This design comes from an exercise in tuning for small area on the open sky130 flow, not from production work.
At most, simulation tests tie the RTL to the original design; equivalence was not proved.
Not every run is shown, and edits may drop behaviour that the tests do not exercise.
Function not checked in runs 7 and 8: the RTL went through the layout flow alone.

[flow/run.sh]
#!/bin/bash
# synth_recipe.tcl (not shown) runs the flow's synth.tcl, then flattens the netlist and writes it again
# the make line also repeats each setting of config.mk as NAME=value (left out here)
make -C /OpenROAD-flow-scripts/flow DESIGN_CONFIG=/design/flow/config.mk WORK_HOME=/design/flow/orfs CLKGATE_MAP_FILE= SYNTH_SCRIPT=/design/flow/synth_recipe.tcl finish
[flow/config.mk]
export PLATFORM = sky130hd
export DESIGN_NAME = CannyEdge
export DESIGN_NICKNAME = CannyEdge
export VERILOG_FILES = /design/flow/design.v
export SDC_FILE = /design/flow/constraint.sdc
export NUM_CORES = 4
export LEC_CHECK = 0
export CAP_MARGIN = 20
export CORE_MARGIN = 2
export CORE_UTILIZATION = 40
export SLEW_MARGIN = 20
[flow/constraint.sdc]
create_clock -name core_clock -period 12.0 [get_ports {clk}]
set_input_delay 2.4000 -clock core_clock [delete_from_list [all_inputs] [get_ports {clk}]]
set_output_delay 2.4000 -clock core_clock [all_outputs]
set_load 0.01 [all_outputs]
[flow/design.v]
`timescale 1ns/10ps
module CannyEdge(dAddrRegRow, dAddrRegCol, bWE, bCE, InData, OutData,
	OPMode, bOPEnable, dReadReg, dWriteReg,	clk, rst_b);
input 	[2:0]			dAddrRegRow, dAddrRegCol;
input				bWE, bCE;
input 	[8-1:0] 	InData;
output 	[8-1:0] 	OutData;
reg     [8-1:0] 	OutData;
input 	[2:0]			OPMode;
input 				bOPEnable;
input 	[3:0]			dReadReg, dWriteReg;
input				clk, rst_b;
reg 	[8-1:0]	regX[0:24];	 
reg 	[8-1:0]	regY[0:24];	 
reg 	[8-1:0]	regZ[0:24];	 
wire 	[8-1:0]	gf[0:24];	 
reg signed [31:0] sobel_x [0:8];
reg signed [31:0] sobel_y [0:8];
reg 	[8-1:0]	Out_gf, Out_gradient, Out_direction, Out_bThres;
parameter 			dThresHigh = 15;
parameter			dThresLow = 10;
reg 		[31:0]		tpSum;
reg		[1:0]		IntSignal;
reg signed 	[31:0] 		Gx, Gy, fGx, fGy;
reg signed	[1:0]		dx, dy;
wire signed [31:0] abs_Gx;
wire signed [31:0] abs_Gy;
assign gf[0] =1;  assign gf[1] =3;  assign gf[2]=4;   assign gf[3]=3;   assign gf[4]=1;
assign gf[5] =3;  assign gf[6] =7;  assign gf[7]=10;  assign gf[8]=7;   assign gf[9]=3;
assign gf[10]=4;  assign gf[11]=10; assign gf[12]=16; assign gf[13]=10; assign gf[14]=4;
assign gf[15]=3;  assign gf[16]=7;  assign gf[17]=10; assign gf[18]=7;  assign gf[19]=3;
assign gf[20]=1;  assign gf[21]=3;  assign gf[22]=4;  assign gf[23]=3;  assign gf[24]=1;
assign 	abs_Gx = (Gx < 0) ? -Gx : Gx;
assign	abs_Gy = (Gy < 0) ? -Gy : Gy;
always @(posedge clk or negedge rst_b)
begin
	if(!rst_b) begin
		IntSignal <= 2'b00;
	end
	else if(bCE==1'b0 && bWE==1'b0) 
	begin
		if(dWriteReg == 0)
			regX[dAddrRegRow*5+dAddrRegCol] <= InData;
		else if (dWriteReg == 1)
            regY[dAddrRegRow*5 + dAddrRegCol] <= InData;
        else if (dWriteReg == 2)
            regZ[dAddrRegRow*5 + dAddrRegCol] <= InData;
	end
	else if(bCE==1'b0 && bWE==1'b1)
	begin
		if(dReadReg == 0)
			OutData <= Out_gf;
		else if (dReadReg == 1)
            OutData <= Out_gradient;
        else if (dReadReg == 2)
            OutData <= Out_direction;
        else if (dReadReg == 3)
            OutData <= regX[dAddrRegRow*5 + dAddrRegCol];
        else if (dReadReg == 4)
            OutData <= Out_bThres;
	end
	else
	begin
	if(bOPEnable==1'b0)
	begin
		if(OPMode == 0)
		begin
			if(IntSignal == 2'b00)	begin
				tpSum <= gf[0]*regX[0]+gf[1]*regX[1]+gf[2]*regX[2]+gf[3]*regX[3]+
						 gf[4]*regX[4]+gf[5]*regX[5]+gf[6]*regX[6]+gf[7]*regX[7]+
						 gf[8]*regX[8]+gf[9]*regX[9]+gf[10]*regX[10]+gf[11]*regX[11]+
						 gf[12]*regX[12]+gf[13]*regX[13]+gf[14]*regX[14]+gf[15]*regX[15]+
						 gf[16]*regX[16]+gf[17]*regX[17]+gf[18]*regX[18]+gf[19]*regX[19]+
						 gf[20]*regX[20]+gf[21]*regX[21]+gf[22]*regX[22]+gf[23]*regX[23]+
						 gf[24]*regX[24];
				IntSignal <= 2'b01;
			end
			else if(IntSignal == 2'b01) begin
				Out_gf <= tpSum >> 7;
				tpSum  <= tpSum;
				IntSignal <= IntSignal;
			end
			else begin
				Out_gf <= Out_gf;
				IntSignal <= IntSignal;
				tpSum <= 0;
			end
		end
		else if(OPMode == 1)
		begin
			if(IntSignal == 2'b00)	begin
				Gx <= regX[0]*-1 + regX[1]*0 + regX[2]*1 +
				      regX[5]*-2 + regX[6]*0 + regX[7]*2 +
				      regX[10]*-1 + regX[11]*0 + regX[12]*1;
				Gy <= regX[0]*1 + regX[1]*2 + regX[2]*1 +
				      regX[5]*0 + regX[6]*0 + regX[7]*0 +
				      regX[10]*-1 + regX[11]*-2 + regX[12]*-1;
				IntSignal <= 2'b01;
			end
			else if(IntSignal == 2'b01) begin
				Out_gradient <= (abs_Gx + abs_Gy) >> 3;
				IntSignal <= 2'b10;
			end	
			else if(IntSignal == 2'b10) begin
				if(Gy < 0)
				begin
					fGx <= -Gx;
					fGy <= -Gy;
				end
				else
				begin
					fGx <= Gx;
					fGy <= Gy;
				end
				IntSignal <= 2'b11;
			end
			else if(IntSignal == 2'b11) begin
				if(fGx >=0)
				begin
				Out_direction <= (fGy <= (fGx >> 1)) ? 0 : (fGy > ((5*fGx) >> 1)) ? 90 : 45;
				end
				else  
				begin
				Out_direction <= (fGy <= -(fGx >>> 1)) ? 0 : (fGy > -(5*fGx >>> 1)) ? 90 : 135;
				end
				IntSignal <= IntSignal;
			end
		end
		else if(OPMode == 2)
		begin
			if(IntSignal == 2'b00) begin
				if(regY[6] == 8'd0)begin
					dx <= 1; dy <= 0;
				end
				else if(regY[6] == 8'd45)begin
					dx <= 1; dy <= -1;
				end				
				else if(regY[6] == 8'd90)begin
					dx <= 0; dy <= 1;
				end				
				else if(regY[6] == 8'd135)begin
					dx <= -1; dy <= -1;
				end
				IntSignal <= 2'b01;
			end
			else if(IntSignal == 2'b01) begin
				if((regX[6] >= regX[6+dx+(5*dy)])&&(regX[6] >= regX[6-dx-(5*dy)]))
				begin
					regX[6+dx+(5*dy)] <= 0;
					regX[6-dx-(5*dy)] <= 0;	 
				end
				else
				begin
					regX[6] <= 0;
				end
				IntSignal <= IntSignal;
			end
		end
		else if(OPMode == 3)
		begin
			if(IntSignal == 2'b00) begin
				case (regY[6])
                        0: begin dx <= 1; dy <= 0; end
                        45: begin dx <= 1; dy <= -1; end
                        90: begin dx <= 0; dy <= 1; end
                        135: begin dx <= -1; dy <= -1; end
                endcase
				IntSignal <= 2'b01;
			end	
			else if(IntSignal == 2'b01) begin
				if(regX[6] >= dThresHigh)		 
					Out_bThres <= 1;
				else if(regX[6] <= dThresLow)		 
					Out_bThres <= 0;
				else					 
				begin
					if(regX[6-5*dy-dx] >= dThresHigh || regX[6+5*dy+dx] >= dThresHigh)
						Out_bThres <= 1;
					else if(regZ[6-5*dy-dx] == 1 || regZ[6+5*dy+dx] == 1)
						Out_bThres <= 1;
					else
						Out_bThres <= 0;
				end
				IntSignal <= IntSignal;
			end
		end
	end	
	else
		IntSignal <= 2'b00;
	end  
end
endmodule
==> results.py, run 1 <==
metrics = {
    "run_status": {
        "status": "timing/DRC/antenna clean",
    },
    "hold_path": {
        "holdCritStartpoint": "tpSum[12]$_SDFFCE_PN0P_",
        "whs_path_depth": 0,
        "hold_path_end": "Out_gf[5]$_DFFE_PP_",
        "hp-class": "register to register",
    },
    "clocking": {
        "cts_hold_buf": 0,
        "postCtsSetupBuffers": 0,
        "cts_tree": "yes",
        "cts_resized": 0,
        "cts.sinks": 581,
        "insertion_delay_ps": 710,
        "clockRootBuffer": "clkbuf_16",
        "cts_buffer_depth": 3,
        "cts_inserted_buffers": 68,
        "path_clk_slew_ps": 60,
        "cts_max_level": 3,
    },
    "place": {
        "pre_cts_slack_ps": 1750,
        "io_buffer_count": 37,
        "gp_congestion": 1.05,
        "placedCellCount": 7418,
        "place_area_sq_mm": 0.0625,
        "hpwl_microns": 187000,
    },
    "worst_setup_path": {
        "cp-end-kind": "register",
        "cp_max_fo": 8,
        "cpMostUsedCell": "fa_1",
        "ff2ff_path_depth": 33,
        "arrival_ps": 10780,
        "endpoint": "Gx[29]$_DFFE_PP_",
        "cp_slowest_cell": "fa_1",
        "startpoint_type": "register",
        "required_ps": 12440,
        "cpPeakStageDelay_ps": 720,
        "r2r_end": "Gx[29]$_DFFE_PP_",
        "reg2reg_setup_slack_ps": 1650,
        "critPathKind": "register to register",
        "reg2reg_from": "regX[5][2]$_DFFE_PP_",
        "critPathLaunch": "regX[5][2]$_DFFE_PP_",
    },
    "timing": {
        "finalClockSkew_ps": 47.4,
        "maxSlewViolCount": 0,
        "fmax_mhz": 96.6,
        "final-hold-violation-count": 0,
        "setup_violations": 0,
        "whs_ps": 422,
        "relSlewSlack_pct": 10.2,
        "rsz0062_at_grt": "no",
        "setup_ws_ps": 1650,
        "fin_crit_sh_pct": 86.2,
        "setup_tns_ps": 0,
        "layout_min_cycle_time_ps": 10350,
        "tightest_slew_ps": 1330,
    },
    "routing": {
        "ant_nets": 0,
        "drt_pass1_iterations": 9,
        "drc": 0,
        "vias_per_cell": 5.97,
        "avgRoutedWirePerCell_microns": 31.2,
        "drtIter0Drc": 5350,
    },
    "final_layout": {
        "layout_common_cells": "inv_1 (1,048), fa_1 (721), edfxtp_1 (579)",
        "nNetsFinal": 6881,
        "final_area_sq_mm": 0.0648,
        "final_core_util_pct": 44.4,
        "layout_commonest_cell": "inv_1",
        "instances_no_fill": 7550,
        "drive_above_1_share_pct": 6.36,
        "area_growth_pct": 10.3,
    },
    "floorplan": {
        "core.rowCount": 140,
        "fp.dieH_microns": 387,
        "initial_utilization_pct": 40.3,
        "coreArea_sq_mm": 0.146,
        "io_pins": 38,
        "fp.dieArea_sq_mm": 0.150,
        "die_x_microns": 387,
    },
    "logic_synthesis": {
        "synth_seq_cells": 581,
        "yosysTopAreaCellShare_pct": 29.6,
        "ys_seq_area_share_pct": 29.7,
        "syn_inst": 5441,
        "synth_flop_cell": "edfxtp_1",
        "synth_top_cell_by_area": "edfxtp_1",
        "syn_nets": 6749,
        "synth_cell_types": 91,
        "synth.area.top_cells": "edfxtp_1 (30%), fa_1 (25%), ha_1 (12%)",
        "yosys_warnings": 4,
        "netlist_area_sq_mm": 0.0587,
        "synth_edf_count": 579,
        "avgSynthCellArea_sq_um": 10.8,
        "synthArstFlopShare_pct": 0.344,
    },
    "run": {
        "drv_cap": 0,
    },
    "grt": {
        "grt_pass1_wl_microns": 334000,
        "grt_max_degree": 65,
        "antenna_found_initial": 16,
        "grt-ovfl-total": 0,
        "grt_pass1_vias": 46100,
    },
}
run 1: cell type report:
class                   instances  area [sq um]
fillers                     13700         81000
multi-input cells            3687         37200
flip-flops and latches        581         17400
inverters                    1049          3940
well taps                    1917          2400
clock buffers                  77          1740
repair buffers                186          1490
clock inverters                46           524
diodes                          7          17.5
run 1: layer usage:
metal / routed length [microns] / GRT usage, % / share of wire [%]
met5: 134 / 0 / 0.057
met2: 102000 / 47.8 / 44
met3: 22400 / 7.96 / 9.5
met4: 17300 / 19.0 / 7.3
met1: 93200 / 40.0 / 40
run 1: synth_stat cells (30+ instances only):
master    instances
o21ai_0         202
edfxtp_1        579
nand4_1          80
xnor2_1         222
nand3_1          94
nand2b_1         50
a22oi_1         124
o22ai_1          38
a222oi_1         42
ha_1            556
nand2_1         238
xor2_1           48
a221oi_1         64
a211oi_1         42
o21a_1           45
inv_1          1049
o21bai_1         30
nor2b_1          53
clkbuf_1         95
fa_1            722
nor2_1          194
nor3_1          101
a21o_1          100
a21oi_1         201
o31ai_1          38
a31oi_1          35
run 1: flip-flops by register name (all words and copies together) (netlist names), 32 cells and up:
register  flops
Gx           32
Gy           32
fGx          32
fGy          32
regX        200
regZ        200
run 1: critical path, delay by kind of cell (launching register included):
kind	cells	cell delay [ps]
flops	1	590
compound gates	11	2680
buf+inv	6	490
xor+xnor	1	80
simple gates	3	380
fa+ha+maj	12	5870
run 1: cells by family (layout without fill, tap and decap cells):
family                   Yosys count  after routing  share of synthesized area [%]
XOR/XNOR                         273            273                           4.11
AND/OR/NAND/NOR                  983            983                           8.52
buffers and inverters           1173           1358                           7.54
flip-flops                       581            581                           29.7
other                              0              7                              0
multiplexers                      19             19                          0.352
AO/OA/AOI/OAI                   1134           1134                           13.3
adder cells (fa/ha/maj)         1278           1278                           36.5
### A small window of the routed layout, run 1

Region (265, 265) to (315, 315) microns. Cells in gray, sequential cells in the stronger gray; small squares are vias.
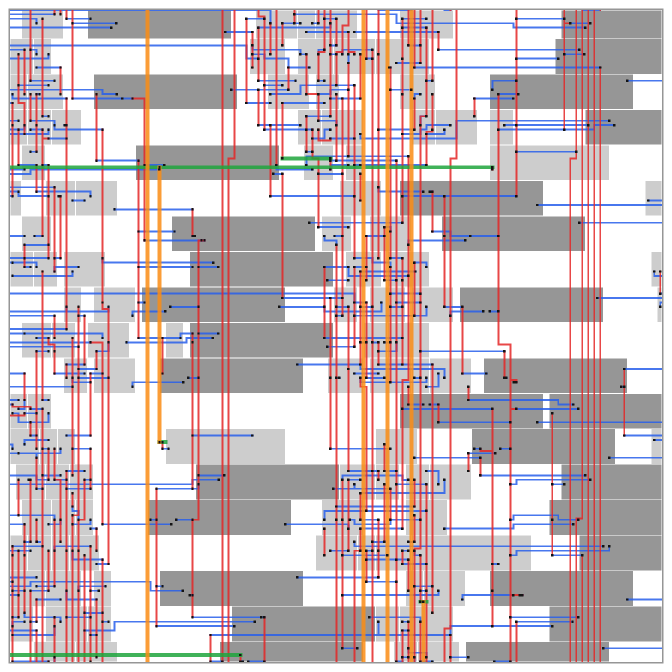
[met1] blue
[met4] orange
[met2] red
[met3] green
sequential cells in the window: 30
cells with their middle in the window: 126
most frequent: edfxtp_1 (30), xnor2_1 (22), o21ai_0 (12)
netlist names of flops here include: fGx (10), Gx (7), fGy (7)

### Met3 routing, run 1

(1.5 px per micron)
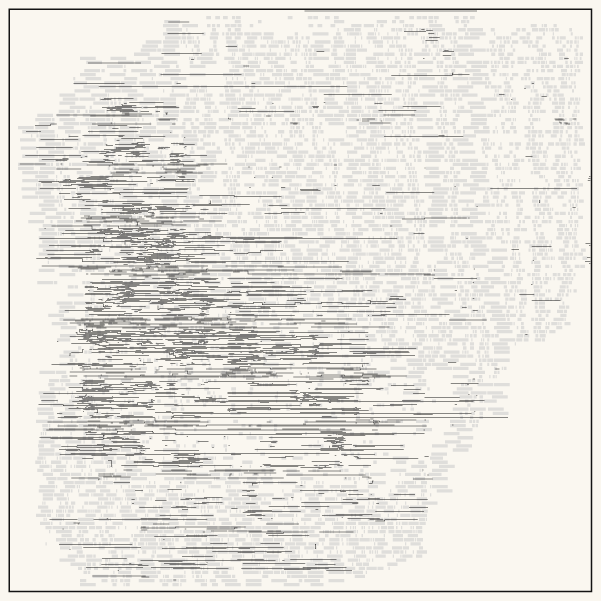
longest straight run: 224 microns
wire length on this layer: 22.4 mm
share of all routed wire: 9.5%
nets with wire on the layer: 641
DRT Wirelength: 235,000 microns
met3 Use GR: 7.96%
DR vias: 45,100

### Track usage over the die, run 1

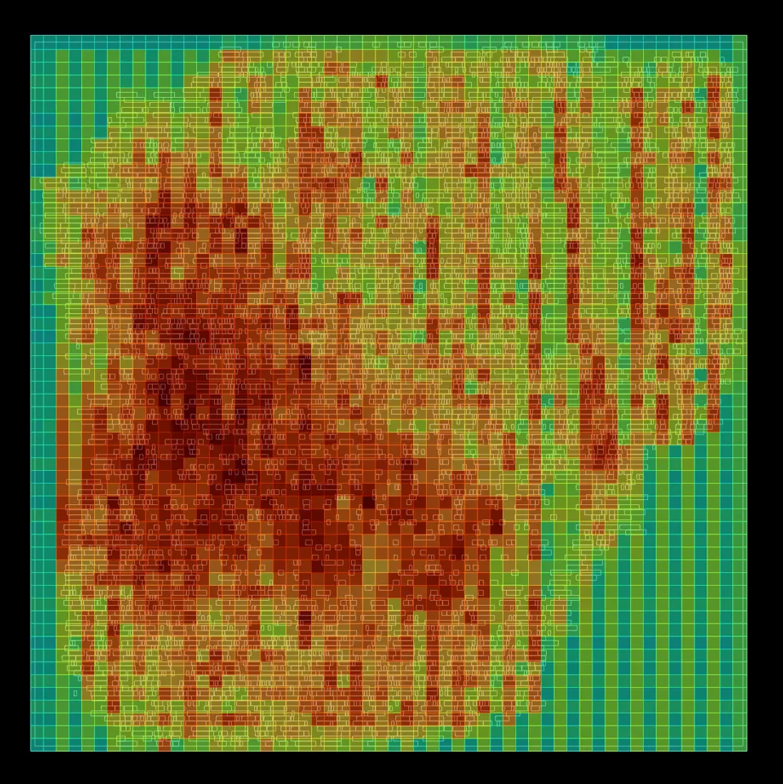
Tot GR Track Use: 31.3%
GR Util met1: 40.0%
grt met2 use: 47.8%

### Placement by cell class, run 1

(1 px per micron) Fill, decap, tap and diode cells in gray.
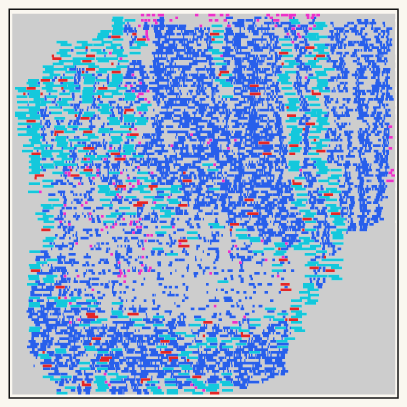
[flip-flops] cyan | cells: 581 | share of their area: 28%
[clock drivers and dummy loads] red | cells: 123 | share of their area: 3.6%
[all other logic] blue | cells: 4,736 | share of their area: 66%
[other buffers and delay cells] magenta | cells: 186 | share of their area: 2.4%

==> run 2: a larger rewrite; changed files in full <==
==> flow/design.v <==
module CannyEdge(dAddrRegRow, dAddrRegCol, bWE, bCE, InData, OutData,
	OPMode, bOPEnable, dReadReg, dWriteReg, clk, rst_b);
input  [2:0] dAddrRegRow, dAddrRegCol;
input        bWE, bCE;
input  [7:0] InData;
output [7:0] OutData;
reg    [7:0] OutData;
input  [2:0] OPMode;
input        bOPEnable;
input  [3:0] dReadReg, dWriteReg;
input        clk, rst_b;
reg [7:0] X [0:24];
reg [1:0] y6;             
reg [7:0] zf;             
reg [2:0] cnt;            
reg [14:0] acc;           
reg [10:0] gx, gy;
reg        flag;          
reg        thr;           
wire op   = bCE & ~bOPEnable;
wire act  = op & (cnt < 3'd5);
wire m_g  = (OPMode == 3'd0);
wire m_s  = (OPMode == 3'd1);
wire m_n  = (OPMode == 3'd2);
wire m_h  = (OPMode == 3'd3);
wire wr   = ~bCE & ~bWE;
wire rd   = ~bCE & bWE;
always @(posedge clk or negedge rst_b)
	if (!rst_b) cnt <= 3'd0;
	else if (op) cnt <= (cnt == 3'd5) ? cnt : cnt + 3'd1;
	else cnt <= 3'd0;
wire       d0 = (y6 == 2'd0);
reg  [2:0] rsel, csel;
always @* begin
	if (op & (m_n | m_h)) begin
		if (cnt[0] == 1'b0) begin
			rsel = d0 ? 3'd1 : 3'd0;
			csel = d0 ? 3'd0 : {1'b0, ~y6};
		end else begin
			rsel = d0 ? 3'd1 : 3'd2;
			csel = d0 ? 3'd2 : {1'b0, y6} - 3'd1;
		end
	end else if (op) begin
		rsel = cnt;
		csel = dAddrRegCol;
	end else begin
		rsel = dAddrRegRow;
		csel = dAddrRegCol;
	end
end
reg [7:0] rb0, rb1, rb2, rb3, rb4;
always @* begin
	case (rsel)
	3'd0: begin rb0 = X[0];  rb1 = X[1];  rb2 = X[2];  rb3 = X[3];  rb4 = X[4];  end
	3'd1: begin rb0 = X[5];  rb1 = X[6];  rb2 = X[7];  rb3 = X[8];  rb4 = X[9];  end
	3'd2: begin rb0 = X[10]; rb1 = X[11]; rb2 = X[12]; rb3 = X[13]; rb4 = X[14]; end
	3'd3: begin rb0 = X[15]; rb1 = X[16]; rb2 = X[17]; rb3 = X[18]; rb4 = X[19]; end
	default: begin rb0 = X[20]; rb1 = X[21]; rb2 = X[22]; rb3 = X[23]; rb4 = X[24]; end
	endcase
end
reg [7:0] xr;
always @* begin
	case (csel)
	3'd0: xr = rb0;
	3'd1: xr = rb1;
	3'd2: xr = rb2;
	3'd3: xr = rb3;
	default: xr = rb4;
	endcase
end
wire [11:0] srow = rb0 + rb4 + 3 * (rb1 + rb3) + 4 * rb2;
wire [9:0]  ring = (cnt == 3'd2) ? (rb1 + rb3) : (cnt[0] ? (rb1 + rb2 + rb3) : 10'd0);
wire [14:0] mrow = (cnt == 3'd2) ? {srow, 2'b00} : (cnt[0] ? 3 * srow : srow);
wire [14:0] accn = (cnt == 3'd0 ? 15'd0 : acc) + mrow - {ring, 1'b0};
always @(posedge clk)
	if (act & m_g) acc <= accn;
wire [10:0] dd = {3'b000, rb2} - {3'b000, rb0};
wire [10:0] ss = rb0 + 2 * rb1 + rb2;
always @(posedge clk)
	if (act & m_s & (cnt < 3'd3)) begin
		gx <= (cnt == 3'd0 ? 11'd0 : gx) + (cnt == 3'd1 ? {dd[9:0], 1'b0} : dd);
		if (cnt == 3'd0) gy <= ss;
		else if (cnt == 3'd2) gy <= gy - ss;
	end
wire [10:0] ax = gx[10] ? -gx : gx;
wire [10:0] ay = gy[10] ? -gy : gy;
wire        ng = gx[10] ^ gy[10];
wire [10:0] gsum = ax + ay;
wire [12:0] m5 = ax + 4 * ax;
wire        c0 = ({ay, 1'b0} <= ax + ng);
wire        c90 = ({ay, 1'b0} > m5 + ng);
wire [7:0]  dirv = c0 ? 8'd0 : c90 ? 8'd90 : ng ? 8'd135 : 8'd45;
wire [7:0] x6 = X[6];
wire       ge6 = (x6 >= xr);
reg        za, zb;
always @* begin
	case (y6)
	2'd0: begin za = zf[3]; zb = zf[4]; end
	2'd1: begin za = zf[2]; zb = zf[5]; end
	2'd2: begin za = zf[1]; zb = zf[6]; end
	default: begin za = zf[0]; zb = zf[7]; end
	endcase
end
wire       hi = (xr >= 8'd15);
wire       nmsw = act & m_n & (cnt == 3'd1);
wire       ok = flag & ge6;
always @(posedge clk)
	if (act & (m_n | m_h) & (cnt == 3'd0))
		flag <= m_n ? ge6 : (hi | za);
always @(posedge clk)
	if (act & m_h & (cnt == 3'd1))
		thr <= (x6 >= 8'd15) | ((x6 > 8'd10) & (flag | hi | zb));
wire [7:0] wd = bCE ? 8'd0 : InData;
wire [4:0] ra = dAddrRegRow * 5 + dAddrRegCol;
wire [4:0] na = d0 ? 5'd5 : (y6 == 2'd1) ? 5'd2 : (y6 == 2'd2) ? 5'd1 : 5'd0;
wire [4:0] nb = d0 ? 5'd7 : (y6 == 2'd1) ? 5'd10 : (y6 == 2'd2) ? 5'd11 : 5'd12;
integer i;
always @(posedge clk) begin
	for (i = 0; i < 25; i = i + 1)
		if ((wr & (dWriteReg == 4'd0) & (ra == i)) |
		    (nmsw & (ok ? (na == i || nb == i) : (i == 6))))
			X[i] <= wd;
end
always @(posedge clk)
	if (wr & (dWriteReg == 4'd1) & (ra == 5'd6)) y6 <= InData[1:0];
wire zone = (InData == 8'd1);
always @(posedge clk)
	if (wr & (dWriteReg == 4'd2)) begin
		if (ra == 5'd0)  zf[0] <= zone;
		if (ra == 5'd1)  zf[1] <= zone;
		if (ra == 5'd2)  zf[2] <= zone;
		if (ra == 5'd5)  zf[3] <= zone;
		if (ra == 5'd7)  zf[4] <= zone;
		if (ra == 5'd10) zf[5] <= zone;
		if (ra == 5'd11) zf[6] <= zone;
		if (ra == 5'd12) zf[7] <= zone;
	end
always @(posedge clk)
	if (rd)
		case (dReadReg)
		4'd0: OutData <= acc[14:7];
		4'd1: OutData <= gsum[10:3];
		4'd2: OutData <= dirv;
		4'd3: OutData <= xr;
		4'd4: OutData <= {7'd0, thr};
		default: ;
		endcase
endmodule
### Metal 2, run 2

(2 px per micron)
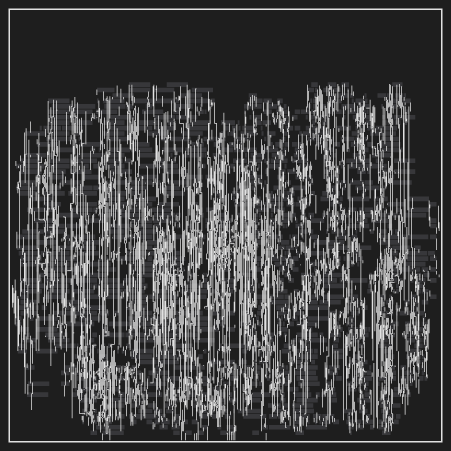
wire length on this layer: 23.0 mm
longest straight run: 117 microns
main direction: vertical
nets with wire on the layer: 1,660
share of all routed wire: 48%

### Placement by cell class, run 2

(2 px per micron) Fill, decap, tap and diode cells in gray.
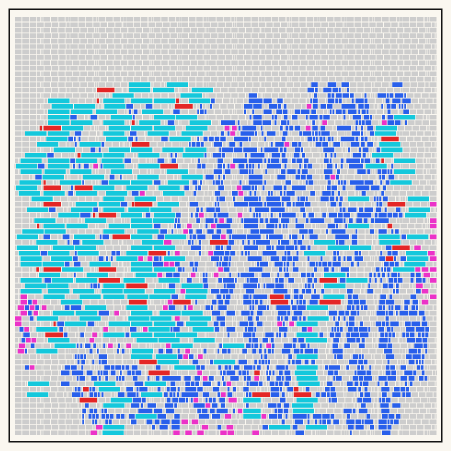
[flip-flops] cyan | cells: 260 | share of their area: 40%
[other buffers and delay cells] magenta | cells: 107 | share of their area: 4.6%
[all other logic] blue | cells: 1,323 | share of their area: 51%
[clock drivers and dummy loads] red | cells: 49 | share of their area: 4.7%
Rows: 77
Core Footprint: 0.0442 sq mm
Seq/total area: 38.3%
Design Area, Final: 0.0203 sq mm
Final Util: 46.0%

==> run 2 against run 1 <==
Still clean on timing, DRC and antenna. Cell count decreased by 69%. Core utilization increased by 1.5 points. First-iteration DRC count decreased by 78%. Global-route usage decreased by 11 points. Sequential cell count decreased by 321. Worst hold slack improved by 190 ps. Die area decreased by 69%. Clock skew decreased by 38 ps. Non-clock buffer count decreased by 79. Final area decreased by 69%. Critical path type is now primary input to register. Critical endpoint is now acc[14]$_DFFE_PP_. Largest cell class unchanged.
==> results.py, run 2 <==
metrics = {
    "run_status": {
        "status": "timing/DRC/antenna clean",
    },
    "routing": {
        "drt_pass1_iterations": 6,
        "wl_met1_microns": 21400,
        "vias": 13000,
        "vias_per_cell": 5.56,
        "route.met2.wl_microns": 23000,
        "drtIter0Drc": 1193,
        "routed_wl_microns": 47900,
        "ant_nets": 0,
        "drc": 0,
        "routed.top_layer": "met4",
        "avgRoutedWirePerCell_microns": 20.6,
        "route.met3.wl_microns": 2400,
    },
    "logic_synthesis": {
        "yosysTopAreaCellShare_pct": 43.2,
        "syn_inst": 1628,
        "ys_seq_area_share_pct": 43.6,
        "synthArstFlopShare_pct": 1.15,
        "netlist_area_sq_mm": 0.0179,
        "syn_nets": 1883,
        "yosys_warnings": 2,
        "avgSynthCellArea_sq_um": 11.0,
        "synth_seq_cells": 260,
        "synth_edf_count": 257,
        "synth_top_cell_by_area": "edfxtp_1",
        "synth.area.top_cells": "edfxtp_1 (43%), ha_1 (12%), fa_1 (5.9%)",
        "ys_top_cells_by_count": "edfxtp_1 (257), ha_1 (172), inv_1 (156)",
        "synth_cell_types": 85,
        "yosysMostFrequentCell": "edfxtp_1",
        "synth_flop_cell": "edfxtp_1",
    },
    "clocking": {
        "cts_buffer_depth": 3,
        "cts.sinks": 260,
        "cts_inserted_buffers": 27,
        "clockRootBuffer": "clkbuf_16",
        "cts_tree": "yes",
        "cts_max_level": 1,
        "insertion_delay_ps": 560,
        "path_clk_slew_ps": 60,
        "cts_hold_buf": 0,
    },
    "floorplan": {
        "fp.dieH_microns": 215,
        "initial_utilization_pct": 40.4,
        "die_x_microns": 215,
        "io_pins": 38,
        "fp.dieArea_sq_mm": 0.0464,
    },
    "final_layout": {
        "regMostFlops": "X",
        "nNetsFinal": 1974,
        "largest_registers": "X: 200 flops, acc: 15 flops",
        "layout_common_cells": "edfxtp_1 (257), ha_1 (172), inv_1 (156)",
        "drive_above_1_share_pct": 9.37,
        "layout_commonest_cell": "edfxtp_1",
        "largest_register_ffs": 200,
        "area_growth_pct": 13.7,
    },
    "worst_setup_path": {
        "cp_max_fo": 12,
        "cp_slowest_cell": "clkdlybuf4s50_1",
        "required_ps": 12360,
        "cpPeakStageDelay_ps": 560,
        "startpoint_type": "primary input",
        "ff2ff_path_depth": 41,
        "r2r_end": "acc[14]$_DFFE_PP_",
        "arrival_ps": 11800,
        "critPathKind": "primary input to register",
        "reg2reg_from": "cnt[0]$_DFFE_PN0P_",
        "cp-end-kind": "register",
        "reg2reg_setup_slack_ps": 1950,
    },
    "hold_path": {
        "hp-class": "register to register",
        "whs_path_depth": 1,
        "hold_path_end": "OutData[1]$_DFFE_PP_",
        "holdCritStartpoint": "acc[8]$_DFFE_PP_",
    },
    "run": {
        "drv_cap": 0,
    },
    "place": {
        "io_buffer_count": 37,
        "hpwl_microns": 37000,
        "gp_congestion": 0.933,
        "place_area_sq_mm": 0.0193,
    },
    "grt": {
        "grt_pass1_vias": 13100,
        "grt_pass1_wl_microns": 74400,
        "grt-ovfl-total": 0,
        "grt_max_degree": 26,
        "grt_usage_pct": 20.7,
        "antenna_found_initial": 0,
    },
    "timing": {
        "relSlewSlack_pct": 26.3,
        "setup_violations": 0,
        "maxSlewViolCount": 0,
        "final-hold-violation-count": 0,
        "tightest_slew_ps": 1100,
        "fmax_mhz": 87.4,
        "finalClockSkew_ps": 9.94,
        "layout_min_cycle_time_ps": 11440,
        "fin_crit_sh_pct": 95.3,
    },
}
==> run 2: metrics by stage <==
step | std cells | utilization (%) | setup TNS [ps] | setup slack (ps) | hold slack [ps]
after detailed placement | 2276 | 43.7 | -20.3 | -20.3 | 606
after global routing | 2331 | 46.0 | -54.5 | -54.5 | 654
final | 2332 | 46.0 | 0 | 561 | 615
after global placement | 2276 | 43.6 | 0 | 165 | 595
after floorplan | 1628 | - | 0 | 724 | 526
after CTS | 2325 | 45.7 | 0 | 508 | 629
==> run 2: kinds of logic after synthesis <==
logic type	after synthesis	synth area share [%]
compound gates	399	15.7
xor+xnor	120	5.88
fa+ha+maj	227	18.1
buf+inv	201	4.48
flops	260	43.6
mux	10	0.581
other cells	1	0.0210
simple gates	410	11.7
==> run 2: critical path, delay by kind of cell <==
family	cells	cell delay, ps
fa+ha+maj	9	3510
mux	3	500
simple gates	5	920
buf+inv	10	1780
xor+xnor	3	580
compound gates	11	2080
==> run 2: cell type report <==
| type | count | area [sq um] |
|---|---|---|
| clock buffer | 29 | 683 |
| sequential | 260 | 7790 |
| fill | 4123 | 23900 |
| clock inverter | 20 | 228 |
| timing repair buffer | 107 | 902 |
| inverter | 156 | 586 |
| antenna | 1 | 2.50 |
| multi-input combinational | 1167 | 9390 |
| tap | 592 | 741 |
==> run 2: worst max-delay path by stage <==
stage,start,endpoint,slack [ps]
finish,bOPEnable,acc[14]$_DFFE_PP_,560
global route,bOPEnable,acc[14]$_DFFE_PP_,-50
CTS,bOPEnable,acc[14]$_DFFE_PP_,510
detailed placement,bCE,acc[14]$_DFFE_PP_,-20
global placement,bOPEnable,acc[14]$_DFFE_PP_,160
floorplan,bOPEnable,acc[14]$_DFFE_PP_,720
==> run 2: routing by layer <==
layer	vias to the layer above	GRT usage, %
met5	-	0
met4	0	5.36
met3	80	2.54
met2	371	35.2
met1	6325	27.9
li1	6179	-
==> run 2: timing repair <==
action                                  4_1_cts  5_1_grt
resized for setup                             0       17
setup buffers                                 0        6
endpoints found under the setup margin        0        2
## Run 3: files that changed since run 2, shown whole
==> flow/design.v <==
module CannyEdge(dAddrRegRow, dAddrRegCol, bWE, bCE, InData, OutData,
	OPMode, bOPEnable, dReadReg, dWriteReg, clk, rst_b);
input  [2:0] dAddrRegRow, dAddrRegCol;
input        bWE, bCE;
input  [7:0] InData;
output [7:0] OutData;
reg    [7:0] OutData;
input  [2:0] OPMode;
input        bOPEnable;
input  [3:0] dReadReg, dWriteReg;
input        clk, rst_b;
function [15:0] add;
	input [15:0] a, b;
	input ci;
	integer k;
	reg c;
	begin
		c = ci;
		for (k = 0; k < 16; k = k + 1) begin
			add[k] = a[k] ^ b[k] ^ c;
			c = (a[k] & b[k]) | (c & (a[k] ^ b[k]));
		end
	end
endfunction
function geq;
	input [13:0] a, b;
	integer k;
	reg c;
	begin
		c = 1'b1;
		for (k = 0; k < 14; k = k + 1)
			c = (a[k] & ~b[k]) | (c & (a[k] | ~b[k]));
		geq = c;
	end
endfunction
reg [7:0] X [0:24];
reg [1:0] y6;             
reg [7:0] zf;             
reg [2:0] cnt;            
reg [14:0] acc;           
reg [10:0] gx, gy;        
reg        flag;          
reg        thr;           
wire op   = bCE & ~bOPEnable;
wire act  = op & ~(cnt[2] & cnt[0]);
wire m_g  = (OPMode == 3'd0);
wire m_s  = (OPMode == 3'd1);
wire m_n  = (OPMode == 3'd2);
wire m_h  = (OPMode == 3'd3);
wire wr   = ~bCE & ~bWE;
wire rd   = ~bCE & bWE;
wire c_0  = (cnt == 3'd0);
wire c_1  = (cnt == 3'd1);
wire c_2  = (cnt == 3'd2);
always @(posedge clk or negedge rst_b)
	if (!rst_b) cnt <= 3'd0;
	else if (op) cnt <= (cnt == 3'd5) ? cnt : cnt + 3'd1;
	else cnt <= 3'd0;
wire       d0 = (y6 == 2'd0);
reg  [2:0] rsel, csel;
always @* begin
	if (op & (m_n | m_h)) begin
		if (cnt[0] == 1'b0) begin
			rsel = d0 ? 3'd1 : 3'd0;
			csel = d0 ? 3'd0 : {1'b0, ~y6};
		end else begin
			rsel = d0 ? 3'd1 : 3'd2;
			csel = d0 ? 3'd2 : {1'b0, y6} - 3'd1;
		end
	end else if (op) begin
		rsel = cnt;
		csel = dAddrRegCol;
	end else begin
		rsel = dAddrRegRow;
		csel = dAddrRegCol;
	end
end
reg [7:0] rb0, rb1, rb2, rb3, rb4;
always @* begin
	case (rsel)
	3'd0: begin rb0 = X[0];  rb1 = X[1];  rb2 = X[2];  rb3 = X[3];  rb4 = X[4];  end
	3'd1: begin rb0 = X[5];  rb1 = X[6];  rb2 = X[7];  rb3 = X[8];  rb4 = X[9];  end
	3'd2: begin rb0 = X[10]; rb1 = X[11]; rb2 = X[12]; rb3 = X[13]; rb4 = X[14]; end
	3'd3: begin rb0 = X[15]; rb1 = X[16]; rb2 = X[17]; rb3 = X[18]; rb4 = X[19]; end
	default: begin rb0 = X[20]; rb1 = X[21]; rb2 = X[22]; rb3 = X[23]; rb4 = X[24]; end
	endcase
end
reg [7:0] xr;
always @* begin
	case (csel)
	3'd0: xr = rb0;
	3'd1: xr = rb1;
	3'd2: xr = rb2;
	3'd3: xr = rb3;
	default: xr = rb4;
	endcase
end
wire [8:0]  gP  = add(rb0, rb4, 1'b0);
wire [8:0]  gQ  = add(rb1, rb3, 1'b0);
wire [9:0]  gPQ = add(gP, gQ, 1'b0);
wire [11:0] gS  = add(add(gPQ, {gQ, 1'b0}, 1'b0), {rb2, 2'b00}, 1'b0);
wire [10:0] gE1 = add(gPQ, {rb2, 1'b0}, 1'b0);
wire [14:0] gsh = c_2 ? {gS, 2'b00} : cnt[0] ? {gS, 1'b0} : {3'b000, gS};
wire [14:0] gE  = c_2 ? ~{5'd0, gQ, 1'b0} : cnt[0] ? {4'd0, gE1} : 15'd0;
wire [14:0] accn = add(add(c_0 ? 15'd0 : acc, gsh, 1'b0), gE, c_2);
always @(posedge clk)
	if (act & m_g) acc <= accn;
wire [10:0] dd = add({3'b000, rb2}, ~{3'b000, rb0}, 1'b1);
wire [10:0] ss = add(add(rb0, rb2, 1'b0), {rb1, 1'b0}, 1'b0);
wire [10:0] gxn = add(c_0 ? 11'd0 : gx, c_1 ? {dd[9:0], 1'b0} : dd, 1'b0);
wire [10:0] gyn = add(c_0 ? 11'd0 : gy, c_2 ? ~ss : ss, c_2);
always @(posedge clk)
	if (act & m_s & ~cnt[2] & ~(cnt[1] & cnt[0])) begin
		gx <= gxn;
		if (~cnt[0]) gy <= gyn;
	end
wire        sx = gx[10], sy = gy[10];
wire [10:0] ax = add(gx ^ {11{sx}}, 16'd0, sx);
wire [10:0] ay = add(gy ^ {11{sy}}, 16'd0, sy);
wire        ng = sx ^ sy;
wire [11:0] gsum = add(ax, ay, 1'b0);
wire [13:0] m5 = add(ax, {ax, 2'b00}, ng);
wire [13:0] m1 = add(ax, 16'd0, ng);
wire        c0  = geq(m1, {ay, 1'b0});
wire        c90 = ~geq(m5, {ay, 1'b0});
wire [7:0]  dirv = c0 ? 8'd0 : c90 ? 8'd90 : ng ? 8'd135 : 8'd45;
wire [7:0] x6 = X[6];
wire       ge6 = geq(x6, xr);
reg        za, zb;
always @* begin
	case (y6)
	2'd0: begin za = zf[3]; zb = zf[4]; end
	2'd1: begin za = zf[2]; zb = zf[5]; end
	2'd2: begin za = zf[1]; zb = zf[6]; end
	default: begin za = zf[0]; zb = zf[7]; end
	endcase
end
wire       hi = (xr[7:4] != 4'd0) | (xr[3:0] == 4'hf);
wire       nmsw = act & m_n & c_1;
wire       ok = flag & ge6;
always @(posedge clk)
	if (act & (m_n | m_h) & c_0)
		flag <= m_n ? ge6 : (hi | za);
always @(posedge clk)
	if (act & m_h & c_1)
		thr <= (x6 >= 8'd15) | ((x6 > 8'd10) & (flag | hi | zb));
wire [7:0] wd = bCE ? 8'd0 : InData;
reg  [4:0] rdec, cdec;
always @* begin
	rdec = 5'd0; cdec = 5'd0;
	case (dAddrRegRow)
	3'd0: rdec[0] = 1'b1;
	3'd1: rdec[1] = 1'b1;
	3'd2: rdec[2] = 1'b1;
	3'd3: rdec[3] = 1'b1;
	3'd4: rdec[4] = 1'b1;
	default: ;
	endcase
	case (dAddrRegCol)
	3'd0: cdec[0] = 1'b1;
	3'd1: cdec[1] = 1'b1;
	3'd2: cdec[2] = 1'b1;
	3'd3: cdec[3] = 1'b1;
	3'd4: cdec[4] = 1'b1;
	default: ;
	endcase
end
wire [4:0] na = d0 ? 5'd5 : (y6 == 2'd1) ? 5'd2 : (y6 == 2'd2) ? 5'd1 : 5'd0;
wire [4:0] nb = d0 ? 5'd7 : (y6 == 2'd1) ? 5'd10 : (y6 == 2'd2) ? 5'd11 : 5'd12;
wire       wx = wr & (dWriteReg == 4'd0);
integer i;
always @(posedge clk) begin
	for (i = 0; i < 25; i = i + 1)
		if ((wx & rdec[i / 5] & cdec[i % 5]) |
		    (nmsw & (ok ? (na == i || nb == i) : (i == 6))))
			X[i] <= wd;
end
always @(posedge clk)
	if (wr & (dWriteReg == 4'd1) & rdec[1] & cdec[1]) y6 <= InData[1:0];
wire zone = (InData == 8'd1);
wire wz   = wr & (dWriteReg == 4'd2);
always @(posedge clk) begin
	if (wz & rdec[0] & cdec[0]) zf[0] <= zone;
	if (wz & rdec[0] & cdec[1]) zf[1] <= zone;
	if (wz & rdec[0] & cdec[2]) zf[2] <= zone;
	if (wz & rdec[1] & cdec[0]) zf[3] <= zone;
	if (wz & rdec[1] & cdec[2]) zf[4] <= zone;
	if (wz & rdec[2] & cdec[0]) zf[5] <= zone;
	if (wz & rdec[2] & cdec[1]) zf[6] <= zone;
	if (wz & rdec[2] & cdec[2]) zf[7] <= zone;
end
always @(posedge clk)
	if (rd)
		case (dReadReg)
		4'd0: OutData <= acc[14:7];
		4'd1: OutData <= gsum[10:3];
		4'd2: OutData <= dirv;
		4'd3: OutData <= xr;
		4'd4: OutData <= {7'd0, thr};
		default: ;
		endcase
endmodule
### Track usage over the die, run 3

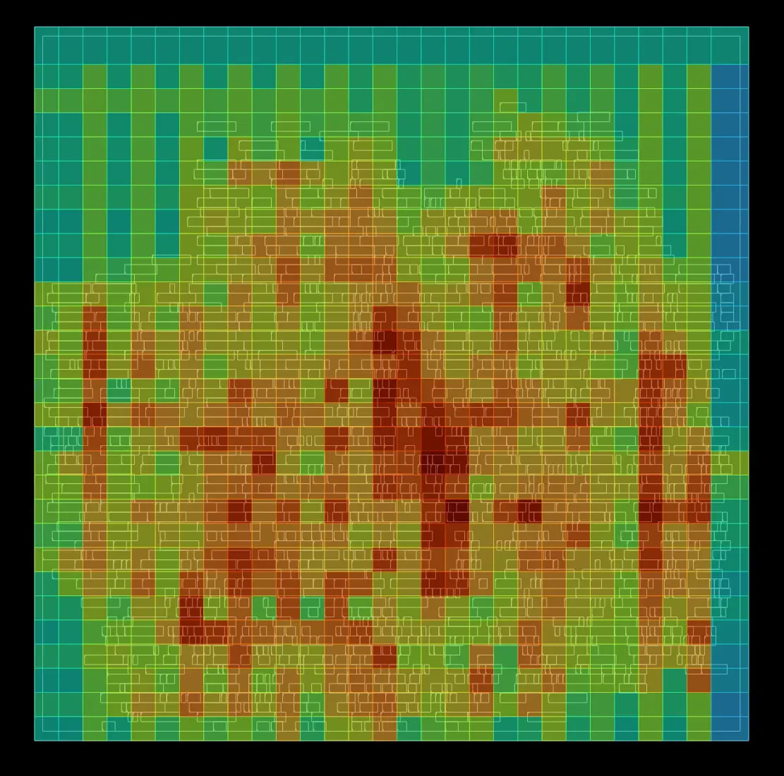
Tot GR Track Use: 21.2%
met3 Use GR: 4.18%
routed len/inst: 21.8 microns

### Met3 routing, run 3

(3 px per micron)
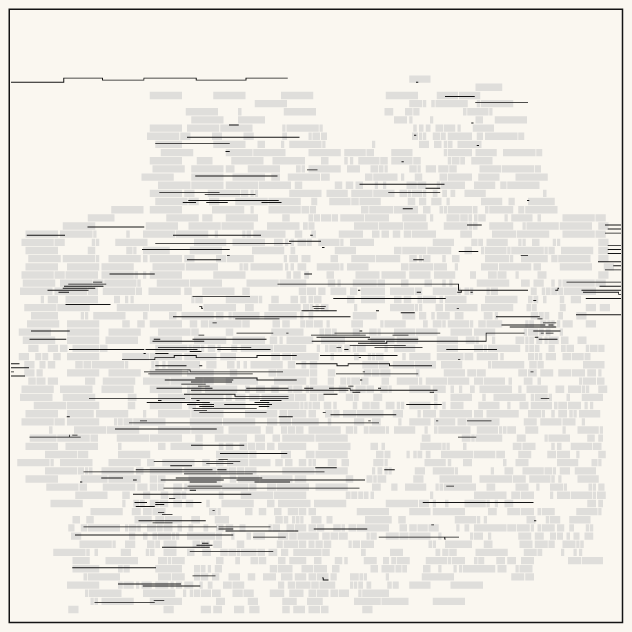
nets with wire on the layer: 159
main direction: horizontal
share of all routed wire: 7.6%
wire length on this layer: 3,270 microns
DRT Wirelength: 43,200 microns
DR vias: 10,900

==> run 3 against run 2 <==
Now fails the layout checks on negative setup slack. Sequential cell count is the same. Cell count shrank 15%. Global-route usage grew 0.57 points. Synthesized cell count shrank 22%. Fmax shrank 5.3%. Wire length shrank 10%. Sequential share of layout area grew 2.2 points. Core utilization grew 2.7 points. Register-to-register slack lost 910 ps. Setup slack lost 640 ps.
==> results.py, run 3 <==
metrics = {
    "logic_synthesis": {
        "avgSynthCellArea_sq_um": 12.6,
        "yosysMostFrequentCell": "edfxtp_1",
        "synth_seq_cells": 260,
        "syn_nets": 1480,
        "ys_top_cells_by_count": "edfxtp_1 (257), fa_1 (127), nand2_1 (115)",
        "synth_edf_count": 257,
        "yosys_warnings": 2,
        "synth_xor_area_share_pct": 2.36,
        "synth_cell_types": 90,
        "synthArstFlopShare_pct": 1.15,
        "yosys.area_share.adder_pct": 20.6,
        "netlist_area_sq_mm": 0.0160,
        "synth.area.top_cells": "edfxtp_1 (48%), fa_1 (16%), ha_1 (4.6%)",
        "synth_compound_area_share_pct": 12.2,
        "syn_inst": 1264,
        "yosysTopAreaCellShare_pct": 48.3,
        "synth_top_family_by_area": "adder cells",
    },
    "timing": {
        "whs_ps": 586,
        "setup_violations": 1,
        "layout_min_cycle_time_ps": 12080,
        "setup_ws_ps": -77.8,
        "maxSlewViolCount": 0,
        "fmax_mhz": 82.8,
        "fin_crit_sh_pct": 101,
    },
    "routing": {
        "drc": 0,
        "ant_nets": 0,
        "drt_pass1_iterations": 5,
        "drtIter0Drc": 1332,
    },
    "run_status": {
        "failed_checks": "negative setup slack",
        "status": "failed layout checks",
    },
    "floorplan": {
        "fp.dieArea_sq_mm": 0.0416,
        "initial_utilization_pct": 40.4,
        "die_x_microns": 204,
        "io_pins": 38,
        "fp.dieH_microns": 204,
        "coreArea_sq_mm": 0.0395,
    },
    "worst_setup_path": {
        "cp_max_fo": 4,
        "startpoint_type": "primary input",
        "reg2reg_setup_slack_ps": 1040,
        "reg2reg_from": "y6[0]$_DFFE_PP_",
        "required_ps": 12310,
        "r2r_end": "acc[14]$_DFFE_PP_",
        "cpPeakStageDelay_ps": 600,
        "critPathLaunch": "OPMode[1]",
        "ff2ff_path_depth": 36,
        "critPathKind": "primary input to register",
        "arrival_ps": 12390,
        "cp_slowest_cell": "fa_2",
    },
    "clocking": {
        "cts_inserted_buffers": 28,
        "insertion_delay_ps": 590,
        "cts.sinks": 260,
        "cts_hold_buf": 0,
        "cts_max_level": 1,
        "cts_tree": "yes",
        "path_clk_slew_ps": 60,
    },
    "grt": {
        "grt_pass1_wl_microns": 66300,
        "antenna_found_initial": 0,
        "grt_pass1_vias": 11000,
    },
    "final_layout": {
        "fillers": 3466,
        "nNetsFinal": 1647,
        "diodes": 0,
        "final_area_sq_mm": 0.0192,
        "regMostFlops": "X",
    },
    "place": {
        "io_buffer_count": 37,
        "gp_congestion": 0.883,
        "placedCellCount": 1904,
        "hpwl_microns": 33000,
    },
    "run": {
        "drv_cap": 0,
    },
}
[run 3: changes by cell type after synthesis, moves of 11 or more]
cell,before,now
inv_1,156,106
o21ai_0,61,21
fa_1,53,127
nor2_1,88,76
ha_1,172,59
o21bai_1,23,1
nor2b_1,29,16
a21oi_1,95,40
xnor2_1,90,22
a21o_1,34,4
mux2i_1,7,18
[run 3: timing repair]
item	in CTS	in global routing
setup endpoints to repair	3	2
setup buffers	16	6
resized for setup	59	14
pin swaps	39	27
[run 3: worst max-delay path: cells and delay by family]
family,cells,cell delay [ps]
adder cells (fa/ha/maj),19,7560
AO/OA/AOI/OAI,4,830
AND/OR/NAND/NOR,4,730
buffers and inverters,5,460
XOR/XNOR,3,400
[run 3: kinds of logic after synthesis]
family	after synthesis
muxes	21
adders and majority gates	188
buffers and inverters	171
AOI/OAI and AO/OA	247
and+or+nand+nor	334
xor gates and xnor gates	43
DFF	260
[run 3: worst min-delay path by stage]
stage                                  from                   end  slack (ps)  cells past startpoint
after detailed placement  acc[14]$_DFFE_PP_  OutData[7]$_DFFE_PP_         570                      1
after floorplan            acc[8]$_DFFE_PP_  OutData[1]$_DFFE_PP_         530                      1
after global placement    acc[12]$_DFFE_PP_  OutData[5]$_DFFE_PP_         560                      1
after CTS                 acc[14]$_DFFE_PP_  OutData[7]$_DFFE_PP_         590                      1
after global routing      acc[14]$_DFFE_PP_  OutData[7]$_DFFE_PP_         610                      1
final                     acc[14]$_DFFE_PP_  OutData[7]$_DFFE_PP_         590                      1
[run 3: area by class of cell]
class / instances / area share, %
clock buffer: 33 / 3.74
clock inverter: 17 / 1.07
inverter: 109 / 2.14
multi-input combinational: 833 / 40.6
sequential: 260 / 40.5
tap: 525 / 3.41
timing repair buffer: 199 / 8.56
[run 3: metal layers]
layer	GRT usage (%)	wire [microns]	vias to the layer above
met4	6.44	1390	0
met5	0	0	-
met1	29.1	18400	5415
met2	34.2	20100	411
met3	4.18	3270	81
li1	-	-	4976
==> run 4, diff against run 3 <==
--- a/flow/design.v
+++ b/flow/design.v
@@ -52,29 +52,18 @@
 wire c_0  = (cnt == 3'd0);
 wire c_1  = (cnt == 3'd1);
 wire c_2  = (cnt == 3'd2);
+wire c_3  = (cnt == 3'd3);
 always @(posedge clk or negedge rst_b)
 	if (!rst_b) cnt <= 3'd0;
 	else if (op) cnt <= (cnt == 3'd5) ? cnt : cnt + 3'd1;
 	else cnt <= 3'd0;
+reg        mnh;
+always @(posedge clk) mnh <= (OPMode[2:1] == 2'b01);
 wire       d0 = (y6 == 2'd0);
-reg  [2:0] rsel, csel;
-always @* begin
-	if (op & (m_n | m_h)) begin
-		if (cnt[0] == 1'b0) begin
-			rsel = d0 ? 3'd1 : 3'd0;
-			csel = d0 ? 3'd0 : {1'b0, ~y6};
-		end else begin
-			rsel = d0 ? 3'd1 : 3'd2;
-			csel = d0 ? 3'd2 : {1'b0, y6} - 3'd1;
-		end
-	end else if (op) begin
-		rsel = cnt;
-		csel = dAddrRegCol;
-	end else begin
-		rsel = dAddrRegRow;
-		csel = dAddrRegCol;
-	end
-end
+wire [2:0] osel = (mnh & c_1 & ~d0) ? 3'd0 : (mnh & c_2 & d0) ? 3'd1 : cnt;
+wire [2:0] ncol = c_1 ? (d0 ? 3'd0 : {1'b0, ~y6}) : (d0 ? 3'd2 : {1'b0, y6} - 3'd1);
+wire [2:0] rsel = bCE ? osel : dAddrRegRow;
+wire [2:0] csel = bCE ? ncol : dAddrRegCol;
 reg [7:0] rb0, rb1, rb2, rb3, rb4;
 always @* begin
 	case (rsel)
@@ -105,19 +94,24 @@
 wire [14:0] accn = add(add(c_0 ? 15'd0 : acc, gsh, 1'b0), gE, c_2);
 always @(posedge clk)
 	if (act & m_g) acc <= accn;
+wire        sx = gx[10], sy = gy[10];
+wire        nx = c_3 & sx, ny = c_3 & sy;
 wire [10:0] dd = add({3'b000, rb2}, ~{3'b000, rb0}, 1'b1);
 wire [10:0] ss = add(add(rb0, rb2, 1'b0), {rb1, 1'b0}, 1'b0);
-wire [10:0] gxn = add(c_0 ? 11'd0 : gx, c_1 ? {dd[9:0], 1'b0} : dd, 1'b0);
-wire [10:0] gyn = add(c_0 ? 11'd0 : gy, c_2 ? ~ss : ss, c_2);
+wire [10:0] gxa = c_0 ? 11'd0 : (gx ^ {11{nx}});
+wire [10:0] gxb = c_3 ? 11'd0 : c_1 ? {dd[9:0], 1'b0} : dd;
+wire [10:0] gya = c_0 ? 11'd0 : (gy ^ {11{ny}});
+wire [10:0] gyb = c_3 ? 11'd0 : c_2 ? ~ss : ss;
+wire [10:0] gxn = add(gxa, gxb, nx);
+wire [10:0] gyn = add(gya, gyb, c_2 | ny);
 always @(posedge clk)
-	if (act & m_s & ~cnt[2] & ~(cnt[1] & cnt[0])) begin
-		gx <= gxn;
-		if (~cnt[0]) gy <= gyn;
+	if (act & m_s & ~cnt[2]) begin
+		gx <= {c_3 ? sx ^ sy : gxn[10], gxn[9:0]};
+		if (~cnt[0] | c_3) gy <= gyn;
 	end
-wire        sx = gx[10], sy = gy[10];
-wire [10:0] ax = add(gx ^ {11{sx}}, 16'd0, sx);
-wire [10:0] ay = add(gy ^ {11{sy}}, 16'd0, sy);
-wire        ng = sx ^ sy;
+wire [9:0]  ax = gx[9:0];
+wire [9:0]  ay = gy[9:0];
+wire        ng = gx[10];
 wire [11:0] gsum = add(ax, ay, 1'b0);
 wire [13:0] m5 = add(ax, {ax, 2'b00}, ng);
 wire [13:0] m1 = add(ax, 16'd0, ng);
@@ -136,13 +130,13 @@
 	endcase
 end
 wire       hi = (xr[7:4] != 4'd0) | (xr[3:0] == 4'hf);
-wire       nmsw = act & m_n & c_1;
+wire       nmsw = act & m_n & c_2;
 wire       ok = flag & ge6;
 always @(posedge clk)
-	if (act & (m_n | m_h) & c_0)
+	if (act & (m_n | m_h) & c_1)
 		flag <= m_n ? ge6 : (hi | za);
 always @(posedge clk)
-	if (act & m_h & c_1)
+	if (act & m_h & c_2)
 		thr <= (x6 >= 8'd15) | ((x6 > 8'd10) & (flag | hi | zb));
 wire [7:0] wd = bCE ? 8'd0 : InData;
 reg  [4:0] rdec, cdec;
--- a/flow/config.mk
+++ b/flow/config.mk
@@ -7,5 +7,7 @@
 export LEC_CHECK = 0
 export CAP_MARGIN = 20
 export CORE_MARGIN = 2
-export CORE_UTILIZATION = 40
+export CORE_UTILIZATION = 60
+export CTS_BUF_LIST = sky130_fd_sc_hd__clkbuf_8
+export GPL_TIMING_DRIVEN = 0
 export SLEW_MARGIN = 20
### A small window of the routed layout, run 4

Region (100, 100) to (150, 150) microns. Cells in gray, sequential cells in the stronger gray; small squares are vias.
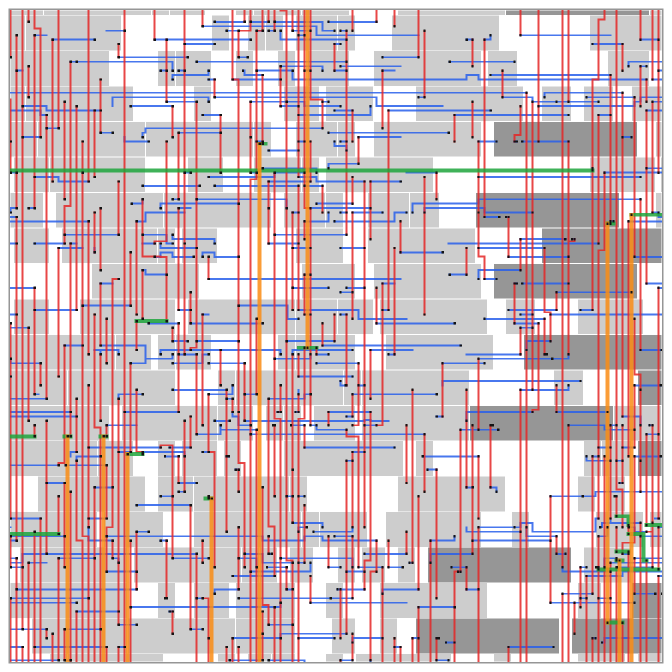
[met1] blue
[met2] red
[met3] green
[met4] orange
cells with their middle in the window: 140
most frequent: fa_2 (33), inv_1 (13), buf_4 (12)
sequential cells in the window: 9
netlist names of flops here include: acc (8), OutData (1)

### Metal 2, run 4

(3 px per micron)
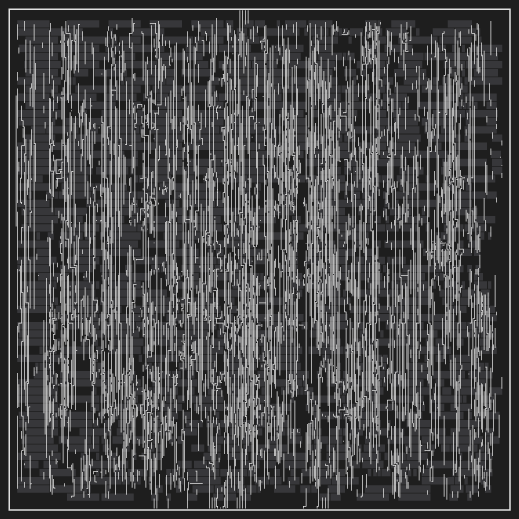
main direction: vertical
nets with wire on the layer: 1,371
wire length on this layer: 21.2 mm
grt met2 use: 52.9%
DRT Wirelength: 44,200 microns
DR vias: 11,200

==> run 4 against run 3 <==
Sequential cell count is 1 higher. Non-clock buffer count is 36 lower. Still fails the layout checks on negative setup slack. Largest cell class is now sequential cells. Setup slack worse by 230 ps. Clock skew is 19 ps lower. Critical path depth is 1 higher. Register-to-register slack worse by 1100 ps. Critical path type unchanged. First-iteration DRC count is 6.1% lower.
==> results.py, run 4 <==
metrics = {
    "floorplan": {
        "io_pins": 38,
        "die_x_microns": 166,
        "core.rowCount": 59,
        "coreArea_sq_mm": 0.0260,
        "fp.dieH_microns": 166,
        "initial_utilization_pct": 60.9,
        "fp.dieArea_sq_mm": 0.0277,
    },
    "final_layout": {
        "fillers": 1835,
        "nNetsFinal": 1594,
        "largest_registers": "X: 200 flops, acc: 15 flops",
        "diodes": 0,
        "area_growth_pct": 16.9,
        "final_area_sq_mm": 0.0185,
        "drive_above_1_share_pct": 19.9,
        "layout_common_cells": "edfxtp_1 (257), nand2_1 (115), inv_1 (108)",
        "largest_register_ffs": 200,
        "regMostFlops": "X",
        "layout_commonest_cell": "edfxtp_1",
        "instances_no_fill": 1765,
    },
    "place": {
        "hpwl_microns": 33100,
        "gp_congestion": 0.916,
        "place_area_sq_mm": 0.0171,
        "io_buffer_count": 33,
        "placedCellCount": 1642,
    },
    "clocking": {
        "insertion_delay_ps": 570,
        "cts_hold_buf": 0,
        "cts.sinks": 261,
        "cts_tree": "yes",
        "cts_buffer_depth": 3,
        "clockRootBuffer": "clkbuf_8",
        "cts_inserted_buffers": 42,
        "cts_max_level": 2,
        "path_clk_slew_ps": 60,
    },
    "timing": {
        "relSlewSlack_pct": 18.4,
        "maxSlewViolCount": 0,
        "tightest_slew_ps": 1210,
        "layout_min_cycle_time_ps": 12310,
        "final-hold-violation-count": 0,
        "setup_violations": 1,
        "setup_tns_ps": -311,
        "fmax_mhz": 81.2,
        "rsz0062_at_grt": "yes",
        "setup_ws_ps": -311,
        "finalClockSkew_ps": 19.2,
        "fin_crit_sh_pct": 103,
    },
    "logic_synthesis": {
        "synth_seq_cells": 261,
        "synth.area.top_cells": "edfxtp_1 (49%), fa_1 (16%), ha_1 (3.1%)",
        "ys_top_cells_by_count": "edfxtp_1 (257), fa_1 (126), nand2_1 (117)",
        "yosysTopAreaCellShare_pct": 48.7,
        "netlist_area_sq_mm": 0.0158,
        "syn_inst": 1255,
        "syn_nets": 1450,
        "synthArstFlopShare_pct": 1.15,
        "avgSynthCellArea_sq_um": 12.6,
        "synth_edf_count": 257,
        "synth_flop_cell": "edfxtp_1",
        "yosysMostFrequentCell": "edfxtp_1",
        "synth_cell_types": 91,
        "synth_top_cell_by_area": "edfxtp_1",
        "ys_seq_area_share_pct": 49.3,
        "yosys_warnings": 2,
    },
    "worst_setup_path": {
        "cpMostUsedCell": "fa_2",
        "critPathKind": "primary input to register",
        "arrival_ps": 12620,
        "cpPeakStageDelay_ps": 590,
        "cp-end-kind": "register",
        "reg2reg_from": "cnt[0]$_DFFE_PN0P_",
        "cp_max_fo": 8,
        "reg2reg_setup_slack_ps": -70,
        "startpoint_type": "primary input",
        "cp_slowest_cell": "fa_2",
        "ff2ff_path_depth": 36,
        "required_ps": 12310,
        "r2r_end": "acc[14]$_DFFE_PP_",
    },
    "grt": {
        "grt_pass1_wl_microns": 66600,
        "antenna_found_initial": 0,
        "grt-ovfl-total": 0,
        "grt_usage_pct": 32.1,
        "grt_pass1_vias": 11200,
        "grt_max_degree": 26,
    },
    "routing": {
        "avgRoutedWirePerCell_microns": 25.0,
        "vias_per_cell": 6.32,
        "drtIter0Drc": 1251,
        "drt_pass1_iterations": 8,
        "ant_nets": 0,
        "drc": 0,
    },
    "hold_path": {
        "hold_path_end": "OutData[6]$_DFFE_PP_",
        "holdCritStartpoint": "acc[13]$_DFFE_PP_",
        "whs_path_depth": 2,
        "hp-class": "register to register",
    },
    "run": {
        "drv_cap": 0,
    },
    "run_status": {
        "status": "failed layout checks",
        "failed_checks": "negative setup slack",
    },
}
[run 4: logic make-up (layout without fill, tap and decap cells)]
group	Yosys count	count (layout)	synth area share, %
fa+ha+maj	169	169	19.3
mux	20	20	1.30
flops	261	261	49.3
xor+xnor	38	38	2.10
compound gates	249	249	12.5
buf+inv	162	337	4.29
simple gates	356	356	11.2
[run 4: through the flow]
step	util, %	hold slack [ps]	worst slack, ps
2_1_floorplan	-	543	-484
3_3_place_gp	64.5	607	-1950
3_5_place_dp	65.7	622	-2080
4_1_cts	70.2	621	-300
5_1_grt	71.2	648	-519
6_report	71.2	632	-311
[run 4: critical path, delay by kind of cell]
kind	cells	cell delay (ps)
fa+ha+maj	19	7720
xor+xnor	3	440
simple gates	2	300
buf+inv	7	830
mux	1	140
compound gates	4	780
[run 4: routing by layer]
metal	share of wire [%]	wire [microns]	vias up	track usage [%]
li1	-	-	4933	-
met1	38	16900	5519	41.5
met2	48	21200	550	52.9
met3	8.0	3520	150	5.77
met4	5.8	2550	0	16.1
met5	0	0	-	0
[run 4: worst max path at each step]
stage | depth (start not counted) | slack [ps] | from | endpoint
final | 36 | -310 | bCE | acc[14]$_DFFE_PP_
after global routing | 36 | -520 | bCE | acc[14]$_DFFE_PP_
after detailed placement | 33 | -2080 | bCE | acc[14]$_DFFE_PP_
after CTS | 35 | -300 | bCE | acc[14]$_DFFE_PP_
after global placement | 35 | -1950 | bCE | acc[14]$_DFFE_PP_
after floorplan | 35 | -480 | bCE | acc[14]$_DFFE_PP_
[run 4: cell type report]
class | count | area, sq um | share of cell area (%)
Sequential cell | 261 | 7810 | 42.2
Inverter | 99 | 379 | 2.05
Buffer | 61 | 447 | 2.41
Timing Repair Buffer | 102 | 915 | 4.94
Clock inverter | 33 | 193 | 1.04
Tap cell | 335 | 419 | 2.26
Multi-Input combinational cell | 832 | 7770 | 42.0
Clock buffer | 42 | 578 | 3.12
[run 4: repair_timing]
| action | in CTS | in global routing |
|---|---|---|
| pin swaps | 46 | 57 |
| gates resized for setup | 70 | 25 |
| setup endpoints to repair | 5 | 2 |
| buffers inserted | 26 | 23 |
==> run 5, diff against run 4 <==
--- a/flow/config.mk
+++ b/flow/config.mk
@@ -7,7 +7,6 @@
 export LEC_CHECK = 0
 export CAP_MARGIN = 20
 export CORE_MARGIN = 2
-export CORE_UTILIZATION = 60
-export CTS_BUF_LIST = sky130_fd_sc_hd__clkbuf_8
+export CORE_UTILIZATION = 40
 export GPL_TIMING_DRIVEN = 0
 export SLEW_MARGIN = 20
### Placement by cell class, run 5

(2 px per micron) Fill, decap, tap and diode cells in gray.
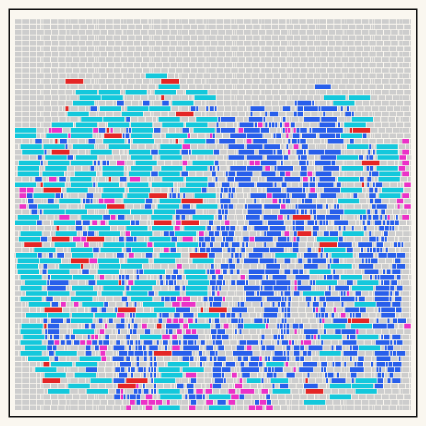
[all other logic] blue | cells: 931 | share of their area: 45%
[flip-flops] cyan | cells: 261 | share of their area: 43%
[other buffers and delay cells] magenta | cells: 157 | share of their area: 6.9%
[clock drivers and dummy loads] red | cells: 49 | share of their area: 4.7%
Design Area, Final: 0.0187 sq mm
Seq/total area: 41.8%
Rows: 72
Final Util: 48.2%

### Track usage over the die, run 5

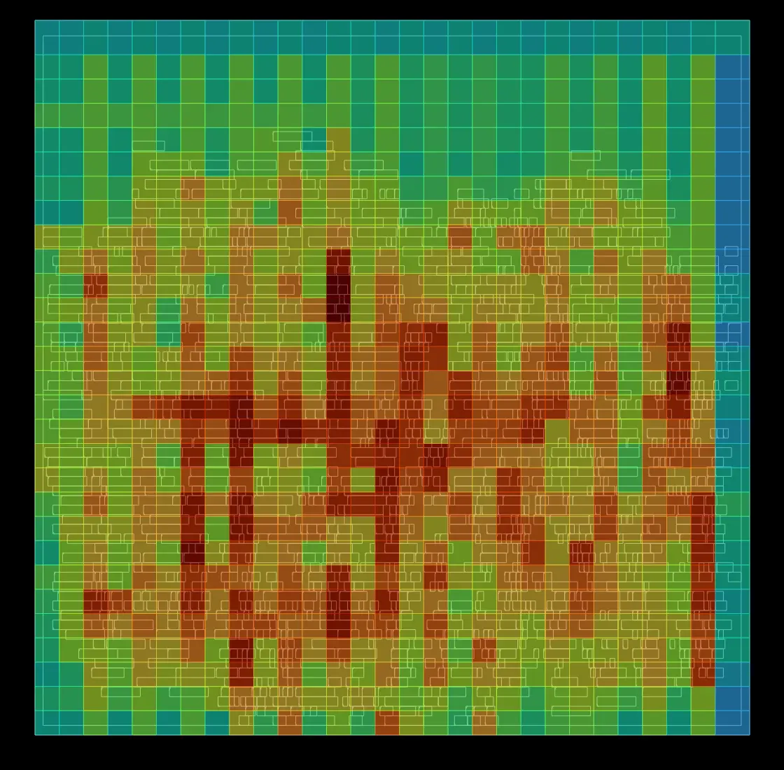
met3 Use GR: 5.02%
Tot GR Track Use: 21.9%

==> run 5 against run 4 <==
Still fails the layout checks on negative setup slack. Global-route usage fell by 10 points. Cell count up 8.6%. Critical path depth down 1. Via count down 2.8%. Die area rose by 49%. Critical path type unchanged.
==> results.py, run 5 <==
metrics = {
    "run_status": {
        "status": "failed layout checks",
        "failed_checks": "negative setup slack",
    },
    "timing": {
        "rsz0062_at_grt": "yes",
        "maxSlewViolCount": 0,
        "setup_ws_ps": -184,
        "setup_tns_ps": -184,
        "finalClockSkew_ps": 13.0,
        "fmax_mhz": 82.1,
        "layout_min_cycle_time_ps": 12180,
        "setup_violations": 1,
        "fin_crit_sh_pct": 102,
    },
    "hold_path": {
        "whs_path_depth": 1,
    },
    "routing": {
        "drc": 0,
        "drt_pass1_iterations": 7,
        "avgRoutedWirePerCell_microns": 23.0,
        "drtIter0Drc": 896,
        "vias": 10800,
        "ant_nets": 0,
        "vias_per_cell": 5.66,
    },
    "clocking": {
        "insertion_delay_ps": 570,
        "clockRootBuffer": "clkbuf_16",
        "postCtsSetupBuffers": 38,
        "cts_resized": 51,
    },
    "place": {
        "io_buffer_count": 33,
        "placedCellCount": 1823,
        "pre_cts_slack_ps": -2320,
    },
    "floorplan": {
        "fp.dieArea_sq_mm": 0.0412,
        "initial_utilization_pct": 40.8,
        "fp.dieH_microns": 203,
        "die_x_microns": 203,
        "coreArea_sq_mm": 0.0388,
    },
    "final_layout": {
        "register_area_sq_mm": 0.00781,
        "layout_common_cells": "edfxtp_1 (257), nand2_1 (117), inv_1 (96)",
        "layout_commonest_cell": "edfxtp_1",
        "diodes": 0,
        "fillers": 3432,
        "multiInputGateArea_sq_mm": 0.00778,
        "drive_above_1_share_pct": 18.4,
        "instances_no_fill": 1916,
        "largest_register_ffs": 200,
        "regMostFlops": "X",
    },
    "logic_synthesis": {
        "synth_top_family_by_area": "adder cells",
        "synth-simple-area-share_pct": 11.2,
        "yosysMostFrequentCell": "edfxtp_1",
        "yosys-mux-area-fraction_pct": 1.30,
        "synth_compound_area_share_pct": 12.5,
        "ys_top_cells_by_count": "edfxtp_1 (257), fa_1 (126), nand2_1 (117)",
        "yosys.area_share.adder_pct": 19.3,
        "syn_nets": 1450,
        "ys_seq_area_share_pct": 49.3,
        "netlist_area_sq_mm": 0.0158,
        "yosysTopAreaCellShare_pct": 48.7,
        "synth_xor_area_share_pct": 2.10,
        "syn_inst": 1255,
    },
    "worst_setup_path": {
        "startpoint_type": "primary input",
        "ff2ff_path_depth": 37,
        "cp-end-kind": "register",
        "arrival_ps": 12500,
        "cp_max_fo": 10,
        "critPathKind": "primary input to register",
        "cp_slowest_cell": "fa_2",
    },
    "grt": {
        "grt_pass1_vias": 11200,
        "grt_pass1_wl_microns": 67300,
        "grt_max_degree": 26,
    },
    "run": {
        "drv_cap": 0,
    },
}
==> run 5: cell count changes in the layout (fill, tap and decap cells not counted), moves of 3 or more <==
cell,delta
inv_1,-12
buf_4,-3
buf_6,+3
buf_12,-7
clkbuf_8,-42
clkbuf_16,+27
clkbuf_1,+3
==> run 5: logic make-up after synthesis <==
logic type,after synthesis
buf+inv,162
mux,20
fa+ha+maj,169
simple gates,356
xor+xnor,38
compound gates,249
flops,261
==> run 5: critical path: cells and delay by family <==
kind	cells	cell delay, ps
multiplexers	1	80
XOR/XNOR	3	470
buffers and inverters	6	690
adder cells (fa/ha/maj)	19	7580
AND/OR/NAND/NOR	1	140
AO/OA/AOI/OAI	5	1150
==> run 5: path summary, 6_finish.rpt <==
check	startpoint	end	slack, ps
worst min register to register	acc[7]$_DFFE_PP_	OutData[0]$_DFFE_PP_	600
max in group asynchronous	rst_b	cnt[0]$_DFFE_PN0P_	9850
worst max-delay path	bCE	acc[14]$_DFFE_PP_	-180
min in group asynchronous	rst_b	cnt[1]$_DFFE_PN0P_	2010
worst max register to register	cnt[0]$_DFFE_PN0P_	acc[14]$_DFFE_PP_	170
worst min-delay path	acc[7]$_DFFE_PP_	OutData[0]$_DFFE_PP_	600
==> run 5: final cells by class <==
type	instances	area share [%]
inverters	99	2.00
clock buffers	30	3.67
clock inverters	19	0.823
repair buffers	97	4.54
well taps	518	3.47
multi-input cells	832	41.6
plain buffers	60	2.09
flip-flops and latches	261	41.8
==> run 5: metal layers <==
layer | wire length, microns | vias to the layer above | global-route usage, %
met3 | 3390 | 92 | 5.02
li1 | - | 4875 | -
met1 | 18100 | 5437 | 28.2
met2 | 20900 | 429 | 36.4
met4 | 1600 | 2 | 7.46
met5 | 13 | - | 0
==> run 5: stage by stage <==
| step | hold WS (ps) | cell area (sq um) |
|---|---|---|
| final | 602 | 18700 |
| after global routing | 642 | 18700 |
| after CTS | 603 | 18500 |
| after detailed placement | 586 | 17300 |
| after global placement | 595 | 17000 |
| after floorplan | 543 | 16000 |
==> run 6, diff against run 5 <==
--- a/flow/config.mk
+++ b/flow/config.mk
@@ -8,5 +8,4 @@
 export CAP_MARGIN = 20
 export CORE_MARGIN = 2
 export CORE_UTILIZATION = 40
-export GPL_TIMING_DRIVEN = 0
 export SLEW_MARGIN = 20
### Metal 2, run 6

(2 px per micron)
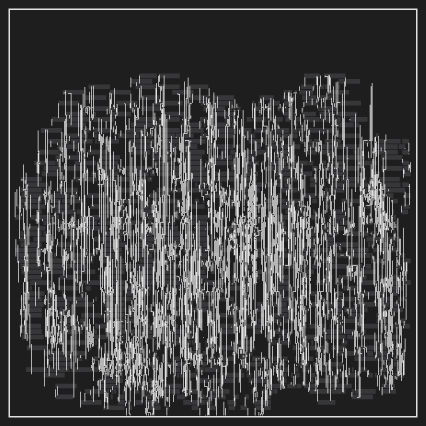
share of all routed wire: 47%
main direction: vertical
nets with wire on the layer: 1,362
grt met2 use: 35.5%
DRT Wirelength: 43,400 microns
DR vias: 10,900

### Track usage over the die, run 6

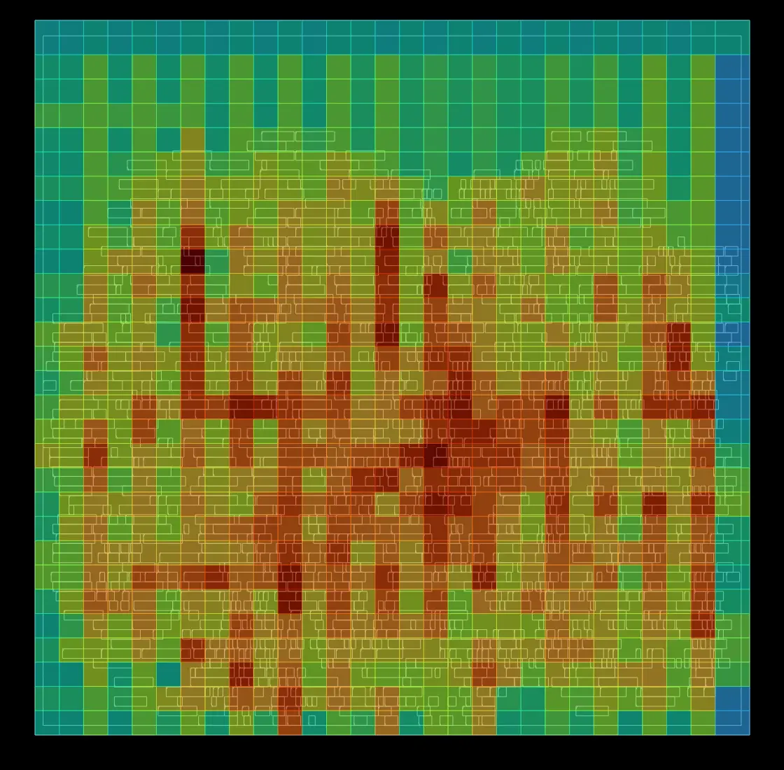
met3 Use GR: 4.21%
Final Util: 49.2%
GRT Max-Usage Layer: met2
Tot GR Track Use: 21.5%

==> run 6 against run 5 <==
Now clean on timing, DRC and antenna. Clock skew grew 29 ps. Critical path depth decreased by 2. Final area rose by 2.1%. Die area unchanged. Sequential cell count did not move. Cell count is 2.1% higher. Sequential share of layout area shrank 0.87 points. Fmax increased by 3.1%. Critical endpoint unchanged. Highest routed layer is now met4.
==> results.py, run 6 <==
metrics = {
    "logic_synthesis": {
        "synth_edf_count": 257,
        "synth_cell_types": 91,
        "yosysMostFrequentCell": "edfxtp_1",
        "syn_nets": 1450,
        "synth_compound_area_share_pct": 12.5,
        "synth_top_cell_by_area": "edfxtp_1",
        "synth_seq_cells": 261,
        "ys_top_cells_by_count": "edfxtp_1 (257), fa_1 (126), nand2_1 (117)",
        "yosysTopAreaCellShare_pct": 48.7,
        "syn_inst": 1255,
        "synth_flop_cell": "edfxtp_1",
        "synth_top_family_by_area": "adder cells",
        "synthArstFlopShare_pct": 1.15,
        "synth_xor_area_share_pct": 2.10,
        "yosys-mux-area-fraction_pct": 1.30,
        "ys_seq_area_share_pct": 49.3,
        "yosys_warnings": 2,
        "yosys.area_share.adder_pct": 19.3,
        "synth-simple-area-share_pct": 11.2,
        "avgSynthCellArea_sq_um": 12.6,
        "synth.area.top_cells": "edfxtp_1 (49%), fa_1 (16%), ha_1 (3.1%)",
        "netlist_area_sq_mm": 0.0158,
    },
    "final_layout": {
        "regMostFlops": "X",
        "area_growth_pct": 20.6,
        "largest_registers": "X: 200 flops, acc: 15 flops",
        "largest_register_ffs": 200,
        "drive_above_1_share_pct": 21.8,
        "nNetsFinal": 1612,
        "layout_commonest_cell": "edfxtp_1",
        "instances_no_fill": 1957,
        "diodes": 0,
        "layout_common_cells": "edfxtp_1 (257), buf_4 (147), nand2_1 (116)",
    },
    "timing": {
        "fmax_mhz": 84.6,
        "rsz0062_at_grt": "yes",
        "setup_ws_ps": 180,
        "relSlewSlack_pct": 23.9,
        "final-hold-violation-count": 0,
        "maxSlewViolCount": 0,
        "tightest_slew_ps": 1140,
        "layout_min_cycle_time_ps": 11820,
        "setup_violations": 0,
        "fin_crit_sh_pct": 98.5,
        "finalClockSkew_ps": 42.3,
    },
    "floorplan": {
        "coreArea_sq_mm": 0.0388,
        "core.rowCount": 72,
        "die_x_microns": 203,
        "fp.dieH_microns": 203,
        "fp.dieArea_sq_mm": 0.0412,
        "io_pins": 38,
        "initial_utilization_pct": 40.8,
    },
    "run": {
        "drv_cap": 0,
    },
    "place": {
        "placedCellCount": 1885,
        "pre_cts_slack_ps": -1140,
        "io_buffer_count": 37,
        "hpwl_microns": 32900,
        "gp_congestion": 0.953,
    },
    "grt": {
        "grt-ovfl-total": 0,
        "grt_max_degree": 39,
        "grt_pass1_vias": 11100,
        "antenna_found_initial": 0,
        "grt_pass1_wl_microns": 66900,
    },
    "routing": {
        "drt_pass1_iterations": 7,
        "avgRoutedWirePerCell_microns": 22.2,
        "drtIter0Drc": 1121,
        "vias_per_cell": 5.58,
        "ant_nets": 0,
        "drc": 0,
    },
    "worst_setup_path": {
        "r2r_end": "acc[14]$_DFFE_PP_",
        "path_delay_family": "adder cells",
        "cpMostUsedCell": "fa_2",
        "reg2reg_from": "y6[0]$_DFFE_PP_",
        "ff2ff_path_depth": 35,
        "required_ps": 12310,
        "startpoint_type": "primary input",
        "cp-end-kind": "register",
        "cpPeakStageDelay_ps": 600,
        "cp_max_fo": 10,
        "cp_slowest_cell": "fa_2",
        "crit_buf_inv": 5,
        "critPathKind": "primary input to register",
        "reg2reg_setup_slack_ps": 730,
        "arrival_ps": 12130,
    },
    "hold_path": {
        "whs_path_depth": 1,
        "hold_path_end": "OutData[0]$_DFFE_PP_",
        "holdCritStartpoint": "acc[7]$_DFFE_PP_",
        "hp-class": "register to register",
    },
    "clocking": {
        "cts_tree": "yes",
        "cts.sinks": 261,
        "insertion_delay_ps": 600,
        "clockRootBuffer": "clkbuf_16",
        "cts_buffer_depth": 3,
        "cts_max_level": 1,
        "path_clk_slew_ps": 60,
        "cts_hold_buf": 0,
        "cts_inserted_buffers": 28,
    },
    "run_status": {
        "status": "timing/DRC/antenna clean",
    },
}
==> run 6: repair_timing <==
| item | in CTS | in global routing |
|---|---|---|
| pin swaps | 53 | 46 |
| setup endpoints to repair | 2 | 2 |
| cloned | 0 | 1 |
| buffers inserted | 13 | 5 |
| resized for setup | 48 | 18 |
==> run 6: cells by family after synthesis <==
logic type                 count (synthesis)
xor gates and xnor gates                  38
muxes                                     20
adders and majority gates                169
buffers and inverters                    162
and+or+nand+nor                          356
DFF                                      261
AOI/OAI and AO/OA                        249
==> run 6: cell type report <==
| type | count | area [sq um] |
|---|---|---|
| timing repair buffer | 195 | 1630 |
| clock buffer | 30 | 708 |
| tap | 518 | 648 |
| fill | 3428 | 19700 |
| inverter | 99 | 374 |
| clock inverter | 22 | 262 |
| sequential | 261 | 7810 |
| multi-input combinational | 832 | 7660 |
==> run 6: routing by layer <==
| layer | global-route usage, % | routed length (microns) | vias to the layer above | share of wire, % |
|---|---|---|---|---|
| met3 | 4.21 | 3090 | 99 | 7.1 |
| met5 | 0 | 0 | - | 0 |
| met4 | 6.67 | 1490 | 0 | 3.4 |
| met2 | 35.5 | 20500 | 426 | 47 |
| met1 | 28.6 | 18300 | 5458 | 42 |
| li1 | - | - | 4946 | - |
==> run 6: per-stage QoR <==
step                util [%]  area, sq um  TNS (ps)  hold WS, ps
finish                  49.2        19100         0          605
global route            49.2        19100      -183          639
CTS                     48.8        19000     -25.0          615
detailed placement      45.8        17800     -2440          601
global placement        45.8        17800     -2300          606
floorplan                  -        16000      -599          543
==> run 6: worst max path at each step <==
stage	end	start	slack, ps	depth (start not counted)
2_1_floorplan	acc[14]$_DFFE_PP_	bCE	-480	35
3_3_place_gp	acc[14]$_DFFE_PP_	bCE	-1100	32
3_5_place_dp	acc[14]$_DFFE_PP_	bCE	-1140	33
4_1_cts	acc[14]$_DFFE_PP_	bCE	-30	35
5_1_grt	acc[14]$_DFFE_PP_	bCE	-180	32
6_report	acc[14]$_DFFE_PP_	bCE	180	33
==> run 7, diff against run 6 <==
--- a/flow/design.v
+++ b/flow/design.v
@@ -87,13 +87,24 @@
 wire [8:0]  gP  = add(rb0, rb4, 1'b0);
 wire [8:0]  gQ  = add(rb1, rb3, 1'b0);
 wire [9:0]  gPQ = add(gP, gQ, 1'b0);
-wire [11:0] gS  = add(add(gPQ, {gQ, 1'b0}, 1'b0), {rb2, 2'b00}, 1'b0);
+wire [9:0]  gQR = add(gQ, {rb2, 1'b0}, 1'b0);
+wire [11:0] gS  = add(gPQ, {gQR, 1'b0}, 1'b0);
 wire [10:0] gE1 = add(gPQ, {rb2, 1'b0}, 1'b0);
 wire [14:0] gsh = c_2 ? {gS, 2'b00} : cnt[0] ? {gS, 1'b0} : {3'b000, gS};
 wire [14:0] gE  = c_2 ? ~{5'd0, gQ, 1'b0} : cnt[0] ? {4'd0, gE1} : 15'd0;
-wire [14:0] accn = add(add(c_0 ? 15'd0 : acc, gsh, 1'b0), gE, c_2);
-always @(posedge clk)
-	if (act & m_g) acc <= accn;
+reg         k1, k2;
+wire [14:0] acp = c_0 ? 15'd0 : acc;
+wire [7:0]  lo1 = add(acp[6:0], gsh[6:0], 1'b0);
+wire [7:0]  lo2 = add(lo1[6:0], gE[6:0], c_2);
+wire [7:0]  hi1 = add(acp[14:7], gsh[14:7], k1 & ~c_0);
+wire [7:0]  hi2 = add(hi1, gE[14:7], k2 & ~c_0);
+always @(posedge clk)
+	if (act & m_g) begin
+		acc <= {hi2, lo2[6:0]};
+		k1 <= lo1[7];
+		k2 <= lo2[7];
+	end
+wire [7:0]  gres = add(acc[14:7], {7'd0, k2}, k1);
 wire        sx = gx[10], sy = gy[10];
 wire        nx = c_3 & sx, ny = c_3 & sy;
 wire [10:0] dd = add({3'b000, rb2}, ~{3'b000, rb0}, 1'b1);
@@ -186,7 +197,7 @@
 always @(posedge clk)
 	if (rd)
 		case (dReadReg)
-		4'd0: OutData <= acc[14:7];
+		4'd0: OutData <= gres;
 		4'd1: OutData <= gsum[10:3];
 		4'd2: OutData <= dirv;
 		4'd3: OutData <= xr;
### Met3 routing, run 7

(3 px per micron)
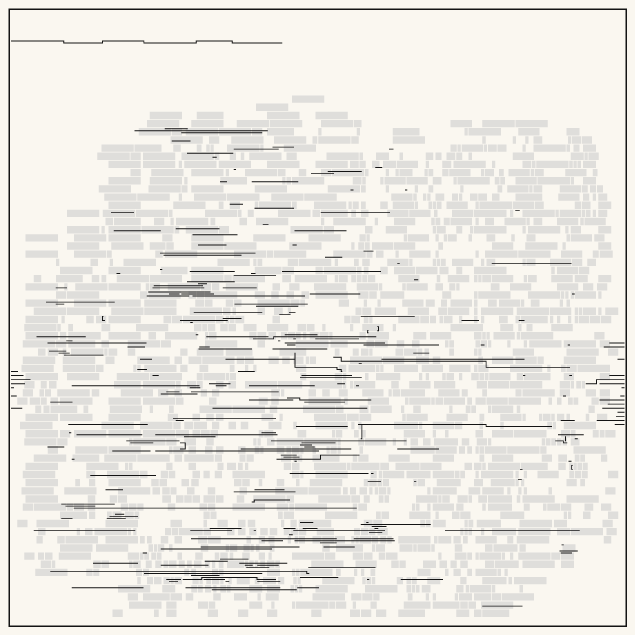
longest straight run: 94.1 microns
wire length on this layer: 3,230 microns
main direction: horizontal
met3 Use GR: 3.50%
DRT Wirelength: 47,200 microns
DR vias: 11,300

### Track usage over the die, run 7

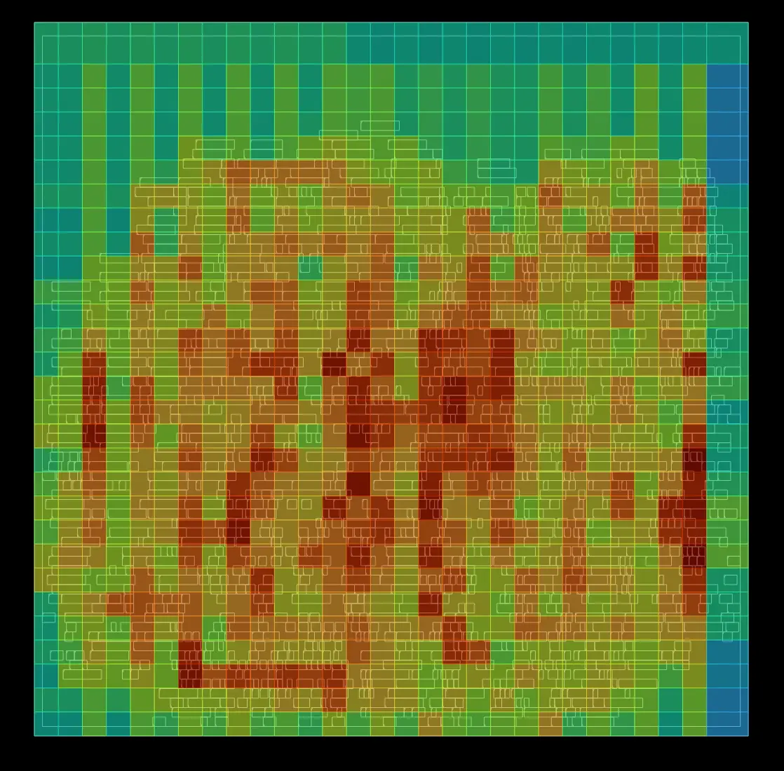
Tot GR Track Use: 22.9%
Final Util: 48.2%
routed len/inst: 23.4 microns

==> run 7 against run 6 <==
Highest routed layer unchanged. Still clean. Via count rose by 3.0%. Wire length grew 8.8%.
==> results.py, run 7 <==
metrics = {
    "worst_setup_path": {
        "startpoint_type": "primary input",
        "arrival_ps": 12000,
        "ff2ff_path_depth": 35,
        "reg2reg_setup_slack_ps": 1120,
        "crit_buf_inv": 3,
        "reg2reg_from": "cnt[1]$_DFFE_PN0P_",
        "r2r_end": "acc[14]$_DFFE_PP_",
        "critPathKind": "primary input to register",
        "cp-end-kind": "register",
        "cp_slowest_cell": "fa_2",
        "cpMostUsedCell": "fa_2",
        "cpPeakStageDelay_ps": 570,
        "path_delay_family": "adder cells",
        "cp_max_fo": 7,
        "required_ps": 12320,
    },
    "grt": {
        "grt_pass1_vias": 11500,
        "grt_max_degree": 39,
        "use_met1_pct": 30.7,
        "antenna_found_initial": 0,
        "grt_pass1_wl_microns": 70500,
        "grt_util_met2_pct": 37.4,
        "grt-ovfl-total": 0,
        "grt-busiest-layer": "met2",
    },
    "logic_synthesis": {
        "syn_nets": 1530,
        "synth_xor_area_share_pct": 2.06,
        "yosys_warnings": 2,
        "synth_cell_types": 88,
        "avgSynthCellArea_sq_um": 12.2,
        "synth_seq_cells": 263,
        "synth_top_cell_by_area": "edfxtp_1",
        "yosysTopAreaCellShare_pct": 48.1,
        "netlist_area_sq_mm": 0.0162,
        "yosys-mux-area-fraction_pct": 1.09,
        "synth_top_family_by_area": "adder cells",
        "synth_flop_cell": "edfxtp_1",
        "synth_compound_area_share_pct": 12.6,
        "syn_inst": 1328,
        "synthArstFlopShare_pct": 1.14,
        "yosysMostFrequentCell": "edfxtp_1",
        "synth.area.top_cells": "edfxtp_1 (48%), fa_1 (16%), ha_1 (3.4%)",
        "synth_edf_count": 259,
        "ys_top_cells_by_count": "edfxtp_1 (259), fa_1 (128), inv_1 (126)",
        "yosys.area_share.adder_pct": 20.1,
        "ys_seq_area_share_pct": 48.6,
        "synth-simple-area-share_pct": 10.8,
    },
    "timing": {
        "finalClockSkew_ps": 16.4,
        "tightest_slew_ps": 1070,
        "final-hold-violation-count": 0,
        "fin_crit_sh_pct": 97.3,
        "rsz0062_at_grt": "no",
        "fmax_mhz": 85.6,
        "setup_ws_ps": 319,
        "relSlewSlack_pct": 28.5,
        "maxSlewViolCount": 0,
        "layout_min_cycle_time_ps": 11680,
        "setup_violations": 0,
    },
    "clocking": {
        "cts_inserted_buffers": 28,
        "cts_hold_buf": 0,
        "path_clk_slew_ps": 60,
        "clockRootBuffer": "clkbuf_16",
        "cts_max_level": 1,
        "insertion_delay_ps": 570,
        "cts_tree": "yes",
        "cts.sinks": 263,
        "cts_buffer_depth": 3,
    },
    "routing": {
        "drc": 0,
        "ant_nets": 0,
        "drt_pass1_iterations": 6,
        "wl_met1_microns": 20000,
        "route.met3.wl_microns": 3230,
        "routed.top_layer": "met4",
        "drtIter0Drc": 1199,
        "route.met2.wl_microns": 22000,
        "vias_per_cell": 5.57,
    },
    "floorplan": {
        "die_x_microns": 205,
        "coreArea_sq_mm": 0.0398,
        "core.rowCount": 73,
        "initial_utilization_pct": 40.6,
        "io_pins": 38,
        "fp.dieArea_sq_mm": 0.0421,
        "fp.dieH_microns": 205,
    },
    "final_layout": {
        "largest_registers": "X: 200 flops, acc: 15 flops",
        "layout_commonest_cell": "edfxtp_1",
        "largest_register_ffs": 200,
        "diodes": 0,
        "drive_above_1_share_pct": 17.3,
        "nNetsFinal": 1676,
        "multiInputGateArea_sq_mm": 0.00769,
        "area_growth_pct": 18.6,
        "fillers": 3586,
        "layout_common_cells": "edfxtp_1 (259), buf_4 (146), inv_1 (125)",
        "register_area_sq_mm": 0.00787,
        "regMostFlops": "X",
    },
    "place": {
        "io_buffer_count": 37,
        "gp_congestion": 0.943,
        "pre_cts_slack_ps": -750,
        "hpwl_microns": 37000,
    },
    "run_status": {
        "status": "timing/DRC/antenna clean",
    },
    "hold_path": {
        "whs_path_depth": 2,
        "hold_path_end": "acc[14]$_DFFE_PP_",
        "holdCritStartpoint": "acc[14]$_DFFE_PP_",
        "hp-class": "register to register",
    },
    "run": {
        "drv_cap": 0,
    },
}
-- run 7: changes by cell type in the layout (fill, tap and decap cells not counted), moves of 9 or more --
cell / previous run / this run
o21ai_0: 21 / 32
nand3_1: 12 / 32
and3_1: 21 / 11
fa_2: 43 / 21
inv_1: 96 / 125
a22oi_1: 9 / 18
fa_1: 83 / 107
a21oi_1: 30 / 46
-- run 7: metrics by stage --
stage	setup TNS [ps]	cells	area, sq um	hold slack, ps	utilization, %
2_1_floorplan	0	1328	16300	567	-
3_3_place_gp	-880	1965	18100	681	45.4
3_5_place_dp	-1070	1965	18100	683	45.4
4_1_cts	0	2018	19100	698	48.0
5_1_grt	0	2021	19200	743	48.2
6_report	0	2021	19200	690	48.2
-- run 7: cells by family (layout without fill, tap and decap cells) --
logic type,after synthesis,count (layout)
AND/OR/NAND/NOR,358,358
AO/OA/AOI/OAI,272,272
flip-flops,263,263
buffers and inverters,195,363
adder cells (fa/ha/maj),185,185
XOR/XNOR,38,38
multiplexers,17,17
-- run 7: how the worst max path moves through the flow --
stage	start	to	slack [ps]	cells after the start
floorplan	bCE	acc[14]$_DFFE_PP_	40	34
global placement	bCE	acc[14]$_DFFE_PP_	-640	33
finish	dAddrRegRow[0]	acc[14]$_DFFE_PP_	320	31
global route	dAddrRegRow[0]	acc[14]$_DFFE_PP_	2	34
detailed placement	bCE	acc[14]$_DFFE_PP_	-750	31
CTS	dAddrRegRow[1]	acc[14]$_DFFE_PP_	30	33
-- run 7: worst min-delay path: cells and delay by family (launching register included) --
family | cells | cell delay [ps]
xor+xnor | 1 | 130
simple gates | 1 | 80
flops | 1 | 380
-- run 7: repair_timing --
item	4_1_cts	5_1_grt
setup endpoints to repair	1	1
gates resized for setup	5	18
cloned	0	0
setup buffers	1	3
pin swaps	1	13
-- run 7: cell type report --
cell class	instances	area share, %
tap	525	3.42
inverter	128	2.50
multi-input combinational	870	40.1
clock buffer	30	3.69
timing repair buffer	183	7.63
clock inverter	22	1.68
sequential	263	41.0
==> run 8, diff against run 7 <==
--- a/flow/design.v
+++ b/flow/design.v
@@ -62,28 +62,48 @@
 wire       d0 = (y6 == 2'd0);
 wire [2:0] osel = (mnh & c_1 & ~d0) ? 3'd0 : (mnh & c_2 & d0) ? 3'd1 : cnt;
 wire [2:0] ncol = c_1 ? (d0 ? 3'd0 : {1'b0, ~y6}) : (d0 ? 3'd2 : {1'b0, y6} - 3'd1);
-wire [2:0] rsel = bCE ? osel : dAddrRegRow;
-wire [2:0] csel = bCE ? ncol : dAddrRegCol;
-reg [7:0] rb0, rb1, rb2, rb3, rb4;
+reg  [4:0] rdec, cdec, odec, ndec;
 always @* begin
-	case (rsel)
-	3'd0: begin rb0 = X[0];  rb1 = X[1];  rb2 = X[2];  rb3 = X[3];  rb4 = X[4];  end
-	3'd1: begin rb0 = X[5];  rb1 = X[6];  rb2 = X[7];  rb3 = X[8];  rb4 = X[9];  end
-	3'd2: begin rb0 = X[10]; rb1 = X[11]; rb2 = X[12]; rb3 = X[13]; rb4 = X[14]; end
-	3'd3: begin rb0 = X[15]; rb1 = X[16]; rb2 = X[17]; rb3 = X[18]; rb4 = X[19]; end
-	default: begin rb0 = X[20]; rb1 = X[21]; rb2 = X[22]; rb3 = X[23]; rb4 = X[24]; end
-	endcase
-end
-reg [7:0] xr;
-always @* begin
-	case (csel)
-	3'd0: xr = rb0;
-	3'd1: xr = rb1;
-	3'd2: xr = rb2;
-	3'd3: xr = rb3;
-	default: xr = rb4;
-	endcase
-end
+	rdec = 5'd0; cdec = 5'd0; odec = 5'd0; ndec = 5'd0;
+	case (dAddrRegRow)
+	3'd0: rdec[0] = 1'b1;
+	3'd1: rdec[1] = 1'b1;
+	3'd2: rdec[2] = 1'b1;
+	3'd3: rdec[3] = 1'b1;
+	3'd4: rdec[4] = 1'b1;
+	default: ;
+	endcase
+	case (dAddrRegCol)
+	3'd0: cdec[0] = 1'b1;
+	3'd1: cdec[1] = 1'b1;
+	3'd2: cdec[2] = 1'b1;
+	3'd3: cdec[3] = 1'b1;
+	3'd4: cdec[4] = 1'b1;
+	default: ;
+	endcase
+	case (osel)
+	3'd0: odec[0] = 1'b1;
+	3'd1: odec[1] = 1'b1;
+	3'd2: odec[2] = 1'b1;
+	3'd3: odec[3] = 1'b1;
+	default: odec[4] = 1'b1;
+	endcase
+	case (ncol)
+	3'd0: ndec[0] = 1'b1;
+	3'd1: ndec[1] = 1'b1;
+	3'd2: ndec[2] = 1'b1;
+	3'd3: ndec[3] = 1'b1;
+	default: ndec[4] = 1'b1;
+	endcase
+end
+wire [4:0] rs = bCE ? odec : rdec;
+wire [4:0] cs = bCE ? ndec : cdec;
+wire [7:0] rb0 = ({8{rs[0]}} & X[0])  | ({8{rs[1]}} & X[5])  | ({8{rs[2]}} & X[10]) | ({8{rs[3]}} & X[15]) | ({8{rs[4]}} & X[20]);
+wire [7:0] rb1 = ({8{rs[0]}} & X[1])  | ({8{rs[1]}} & X[6])  | ({8{rs[2]}} & X[11]) | ({8{rs[3]}} & X[16]) | ({8{rs[4]}} & X[21]);
+wire [7:0] rb2 = ({8{rs[0]}} & X[2])  | ({8{rs[1]}} & X[7])  | ({8{rs[2]}} & X[12]) | ({8{rs[3]}} & X[17]) | ({8{rs[4]}} & X[22]);
+wire [7:0] rb3 = ({8{rs[0]}} & X[3])  | ({8{rs[1]}} & X[8])  | ({8{rs[2]}} & X[13]) | ({8{rs[3]}} & X[18]) | ({8{rs[4]}} & X[23]);
+wire [7:0] rb4 = ({8{rs[0]}} & X[4])  | ({8{rs[1]}} & X[9])  | ({8{rs[2]}} & X[14]) | ({8{rs[3]}} & X[19]) | ({8{rs[4]}} & X[24]);
+wire [7:0] xr  = ({8{cs[0]}} & rb0) | ({8{cs[1]}} & rb1) | ({8{cs[2]}} & rb2) | ({8{cs[3]}} & rb3) | ({8{cs[4]}} & rb4);
 wire [8:0]  gP  = add(rb0, rb4, 1'b0);
 wire [8:0]  gQ  = add(rb1, rb3, 1'b0);
 wire [9:0]  gPQ = add(gP, gQ, 1'b0);
@@ -150,26 +170,6 @@
 	if (act & m_h & c_2)
 		thr <= (x6 >= 8'd15) | ((x6 > 8'd10) & (flag | hi | zb));
 wire [7:0] wd = bCE ? 8'd0 : InData;
-reg  [4:0] rdec, cdec;
-always @* begin
-	rdec = 5'd0; cdec = 5'd0;
-	case (dAddrRegRow)
-	3'd0: rdec[0] = 1'b1;
-	3'd1: rdec[1] = 1'b1;
-	3'd2: rdec[2] = 1'b1;
-	3'd3: rdec[3] = 1'b1;
-	3'd4: rdec[4] = 1'b1;
-	default: ;
-	endcase
-	case (dAddrRegCol)
-	3'd0: cdec[0] = 1'b1;
-	3'd1: cdec[1] = 1'b1;
-	3'd2: cdec[2] = 1'b1;
-	3'd3: cdec[3] = 1'b1;
-	3'd4: cdec[4] = 1'b1;
-	default: ;
-	endcase
-end
 wire [4:0] na = d0 ? 5'd5 : (y6 == 2'd1) ? 5'd2 : (y6 == 2'd2) ? 5'd1 : 5'd0;
 wire [4:0] nb = d0 ? 5'd7 : (y6 == 2'd1) ? 5'd10 : (y6 == 2'd2) ? 5'd11 : 5'd12;
 wire       wx = wr & (dWriteReg == 4'd0);
### Met3 routing, run 8

(3 px per micron)
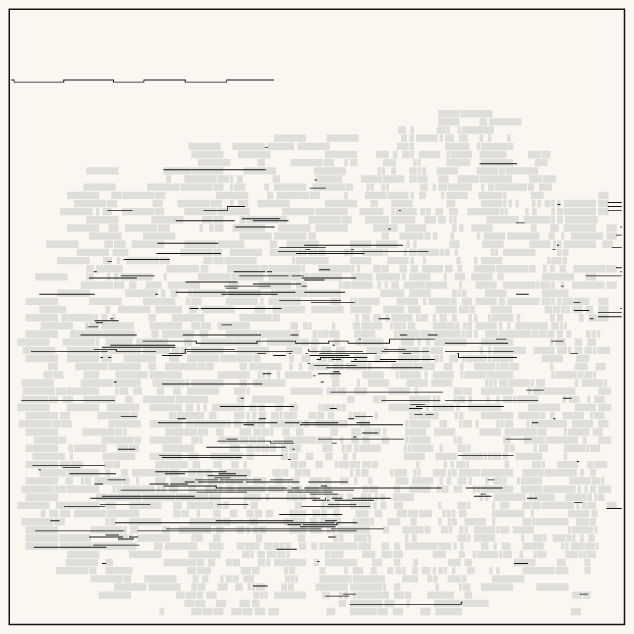
share of all routed wire: 7.1%
nets with wire on the layer: 153

### Metal 2, run 8

(2 px per micron)
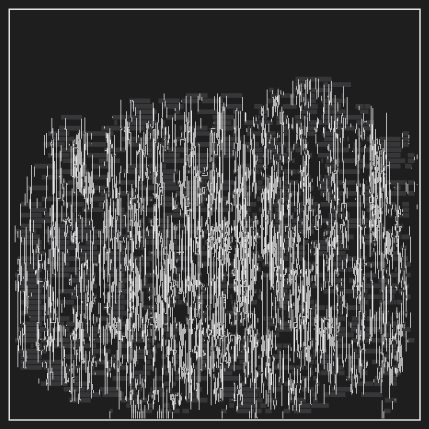
longest straight run: 85.2 microns
share of all routed wire: 47%
main direction: vertical
nets with wire on the layer: 1,356
wire length on this layer: 19,800 microns

==> run 8 against run 7 <==
Wire length is 11% lower. Register-to-register slack hardly changed. Setup slack better by 9.7 ps. Global-route usage is 2.0 points lower. Fmax hardly changed. Die area is 0.57% lower. Critical path depth stayed put. Core utilization is 0.81 points lower. Final area is 1.9% lower. Non-clock buffer count is 27 lower. Clock skew is 27 ps higher. Largest cell class unchanged. Highest routed layer unchanged.
==> results.py, run 8 <==
metrics = {
    "final_layout": {
        "largest_registers": "X: 200 flops, acc: 15 flops",
        "largest_register_ffs": 200,
        "layout_commonest_cell": "edfxtp_1",
        "nNetsFinal": 1607,
        "layout_common_cells": "edfxtp_1 (259), inv_1 (124), nand2_1 (121)",
        "regMostFlops": "X",
        "drive_above_1_share_pct": 16.6,
        "area_growth_pct": 17.0,
        "final_area_sq_mm": 0.0188,
        "register_area_sq_mm": 0.00787,
        "multiInputGateArea_sq_mm": 0.00756,
        "final_core_util_pct": 47.4,
        "fillers": 3603,
        "instances_no_fill": 1952,
        "diodes": 0,
    },
    "worst_setup_path": {
        "cpMostUsedCell": "fa_2",
        "cp_max_fo": 5,
        "cp-end-kind": "register",
        "cpPeakStageDelay_ps": 560,
        "required_ps": 12300,
        "arrival_ps": 11970,
        "startpoint_type": "primary input",
        "critPathKind": "primary input to register",
        "cp_slowest_cell": "fa_2",
    },
    "routing": {
        "drtIter0Drc": 1038,
        "drt_pass1_iterations": 7,
        "drc": 0,
        "ant_nets": 0,
        "vias_per_cell": 5.60,
        "vias": 10900,
        "avgRoutedWirePerCell_microns": 21.6,
        "routed_wl_microns": 42200,
    },
    "clocking": {
        "cts_hold_buf": 0,
        "clockRootBuffer": "clkbuf_16",
        "cts.sinks": 263,
        "postCtsSetupBuffers": 0,
        "cts_tree": "yes",
        "cts_max_level": 1,
        "insertion_delay_ps": 590,
        "cts_inserted_buffers": 28,
        "path_clk_slew_ps": 60,
        "cts_buffer_depth": 3,
    },
    "hold_path": {
        "hp-class": "register to register",
    },
    "timing": {
        "setup_violations": 0,
        "finalClockSkew_ps": 43.7,
        "layout_min_cycle_time_ps": 11670,
        "relSlewSlack_pct": 28.5,
        "rsz0062_at_grt": "no",
        "fmax_mhz": 85.7,
        "setup_ws_ps": 329,
        "tightest_slew_ps": 1070,
        "setup_tns_ps": 0,
        "fin_crit_sh_pct": 97.3,
        "final-hold-violation-count": 0,
        "maxSlewViolCount": 0,
        "whs_ps": 699,
    },
    "logic_synthesis": {
        "ys_top_cells_by_count": "edfxtp_1 (259), fa_1 (128), inv_1 (124)",
        "avgSynthCellArea_sq_um": 12.5,
        "synth_edf_count": 259,
        "synth_cell_types": 79,
        "yosys_warnings": 2,
        "synth_flop_cell": "edfxtp_1",
        "ys_seq_area_share_pct": 48.9,
        "netlist_area_sq_mm": 0.0161,
        "synth.area.top_cells": "edfxtp_1 (48%), fa_1 (16%), ha_1 (3.4%)",
        "yosysTopAreaCellShare_pct": 48.3,
        "yosysMostFrequentCell": "edfxtp_1",
        "synth_seq_cells": 263,
        "syn_inst": 1283,
        "syn_nets": 1485,
        "synthArstFlopShare_pct": 1.14,
        "synth_top_cell_by_area": "edfxtp_1",
    },
    "grt": {
        "grt_pass1_wl_microns": 66100,
        "grt_max_degree": 44,
        "grt_pass1_vias": 11400,
        "antenna_found_initial": 0,
        "grt-ovfl-total": 0,
        "grt_usage_pct": 20.8,
    },
    "floorplan": {
        "coreArea_sq_mm": 0.0397,
        "fp.dieH_microns": 205,
        "initial_utilization_pct": 40.5,
        "die_x_microns": 205,
        "io_pins": 38,
        "core.rowCount": 73,
        "fp.dieArea_sq_mm": 0.0418,
    },
    "place": {
        "gp_congestion": 0.922,
        "placedCellCount": 1900,
        "io_buffer_count": 37,
        "place_area_sq_mm": 0.0178,
        "pre_cts_slack_ps": -616,
        "hpwl_microns": 32000,
    },
    "run_status": {
        "status": "timing/DRC/antenna clean",
    },
    "run": {
        "drv_cap": 0,
    },
}
[run 8: cell count changes in the layout (fill, tap and decap cells not counted), moves of 14 or more]
cell	change
a21oi_1	-16
a22oi_1	+14
buf_4	-28
mux2i_1	+14
nor2_1	-16
o211ai_1	-16
[run 8: logic make-up after synthesis]
| group | Yosys count | synth area share, % |
|---|---|---|
| AO/OA/AOI/OAI | 239 | 11.6 |
| flip-flops | 263 | 48.9 |
| multiplexers | 40 | 2.60 |
| XOR/XNOR | 39 | 2.12 |
| buffers and inverters | 189 | 4.85 |
| AND/OR/NAND/NOR | 334 | 10.1 |
| adder cells (fa/ha/maj) | 179 | 19.8 |
[run 8: area by class of cell]
type                       count  share of cell area, %
inverter                     125                   2.49
multi-input combinational    831                   40.1
timing repair buffer         156                   6.70
clock buffer                  30                   3.76
clock inverter                22                   1.60
sequential                   263                   41.8
tap                          525                   3.49
[run 8: per-layer routing]
metal / vias to the layer above / track usage (%) / part of all wire (%)
met5: - / 0 / 0
met4: 0 / 7.87 / 3.9
met3: 100 / 3.45 / 7.1
met2: 408 / 34.1 / 47
met1: 5501 / 27.8 / 42
li1: 4923 / - / -
[run 8: worst paths after layout]
kind / from / depth (start not counted) / end / slack (ps)
max: dAddrRegRow[2] / 31 / acc[14]$_DFFE_PP_ / 330
min: X[6][6]$_DFFE_PP_ / 2 / thr$_DFFE_PP_ / 700
max reg2reg: y6[0]$_DFFE_PP_ / 33 / acc[14]$_DFFE_PP_ / 1110
min reg2reg: X[6][6]$_DFFE_PP_ / 2 / thr$_DFFE_PP_ / 700
max in group asynchronous: rst_b / 1 / cnt[1]$_DFFE_PN0P_ / 9850
min in group asynchronous: rst_b / 1 / cnt[2]$_DFFE_PN0P_ / 2020
[run 8: what timing repair did]
| item | CTS | global route |
|---|---|---|
| gates cloned | 0 | 0 |
| setup endpoints to repair | 1 | 1 |
| pin swaps | 0 | 5 |
| resized for setup | 1 | 10 |
[run 8: worst max-delay path, delay by kind of cell]
| kind | cells | cell delay (ps) |
|---|---|---|
| adders and majority gates | 18 | 7200 |
| AOI/OAI and AO/OA | 3 | 630 |
| buffers and inverters | 3 | 590 |
| and+or+nand+nor | 3 | 540 |
| xor gates and xnor gates | 3 | 460 |
| muxes | 1 | 150 |
==> run 9, diff against run 8 <==
--- a/flow/design.v
+++ b/flow/design.v
@@ -112,19 +112,11 @@
 wire [10:0] gE1 = add(gPQ, {rb2, 1'b0}, 1'b0);
 wire [14:0] gsh = c_2 ? {gS, 2'b00} : cnt[0] ? {gS, 1'b0} : {3'b000, gS};
 wire [14:0] gE  = c_2 ? ~{5'd0, gQ, 1'b0} : cnt[0] ? {4'd0, gE1} : 15'd0;
-reg         k1, k2;
 wire [14:0] acp = c_0 ? 15'd0 : acc;
-wire [7:0]  lo1 = add(acp[6:0], gsh[6:0], 1'b0);
-wire [7:0]  lo2 = add(lo1[6:0], gE[6:0], c_2);
-wire [7:0]  hi1 = add(acp[14:7], gsh[14:7], k1 & ~c_0);
-wire [7:0]  hi2 = add(hi1, gE[14:7], k2 & ~c_0);
+wire [14:0] accn = acp + gsh + gE + {14'd0, c_2};
 always @(posedge clk)
-	if (act & m_g) begin
-		acc <= {hi2, lo2[6:0]};
-		k1 <= lo1[7];
-		k2 <= lo2[7];
-	end
-wire [7:0]  gres = add(acc[14:7], {7'd0, k2}, k1);
+	if (act & m_g) acc <= accn;
+wire [7:0]  gres = acc[14:7];
 wire        sx = gx[10], sy = gy[10];
 wire        nx = c_3 & sx, ny = c_3 & sy;
 wire [10:0] dd = add({3'b000, rb2}, ~{3'b000, rb0}, 1'b1);
--- a/flow/config.mk
+++ b/flow/config.mk
@@ -7,5 +7,6 @@
 export LEC_CHECK = 0
 export CAP_MARGIN = 20
 export CORE_MARGIN = 2
-export CORE_UTILIZATION = 40
+export CORE_UTILIZATION = 55
+export GPL_TIMING_DRIVEN = 0
 export SLEW_MARGIN = 20
### A small window of the routed layout, run 9

Region (107, 107) to (157, 157) microns. Cells in gray, sequential cells in the stronger gray; small squares are vias.
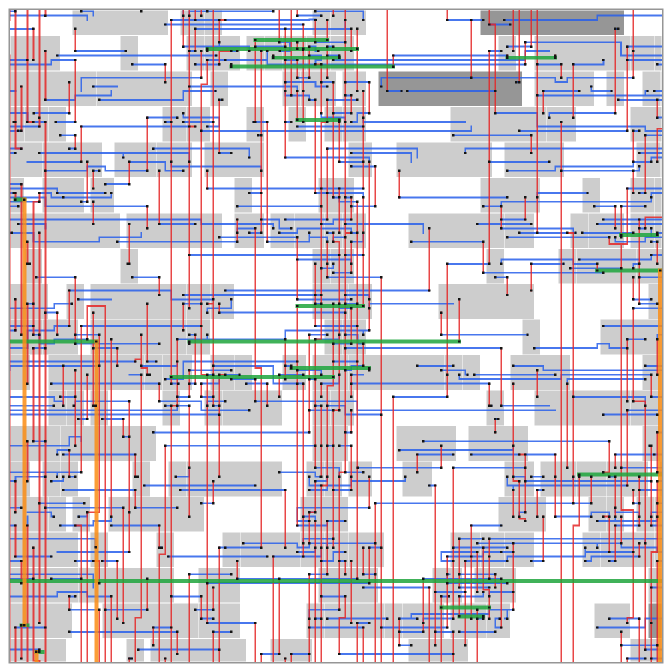
[met2] red
[met4] orange
[met1] blue
[met3] green
most frequent: inv_1 (31), fa_1 (26), ha_1 (17)
netlist names of flops here include: acc (2)
cells with their middle in the window: 180
sequential cells in the window: 2

### Track usage over the die, run 9

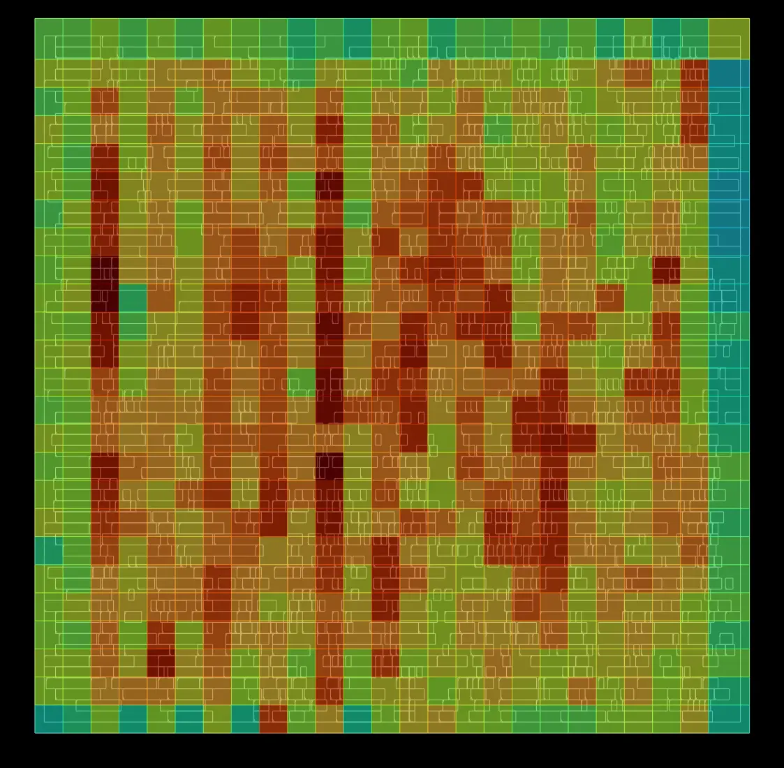
GR Util met1: 40.5%
grt met2 use: 51.6%

==> run 9 against run 8 <==
Non-clock buffer count fell by 50. Setup slack gained 170 ps. Wire length up 9.5%.
==> results.py, run 9 <==
metrics = {
    "clocking": {
        "path_clk_slew_ps": 60,
        "cts_tree": "yes",
        "cts_buffer_depth": 3,
        "cts_max_level": 1,
        "cts_inserted_buffers": 28,
        "postCtsSetupBuffers": 0,
        "cts_resized": 0,
        "cts_hold_buf": 0,
    },
    "routing": {
        "routed.top_layer": "met4",
        "drtIter0Drc": 1322,
        "vias": 11500,
        "vias_per_cell": 6.14,
        "drt_pass1_iterations": 6,
        "route.met2.wl_microns": 22300,
        "route.met3.wl_microns": 3340,
        "wl_met1_microns": 18500,
        "routed_wl_microns": 46200,
    },
    "timing": {
        "fin_crit_sh_pct": 95.9,
        "setup_ws_ps": 495,
        "fmax_mhz": 86.9,
        "final-hold-violation-count": 0,
        "maxSlewViolCount": 0,
        "rsz0062_at_grt": "no",
    },
    "grt": {
        "grt_pass1_vias": 11300,
        "grt-ovfl-total": 0,
        "gr-usage-met3_pct": 4.18,
        "grt_pass1_wl_microns": 69500,
        "grt_usage_pct": 30.6,
        "grt-busiest-layer": "met2",
    },
    "logic_synthesis": {
        "synth.area.top_cells": "edfxtp_1 (48%), fa_1 (12%), ha_1 (5.1%)",
        "synth_flop_cell": "edfxtp_1",
        "yosysMostFrequentCell": "edfxtp_1",
        "synth_edf_count": 257,
        "synth_top_cell_by_area": "edfxtp_1",
        "avgSynthCellArea_sq_um": 11.6,
        "syn_inst": 1397,
        "ys_seq_area_share_pct": 48.2,
        "synthArstFlopShare_pct": 1.15,
        "ys_top_cells_by_count": "edfxtp_1 (257), inv_1 (137), nand2_1 (127)",
        "yosysTopAreaCellShare_pct": 47.6,
        "synth_cell_types": 81,
        "yosys_warnings": 2,
    },
    "place": {
        "pre_cts_slack_ps": -250,
        "placedCellCount": 1827,
        "io_buffer_count": 33,
    },
    "worst_setup_path": {
        "endpoint": "acc[13]$_DFFE_PP_",
        "ff2ff_path_depth": 39,
        "reg2reg_setup_slack_ps": 570,
        "cp_max_fo": 10,
        "r2r_end": "acc[13]$_DFFE_PP_",
    },
    "final_layout": {
        "regMostFlops": "X",
        "diodes": 0,
        "largest_register_ffs": 200,
        "final_area_sq_mm": 0.0181,
        "drive_above_1_share_pct": 7.23,
        "instances_no_fill": 1877,
        "final_core_util_pct": 62.7,
        "layout_commonest_cell": "edfxtp_1",
    },
    "floorplan": {
        "die_x_microns": 176,
        "fp.dieH_microns": 176,
        "core.rowCount": 62,
        "io_pins": 38,
        "initial_utilization_pct": 56.2,
        "coreArea_sq_mm": 0.0289,
    },
    "run_status": {
        "status": "timing/DRC/antenna clean",
    },
}
## run 9: changes by cell type after synthesis, sizes merged, moves of 13 or more
cell / change
a21oi: +30
mux2: -14
inv: +13
nor2: +32
fa: -29
ha: +22
## run 9: worst min-delay path by stage
stage	startpoint	depth (start not counted)	slack, ps	to
6_report	acc[14]$_DFFE_PP_	1	590	OutData[7]$_DFFE_PP_
5_1_grt	acc[14]$_DFFE_PP_	1	610	OutData[7]$_DFFE_PP_
4_1_cts	acc[14]$_DFFE_PP_	1	590	OutData[7]$_DFFE_PP_
3_5_place_dp	acc[14]$_DFFE_PP_	1	570	OutData[7]$_DFFE_PP_
3_3_place_gp	acc[14]$_DFFE_PP_	1	570	OutData[7]$_DFFE_PP_
2_1_floorplan	acc[7]$_DFFE_PP_	1	530	OutData[0]$_DFFE_PP_
## run 9: logic make-up (layout without fill, tap and decap cells)
family / Yosys count / after routing / share of synthesized area [%]
compound gates: 299 / 299 / 13.6
xor+xnor: 56 / 56 / 3.03
fa+ha+maj: 171 / 171 / 17.7
buf+inv: 197 / 293 / 4.70
flops: 261 / 261 / 48.2
mux: 18 / 18 / 1.12
simple gates: 395 / 395 / 11.6
## run 9: metrics by stage
| stage | hold WS [ps] |
|---|---|
| floorplan | 527 |
| global placement | 568 |
| detailed placement | 572 |
| CTS | 590 |
| global route | 612 |
| finish | 590 |
## run 9: cell type report
class | instances | area (sq um) | share of cell area (%)
inverters | 137 | 514 | 2.84
repair buffers | 46 | 460 | 2.54
flip-flops and latches | 261 | 7810 | 43.2
plain buffers | 60 | 253 | 1.40
clock inverters | 18 | 183 | 1.01
clock buffers | 32 | 716 | 3.95
well taps | 384 | 480 | 2.65
multi-input cells | 939 | 7690 | 42.5
## run 9: critical path, delay by kind of cell
| family | cells | cell delay (ps) |
|---|---|---|
| AOI/OAI and AO/OA | 8 | 1250 |
| xor gates and xnor gates | 3 | 460 |
| adders and majority gates | 14 | 4330 |
| buffers and inverters | 8 | 1680 |
| muxes | 2 | 430 |
| and+or+nand+nor | 4 | 1230 |

==> screenshots <==
Met3 routing.
(3 px per micron)
Plate I
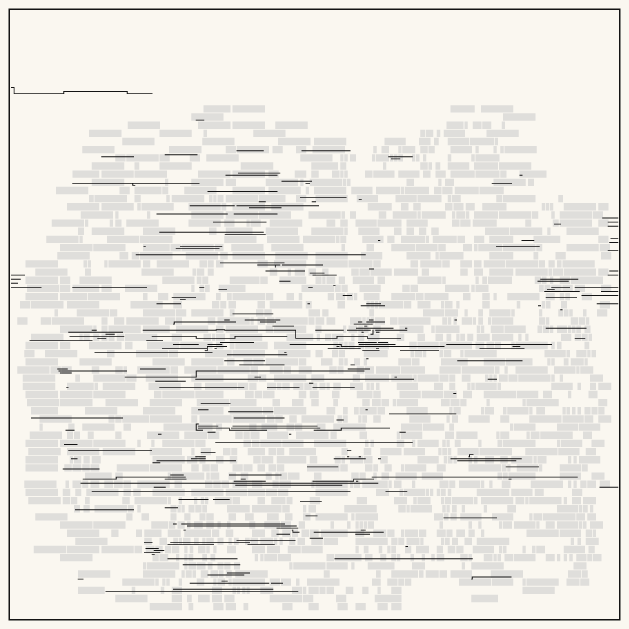
Plate II
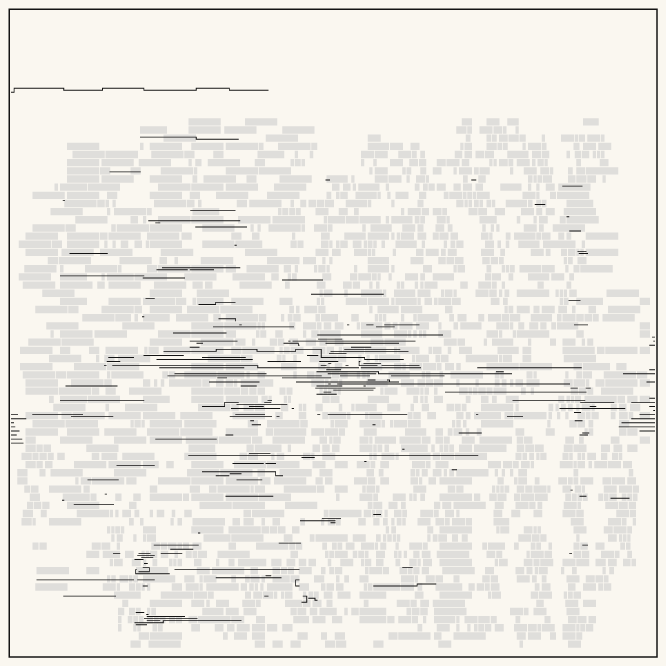
Plate III
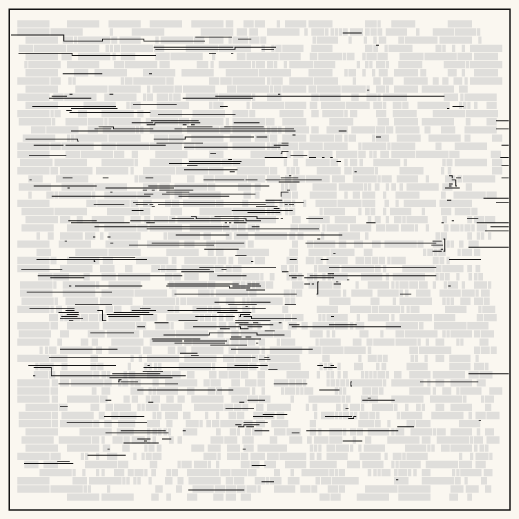
Plate IV
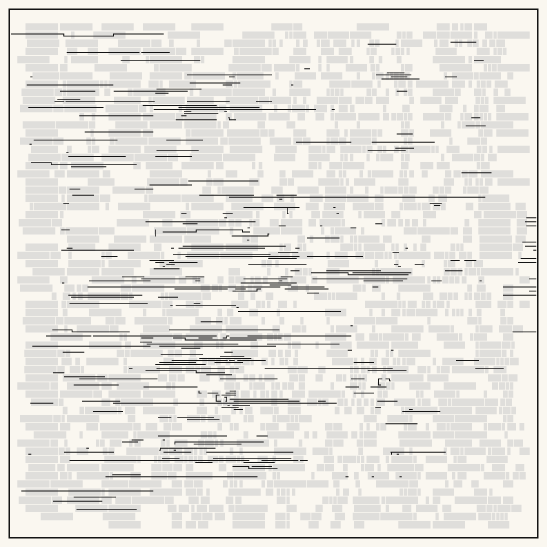
Plate I -> run 6
Plate IV -> run 9
Plate III -> run 4
Plate II -> run 2

re-timing with driven ports:
How much do the figures lean on ideal ports? The routed layouts below were timed once more, with nothing changed but the port constraints. Step 1: set_driving_cell puts a clkbuf_16 on clk and a buf_2 on each other input, an assumption about the parent block. Step 2 also shifts input and output timing later by t, the mid clock arrival at the registers, as if the neighbouring blocks saw the same clock. Three values: ideal, step 1, step 2; two values: the first two.
run | shift t [ns] | setup WS [ns] | worst slew at a driven data input, ns | pins driven straight from the clock port
run 1 | 0.764 | 1.653 / 1.653 / 1.653 | 0.09 | 1
run 2 | 0.613 | 0.561 / 0.584 / -0.029 | 0.04 | 1
run 3 | 0.617 | -0.078 / -0.066 / -0.683 | 0.06 | 1
run 4 | 0.611 | -0.311 / -0.313 / -0.924 | 0.06 | 1
run 5 | 0.621 | -0.184 / -0.175 / -0.796 | 0.04 | 1
run 6 | 0.626 | 0.180 / 0.156 / -0.470 | 0.07 | 1
run 7 | 0.617 | 0.319 / 0.349 / -0.268 | 0.05 | 1
run 8 | 0.625 | 0.329 / 0.356 / -0.269 | 0.03 | 1
run 9 | 0.608 | 0.495 / 0.522 / -0.086 | 0.04 | 1
With both steps, setup timing fails in 5 of these runs, where it was met with ideal ports. For run 6, which loses most, drivers alone change the setup slack by -0.024 ns; drivers and shift together by -0.650 ns.
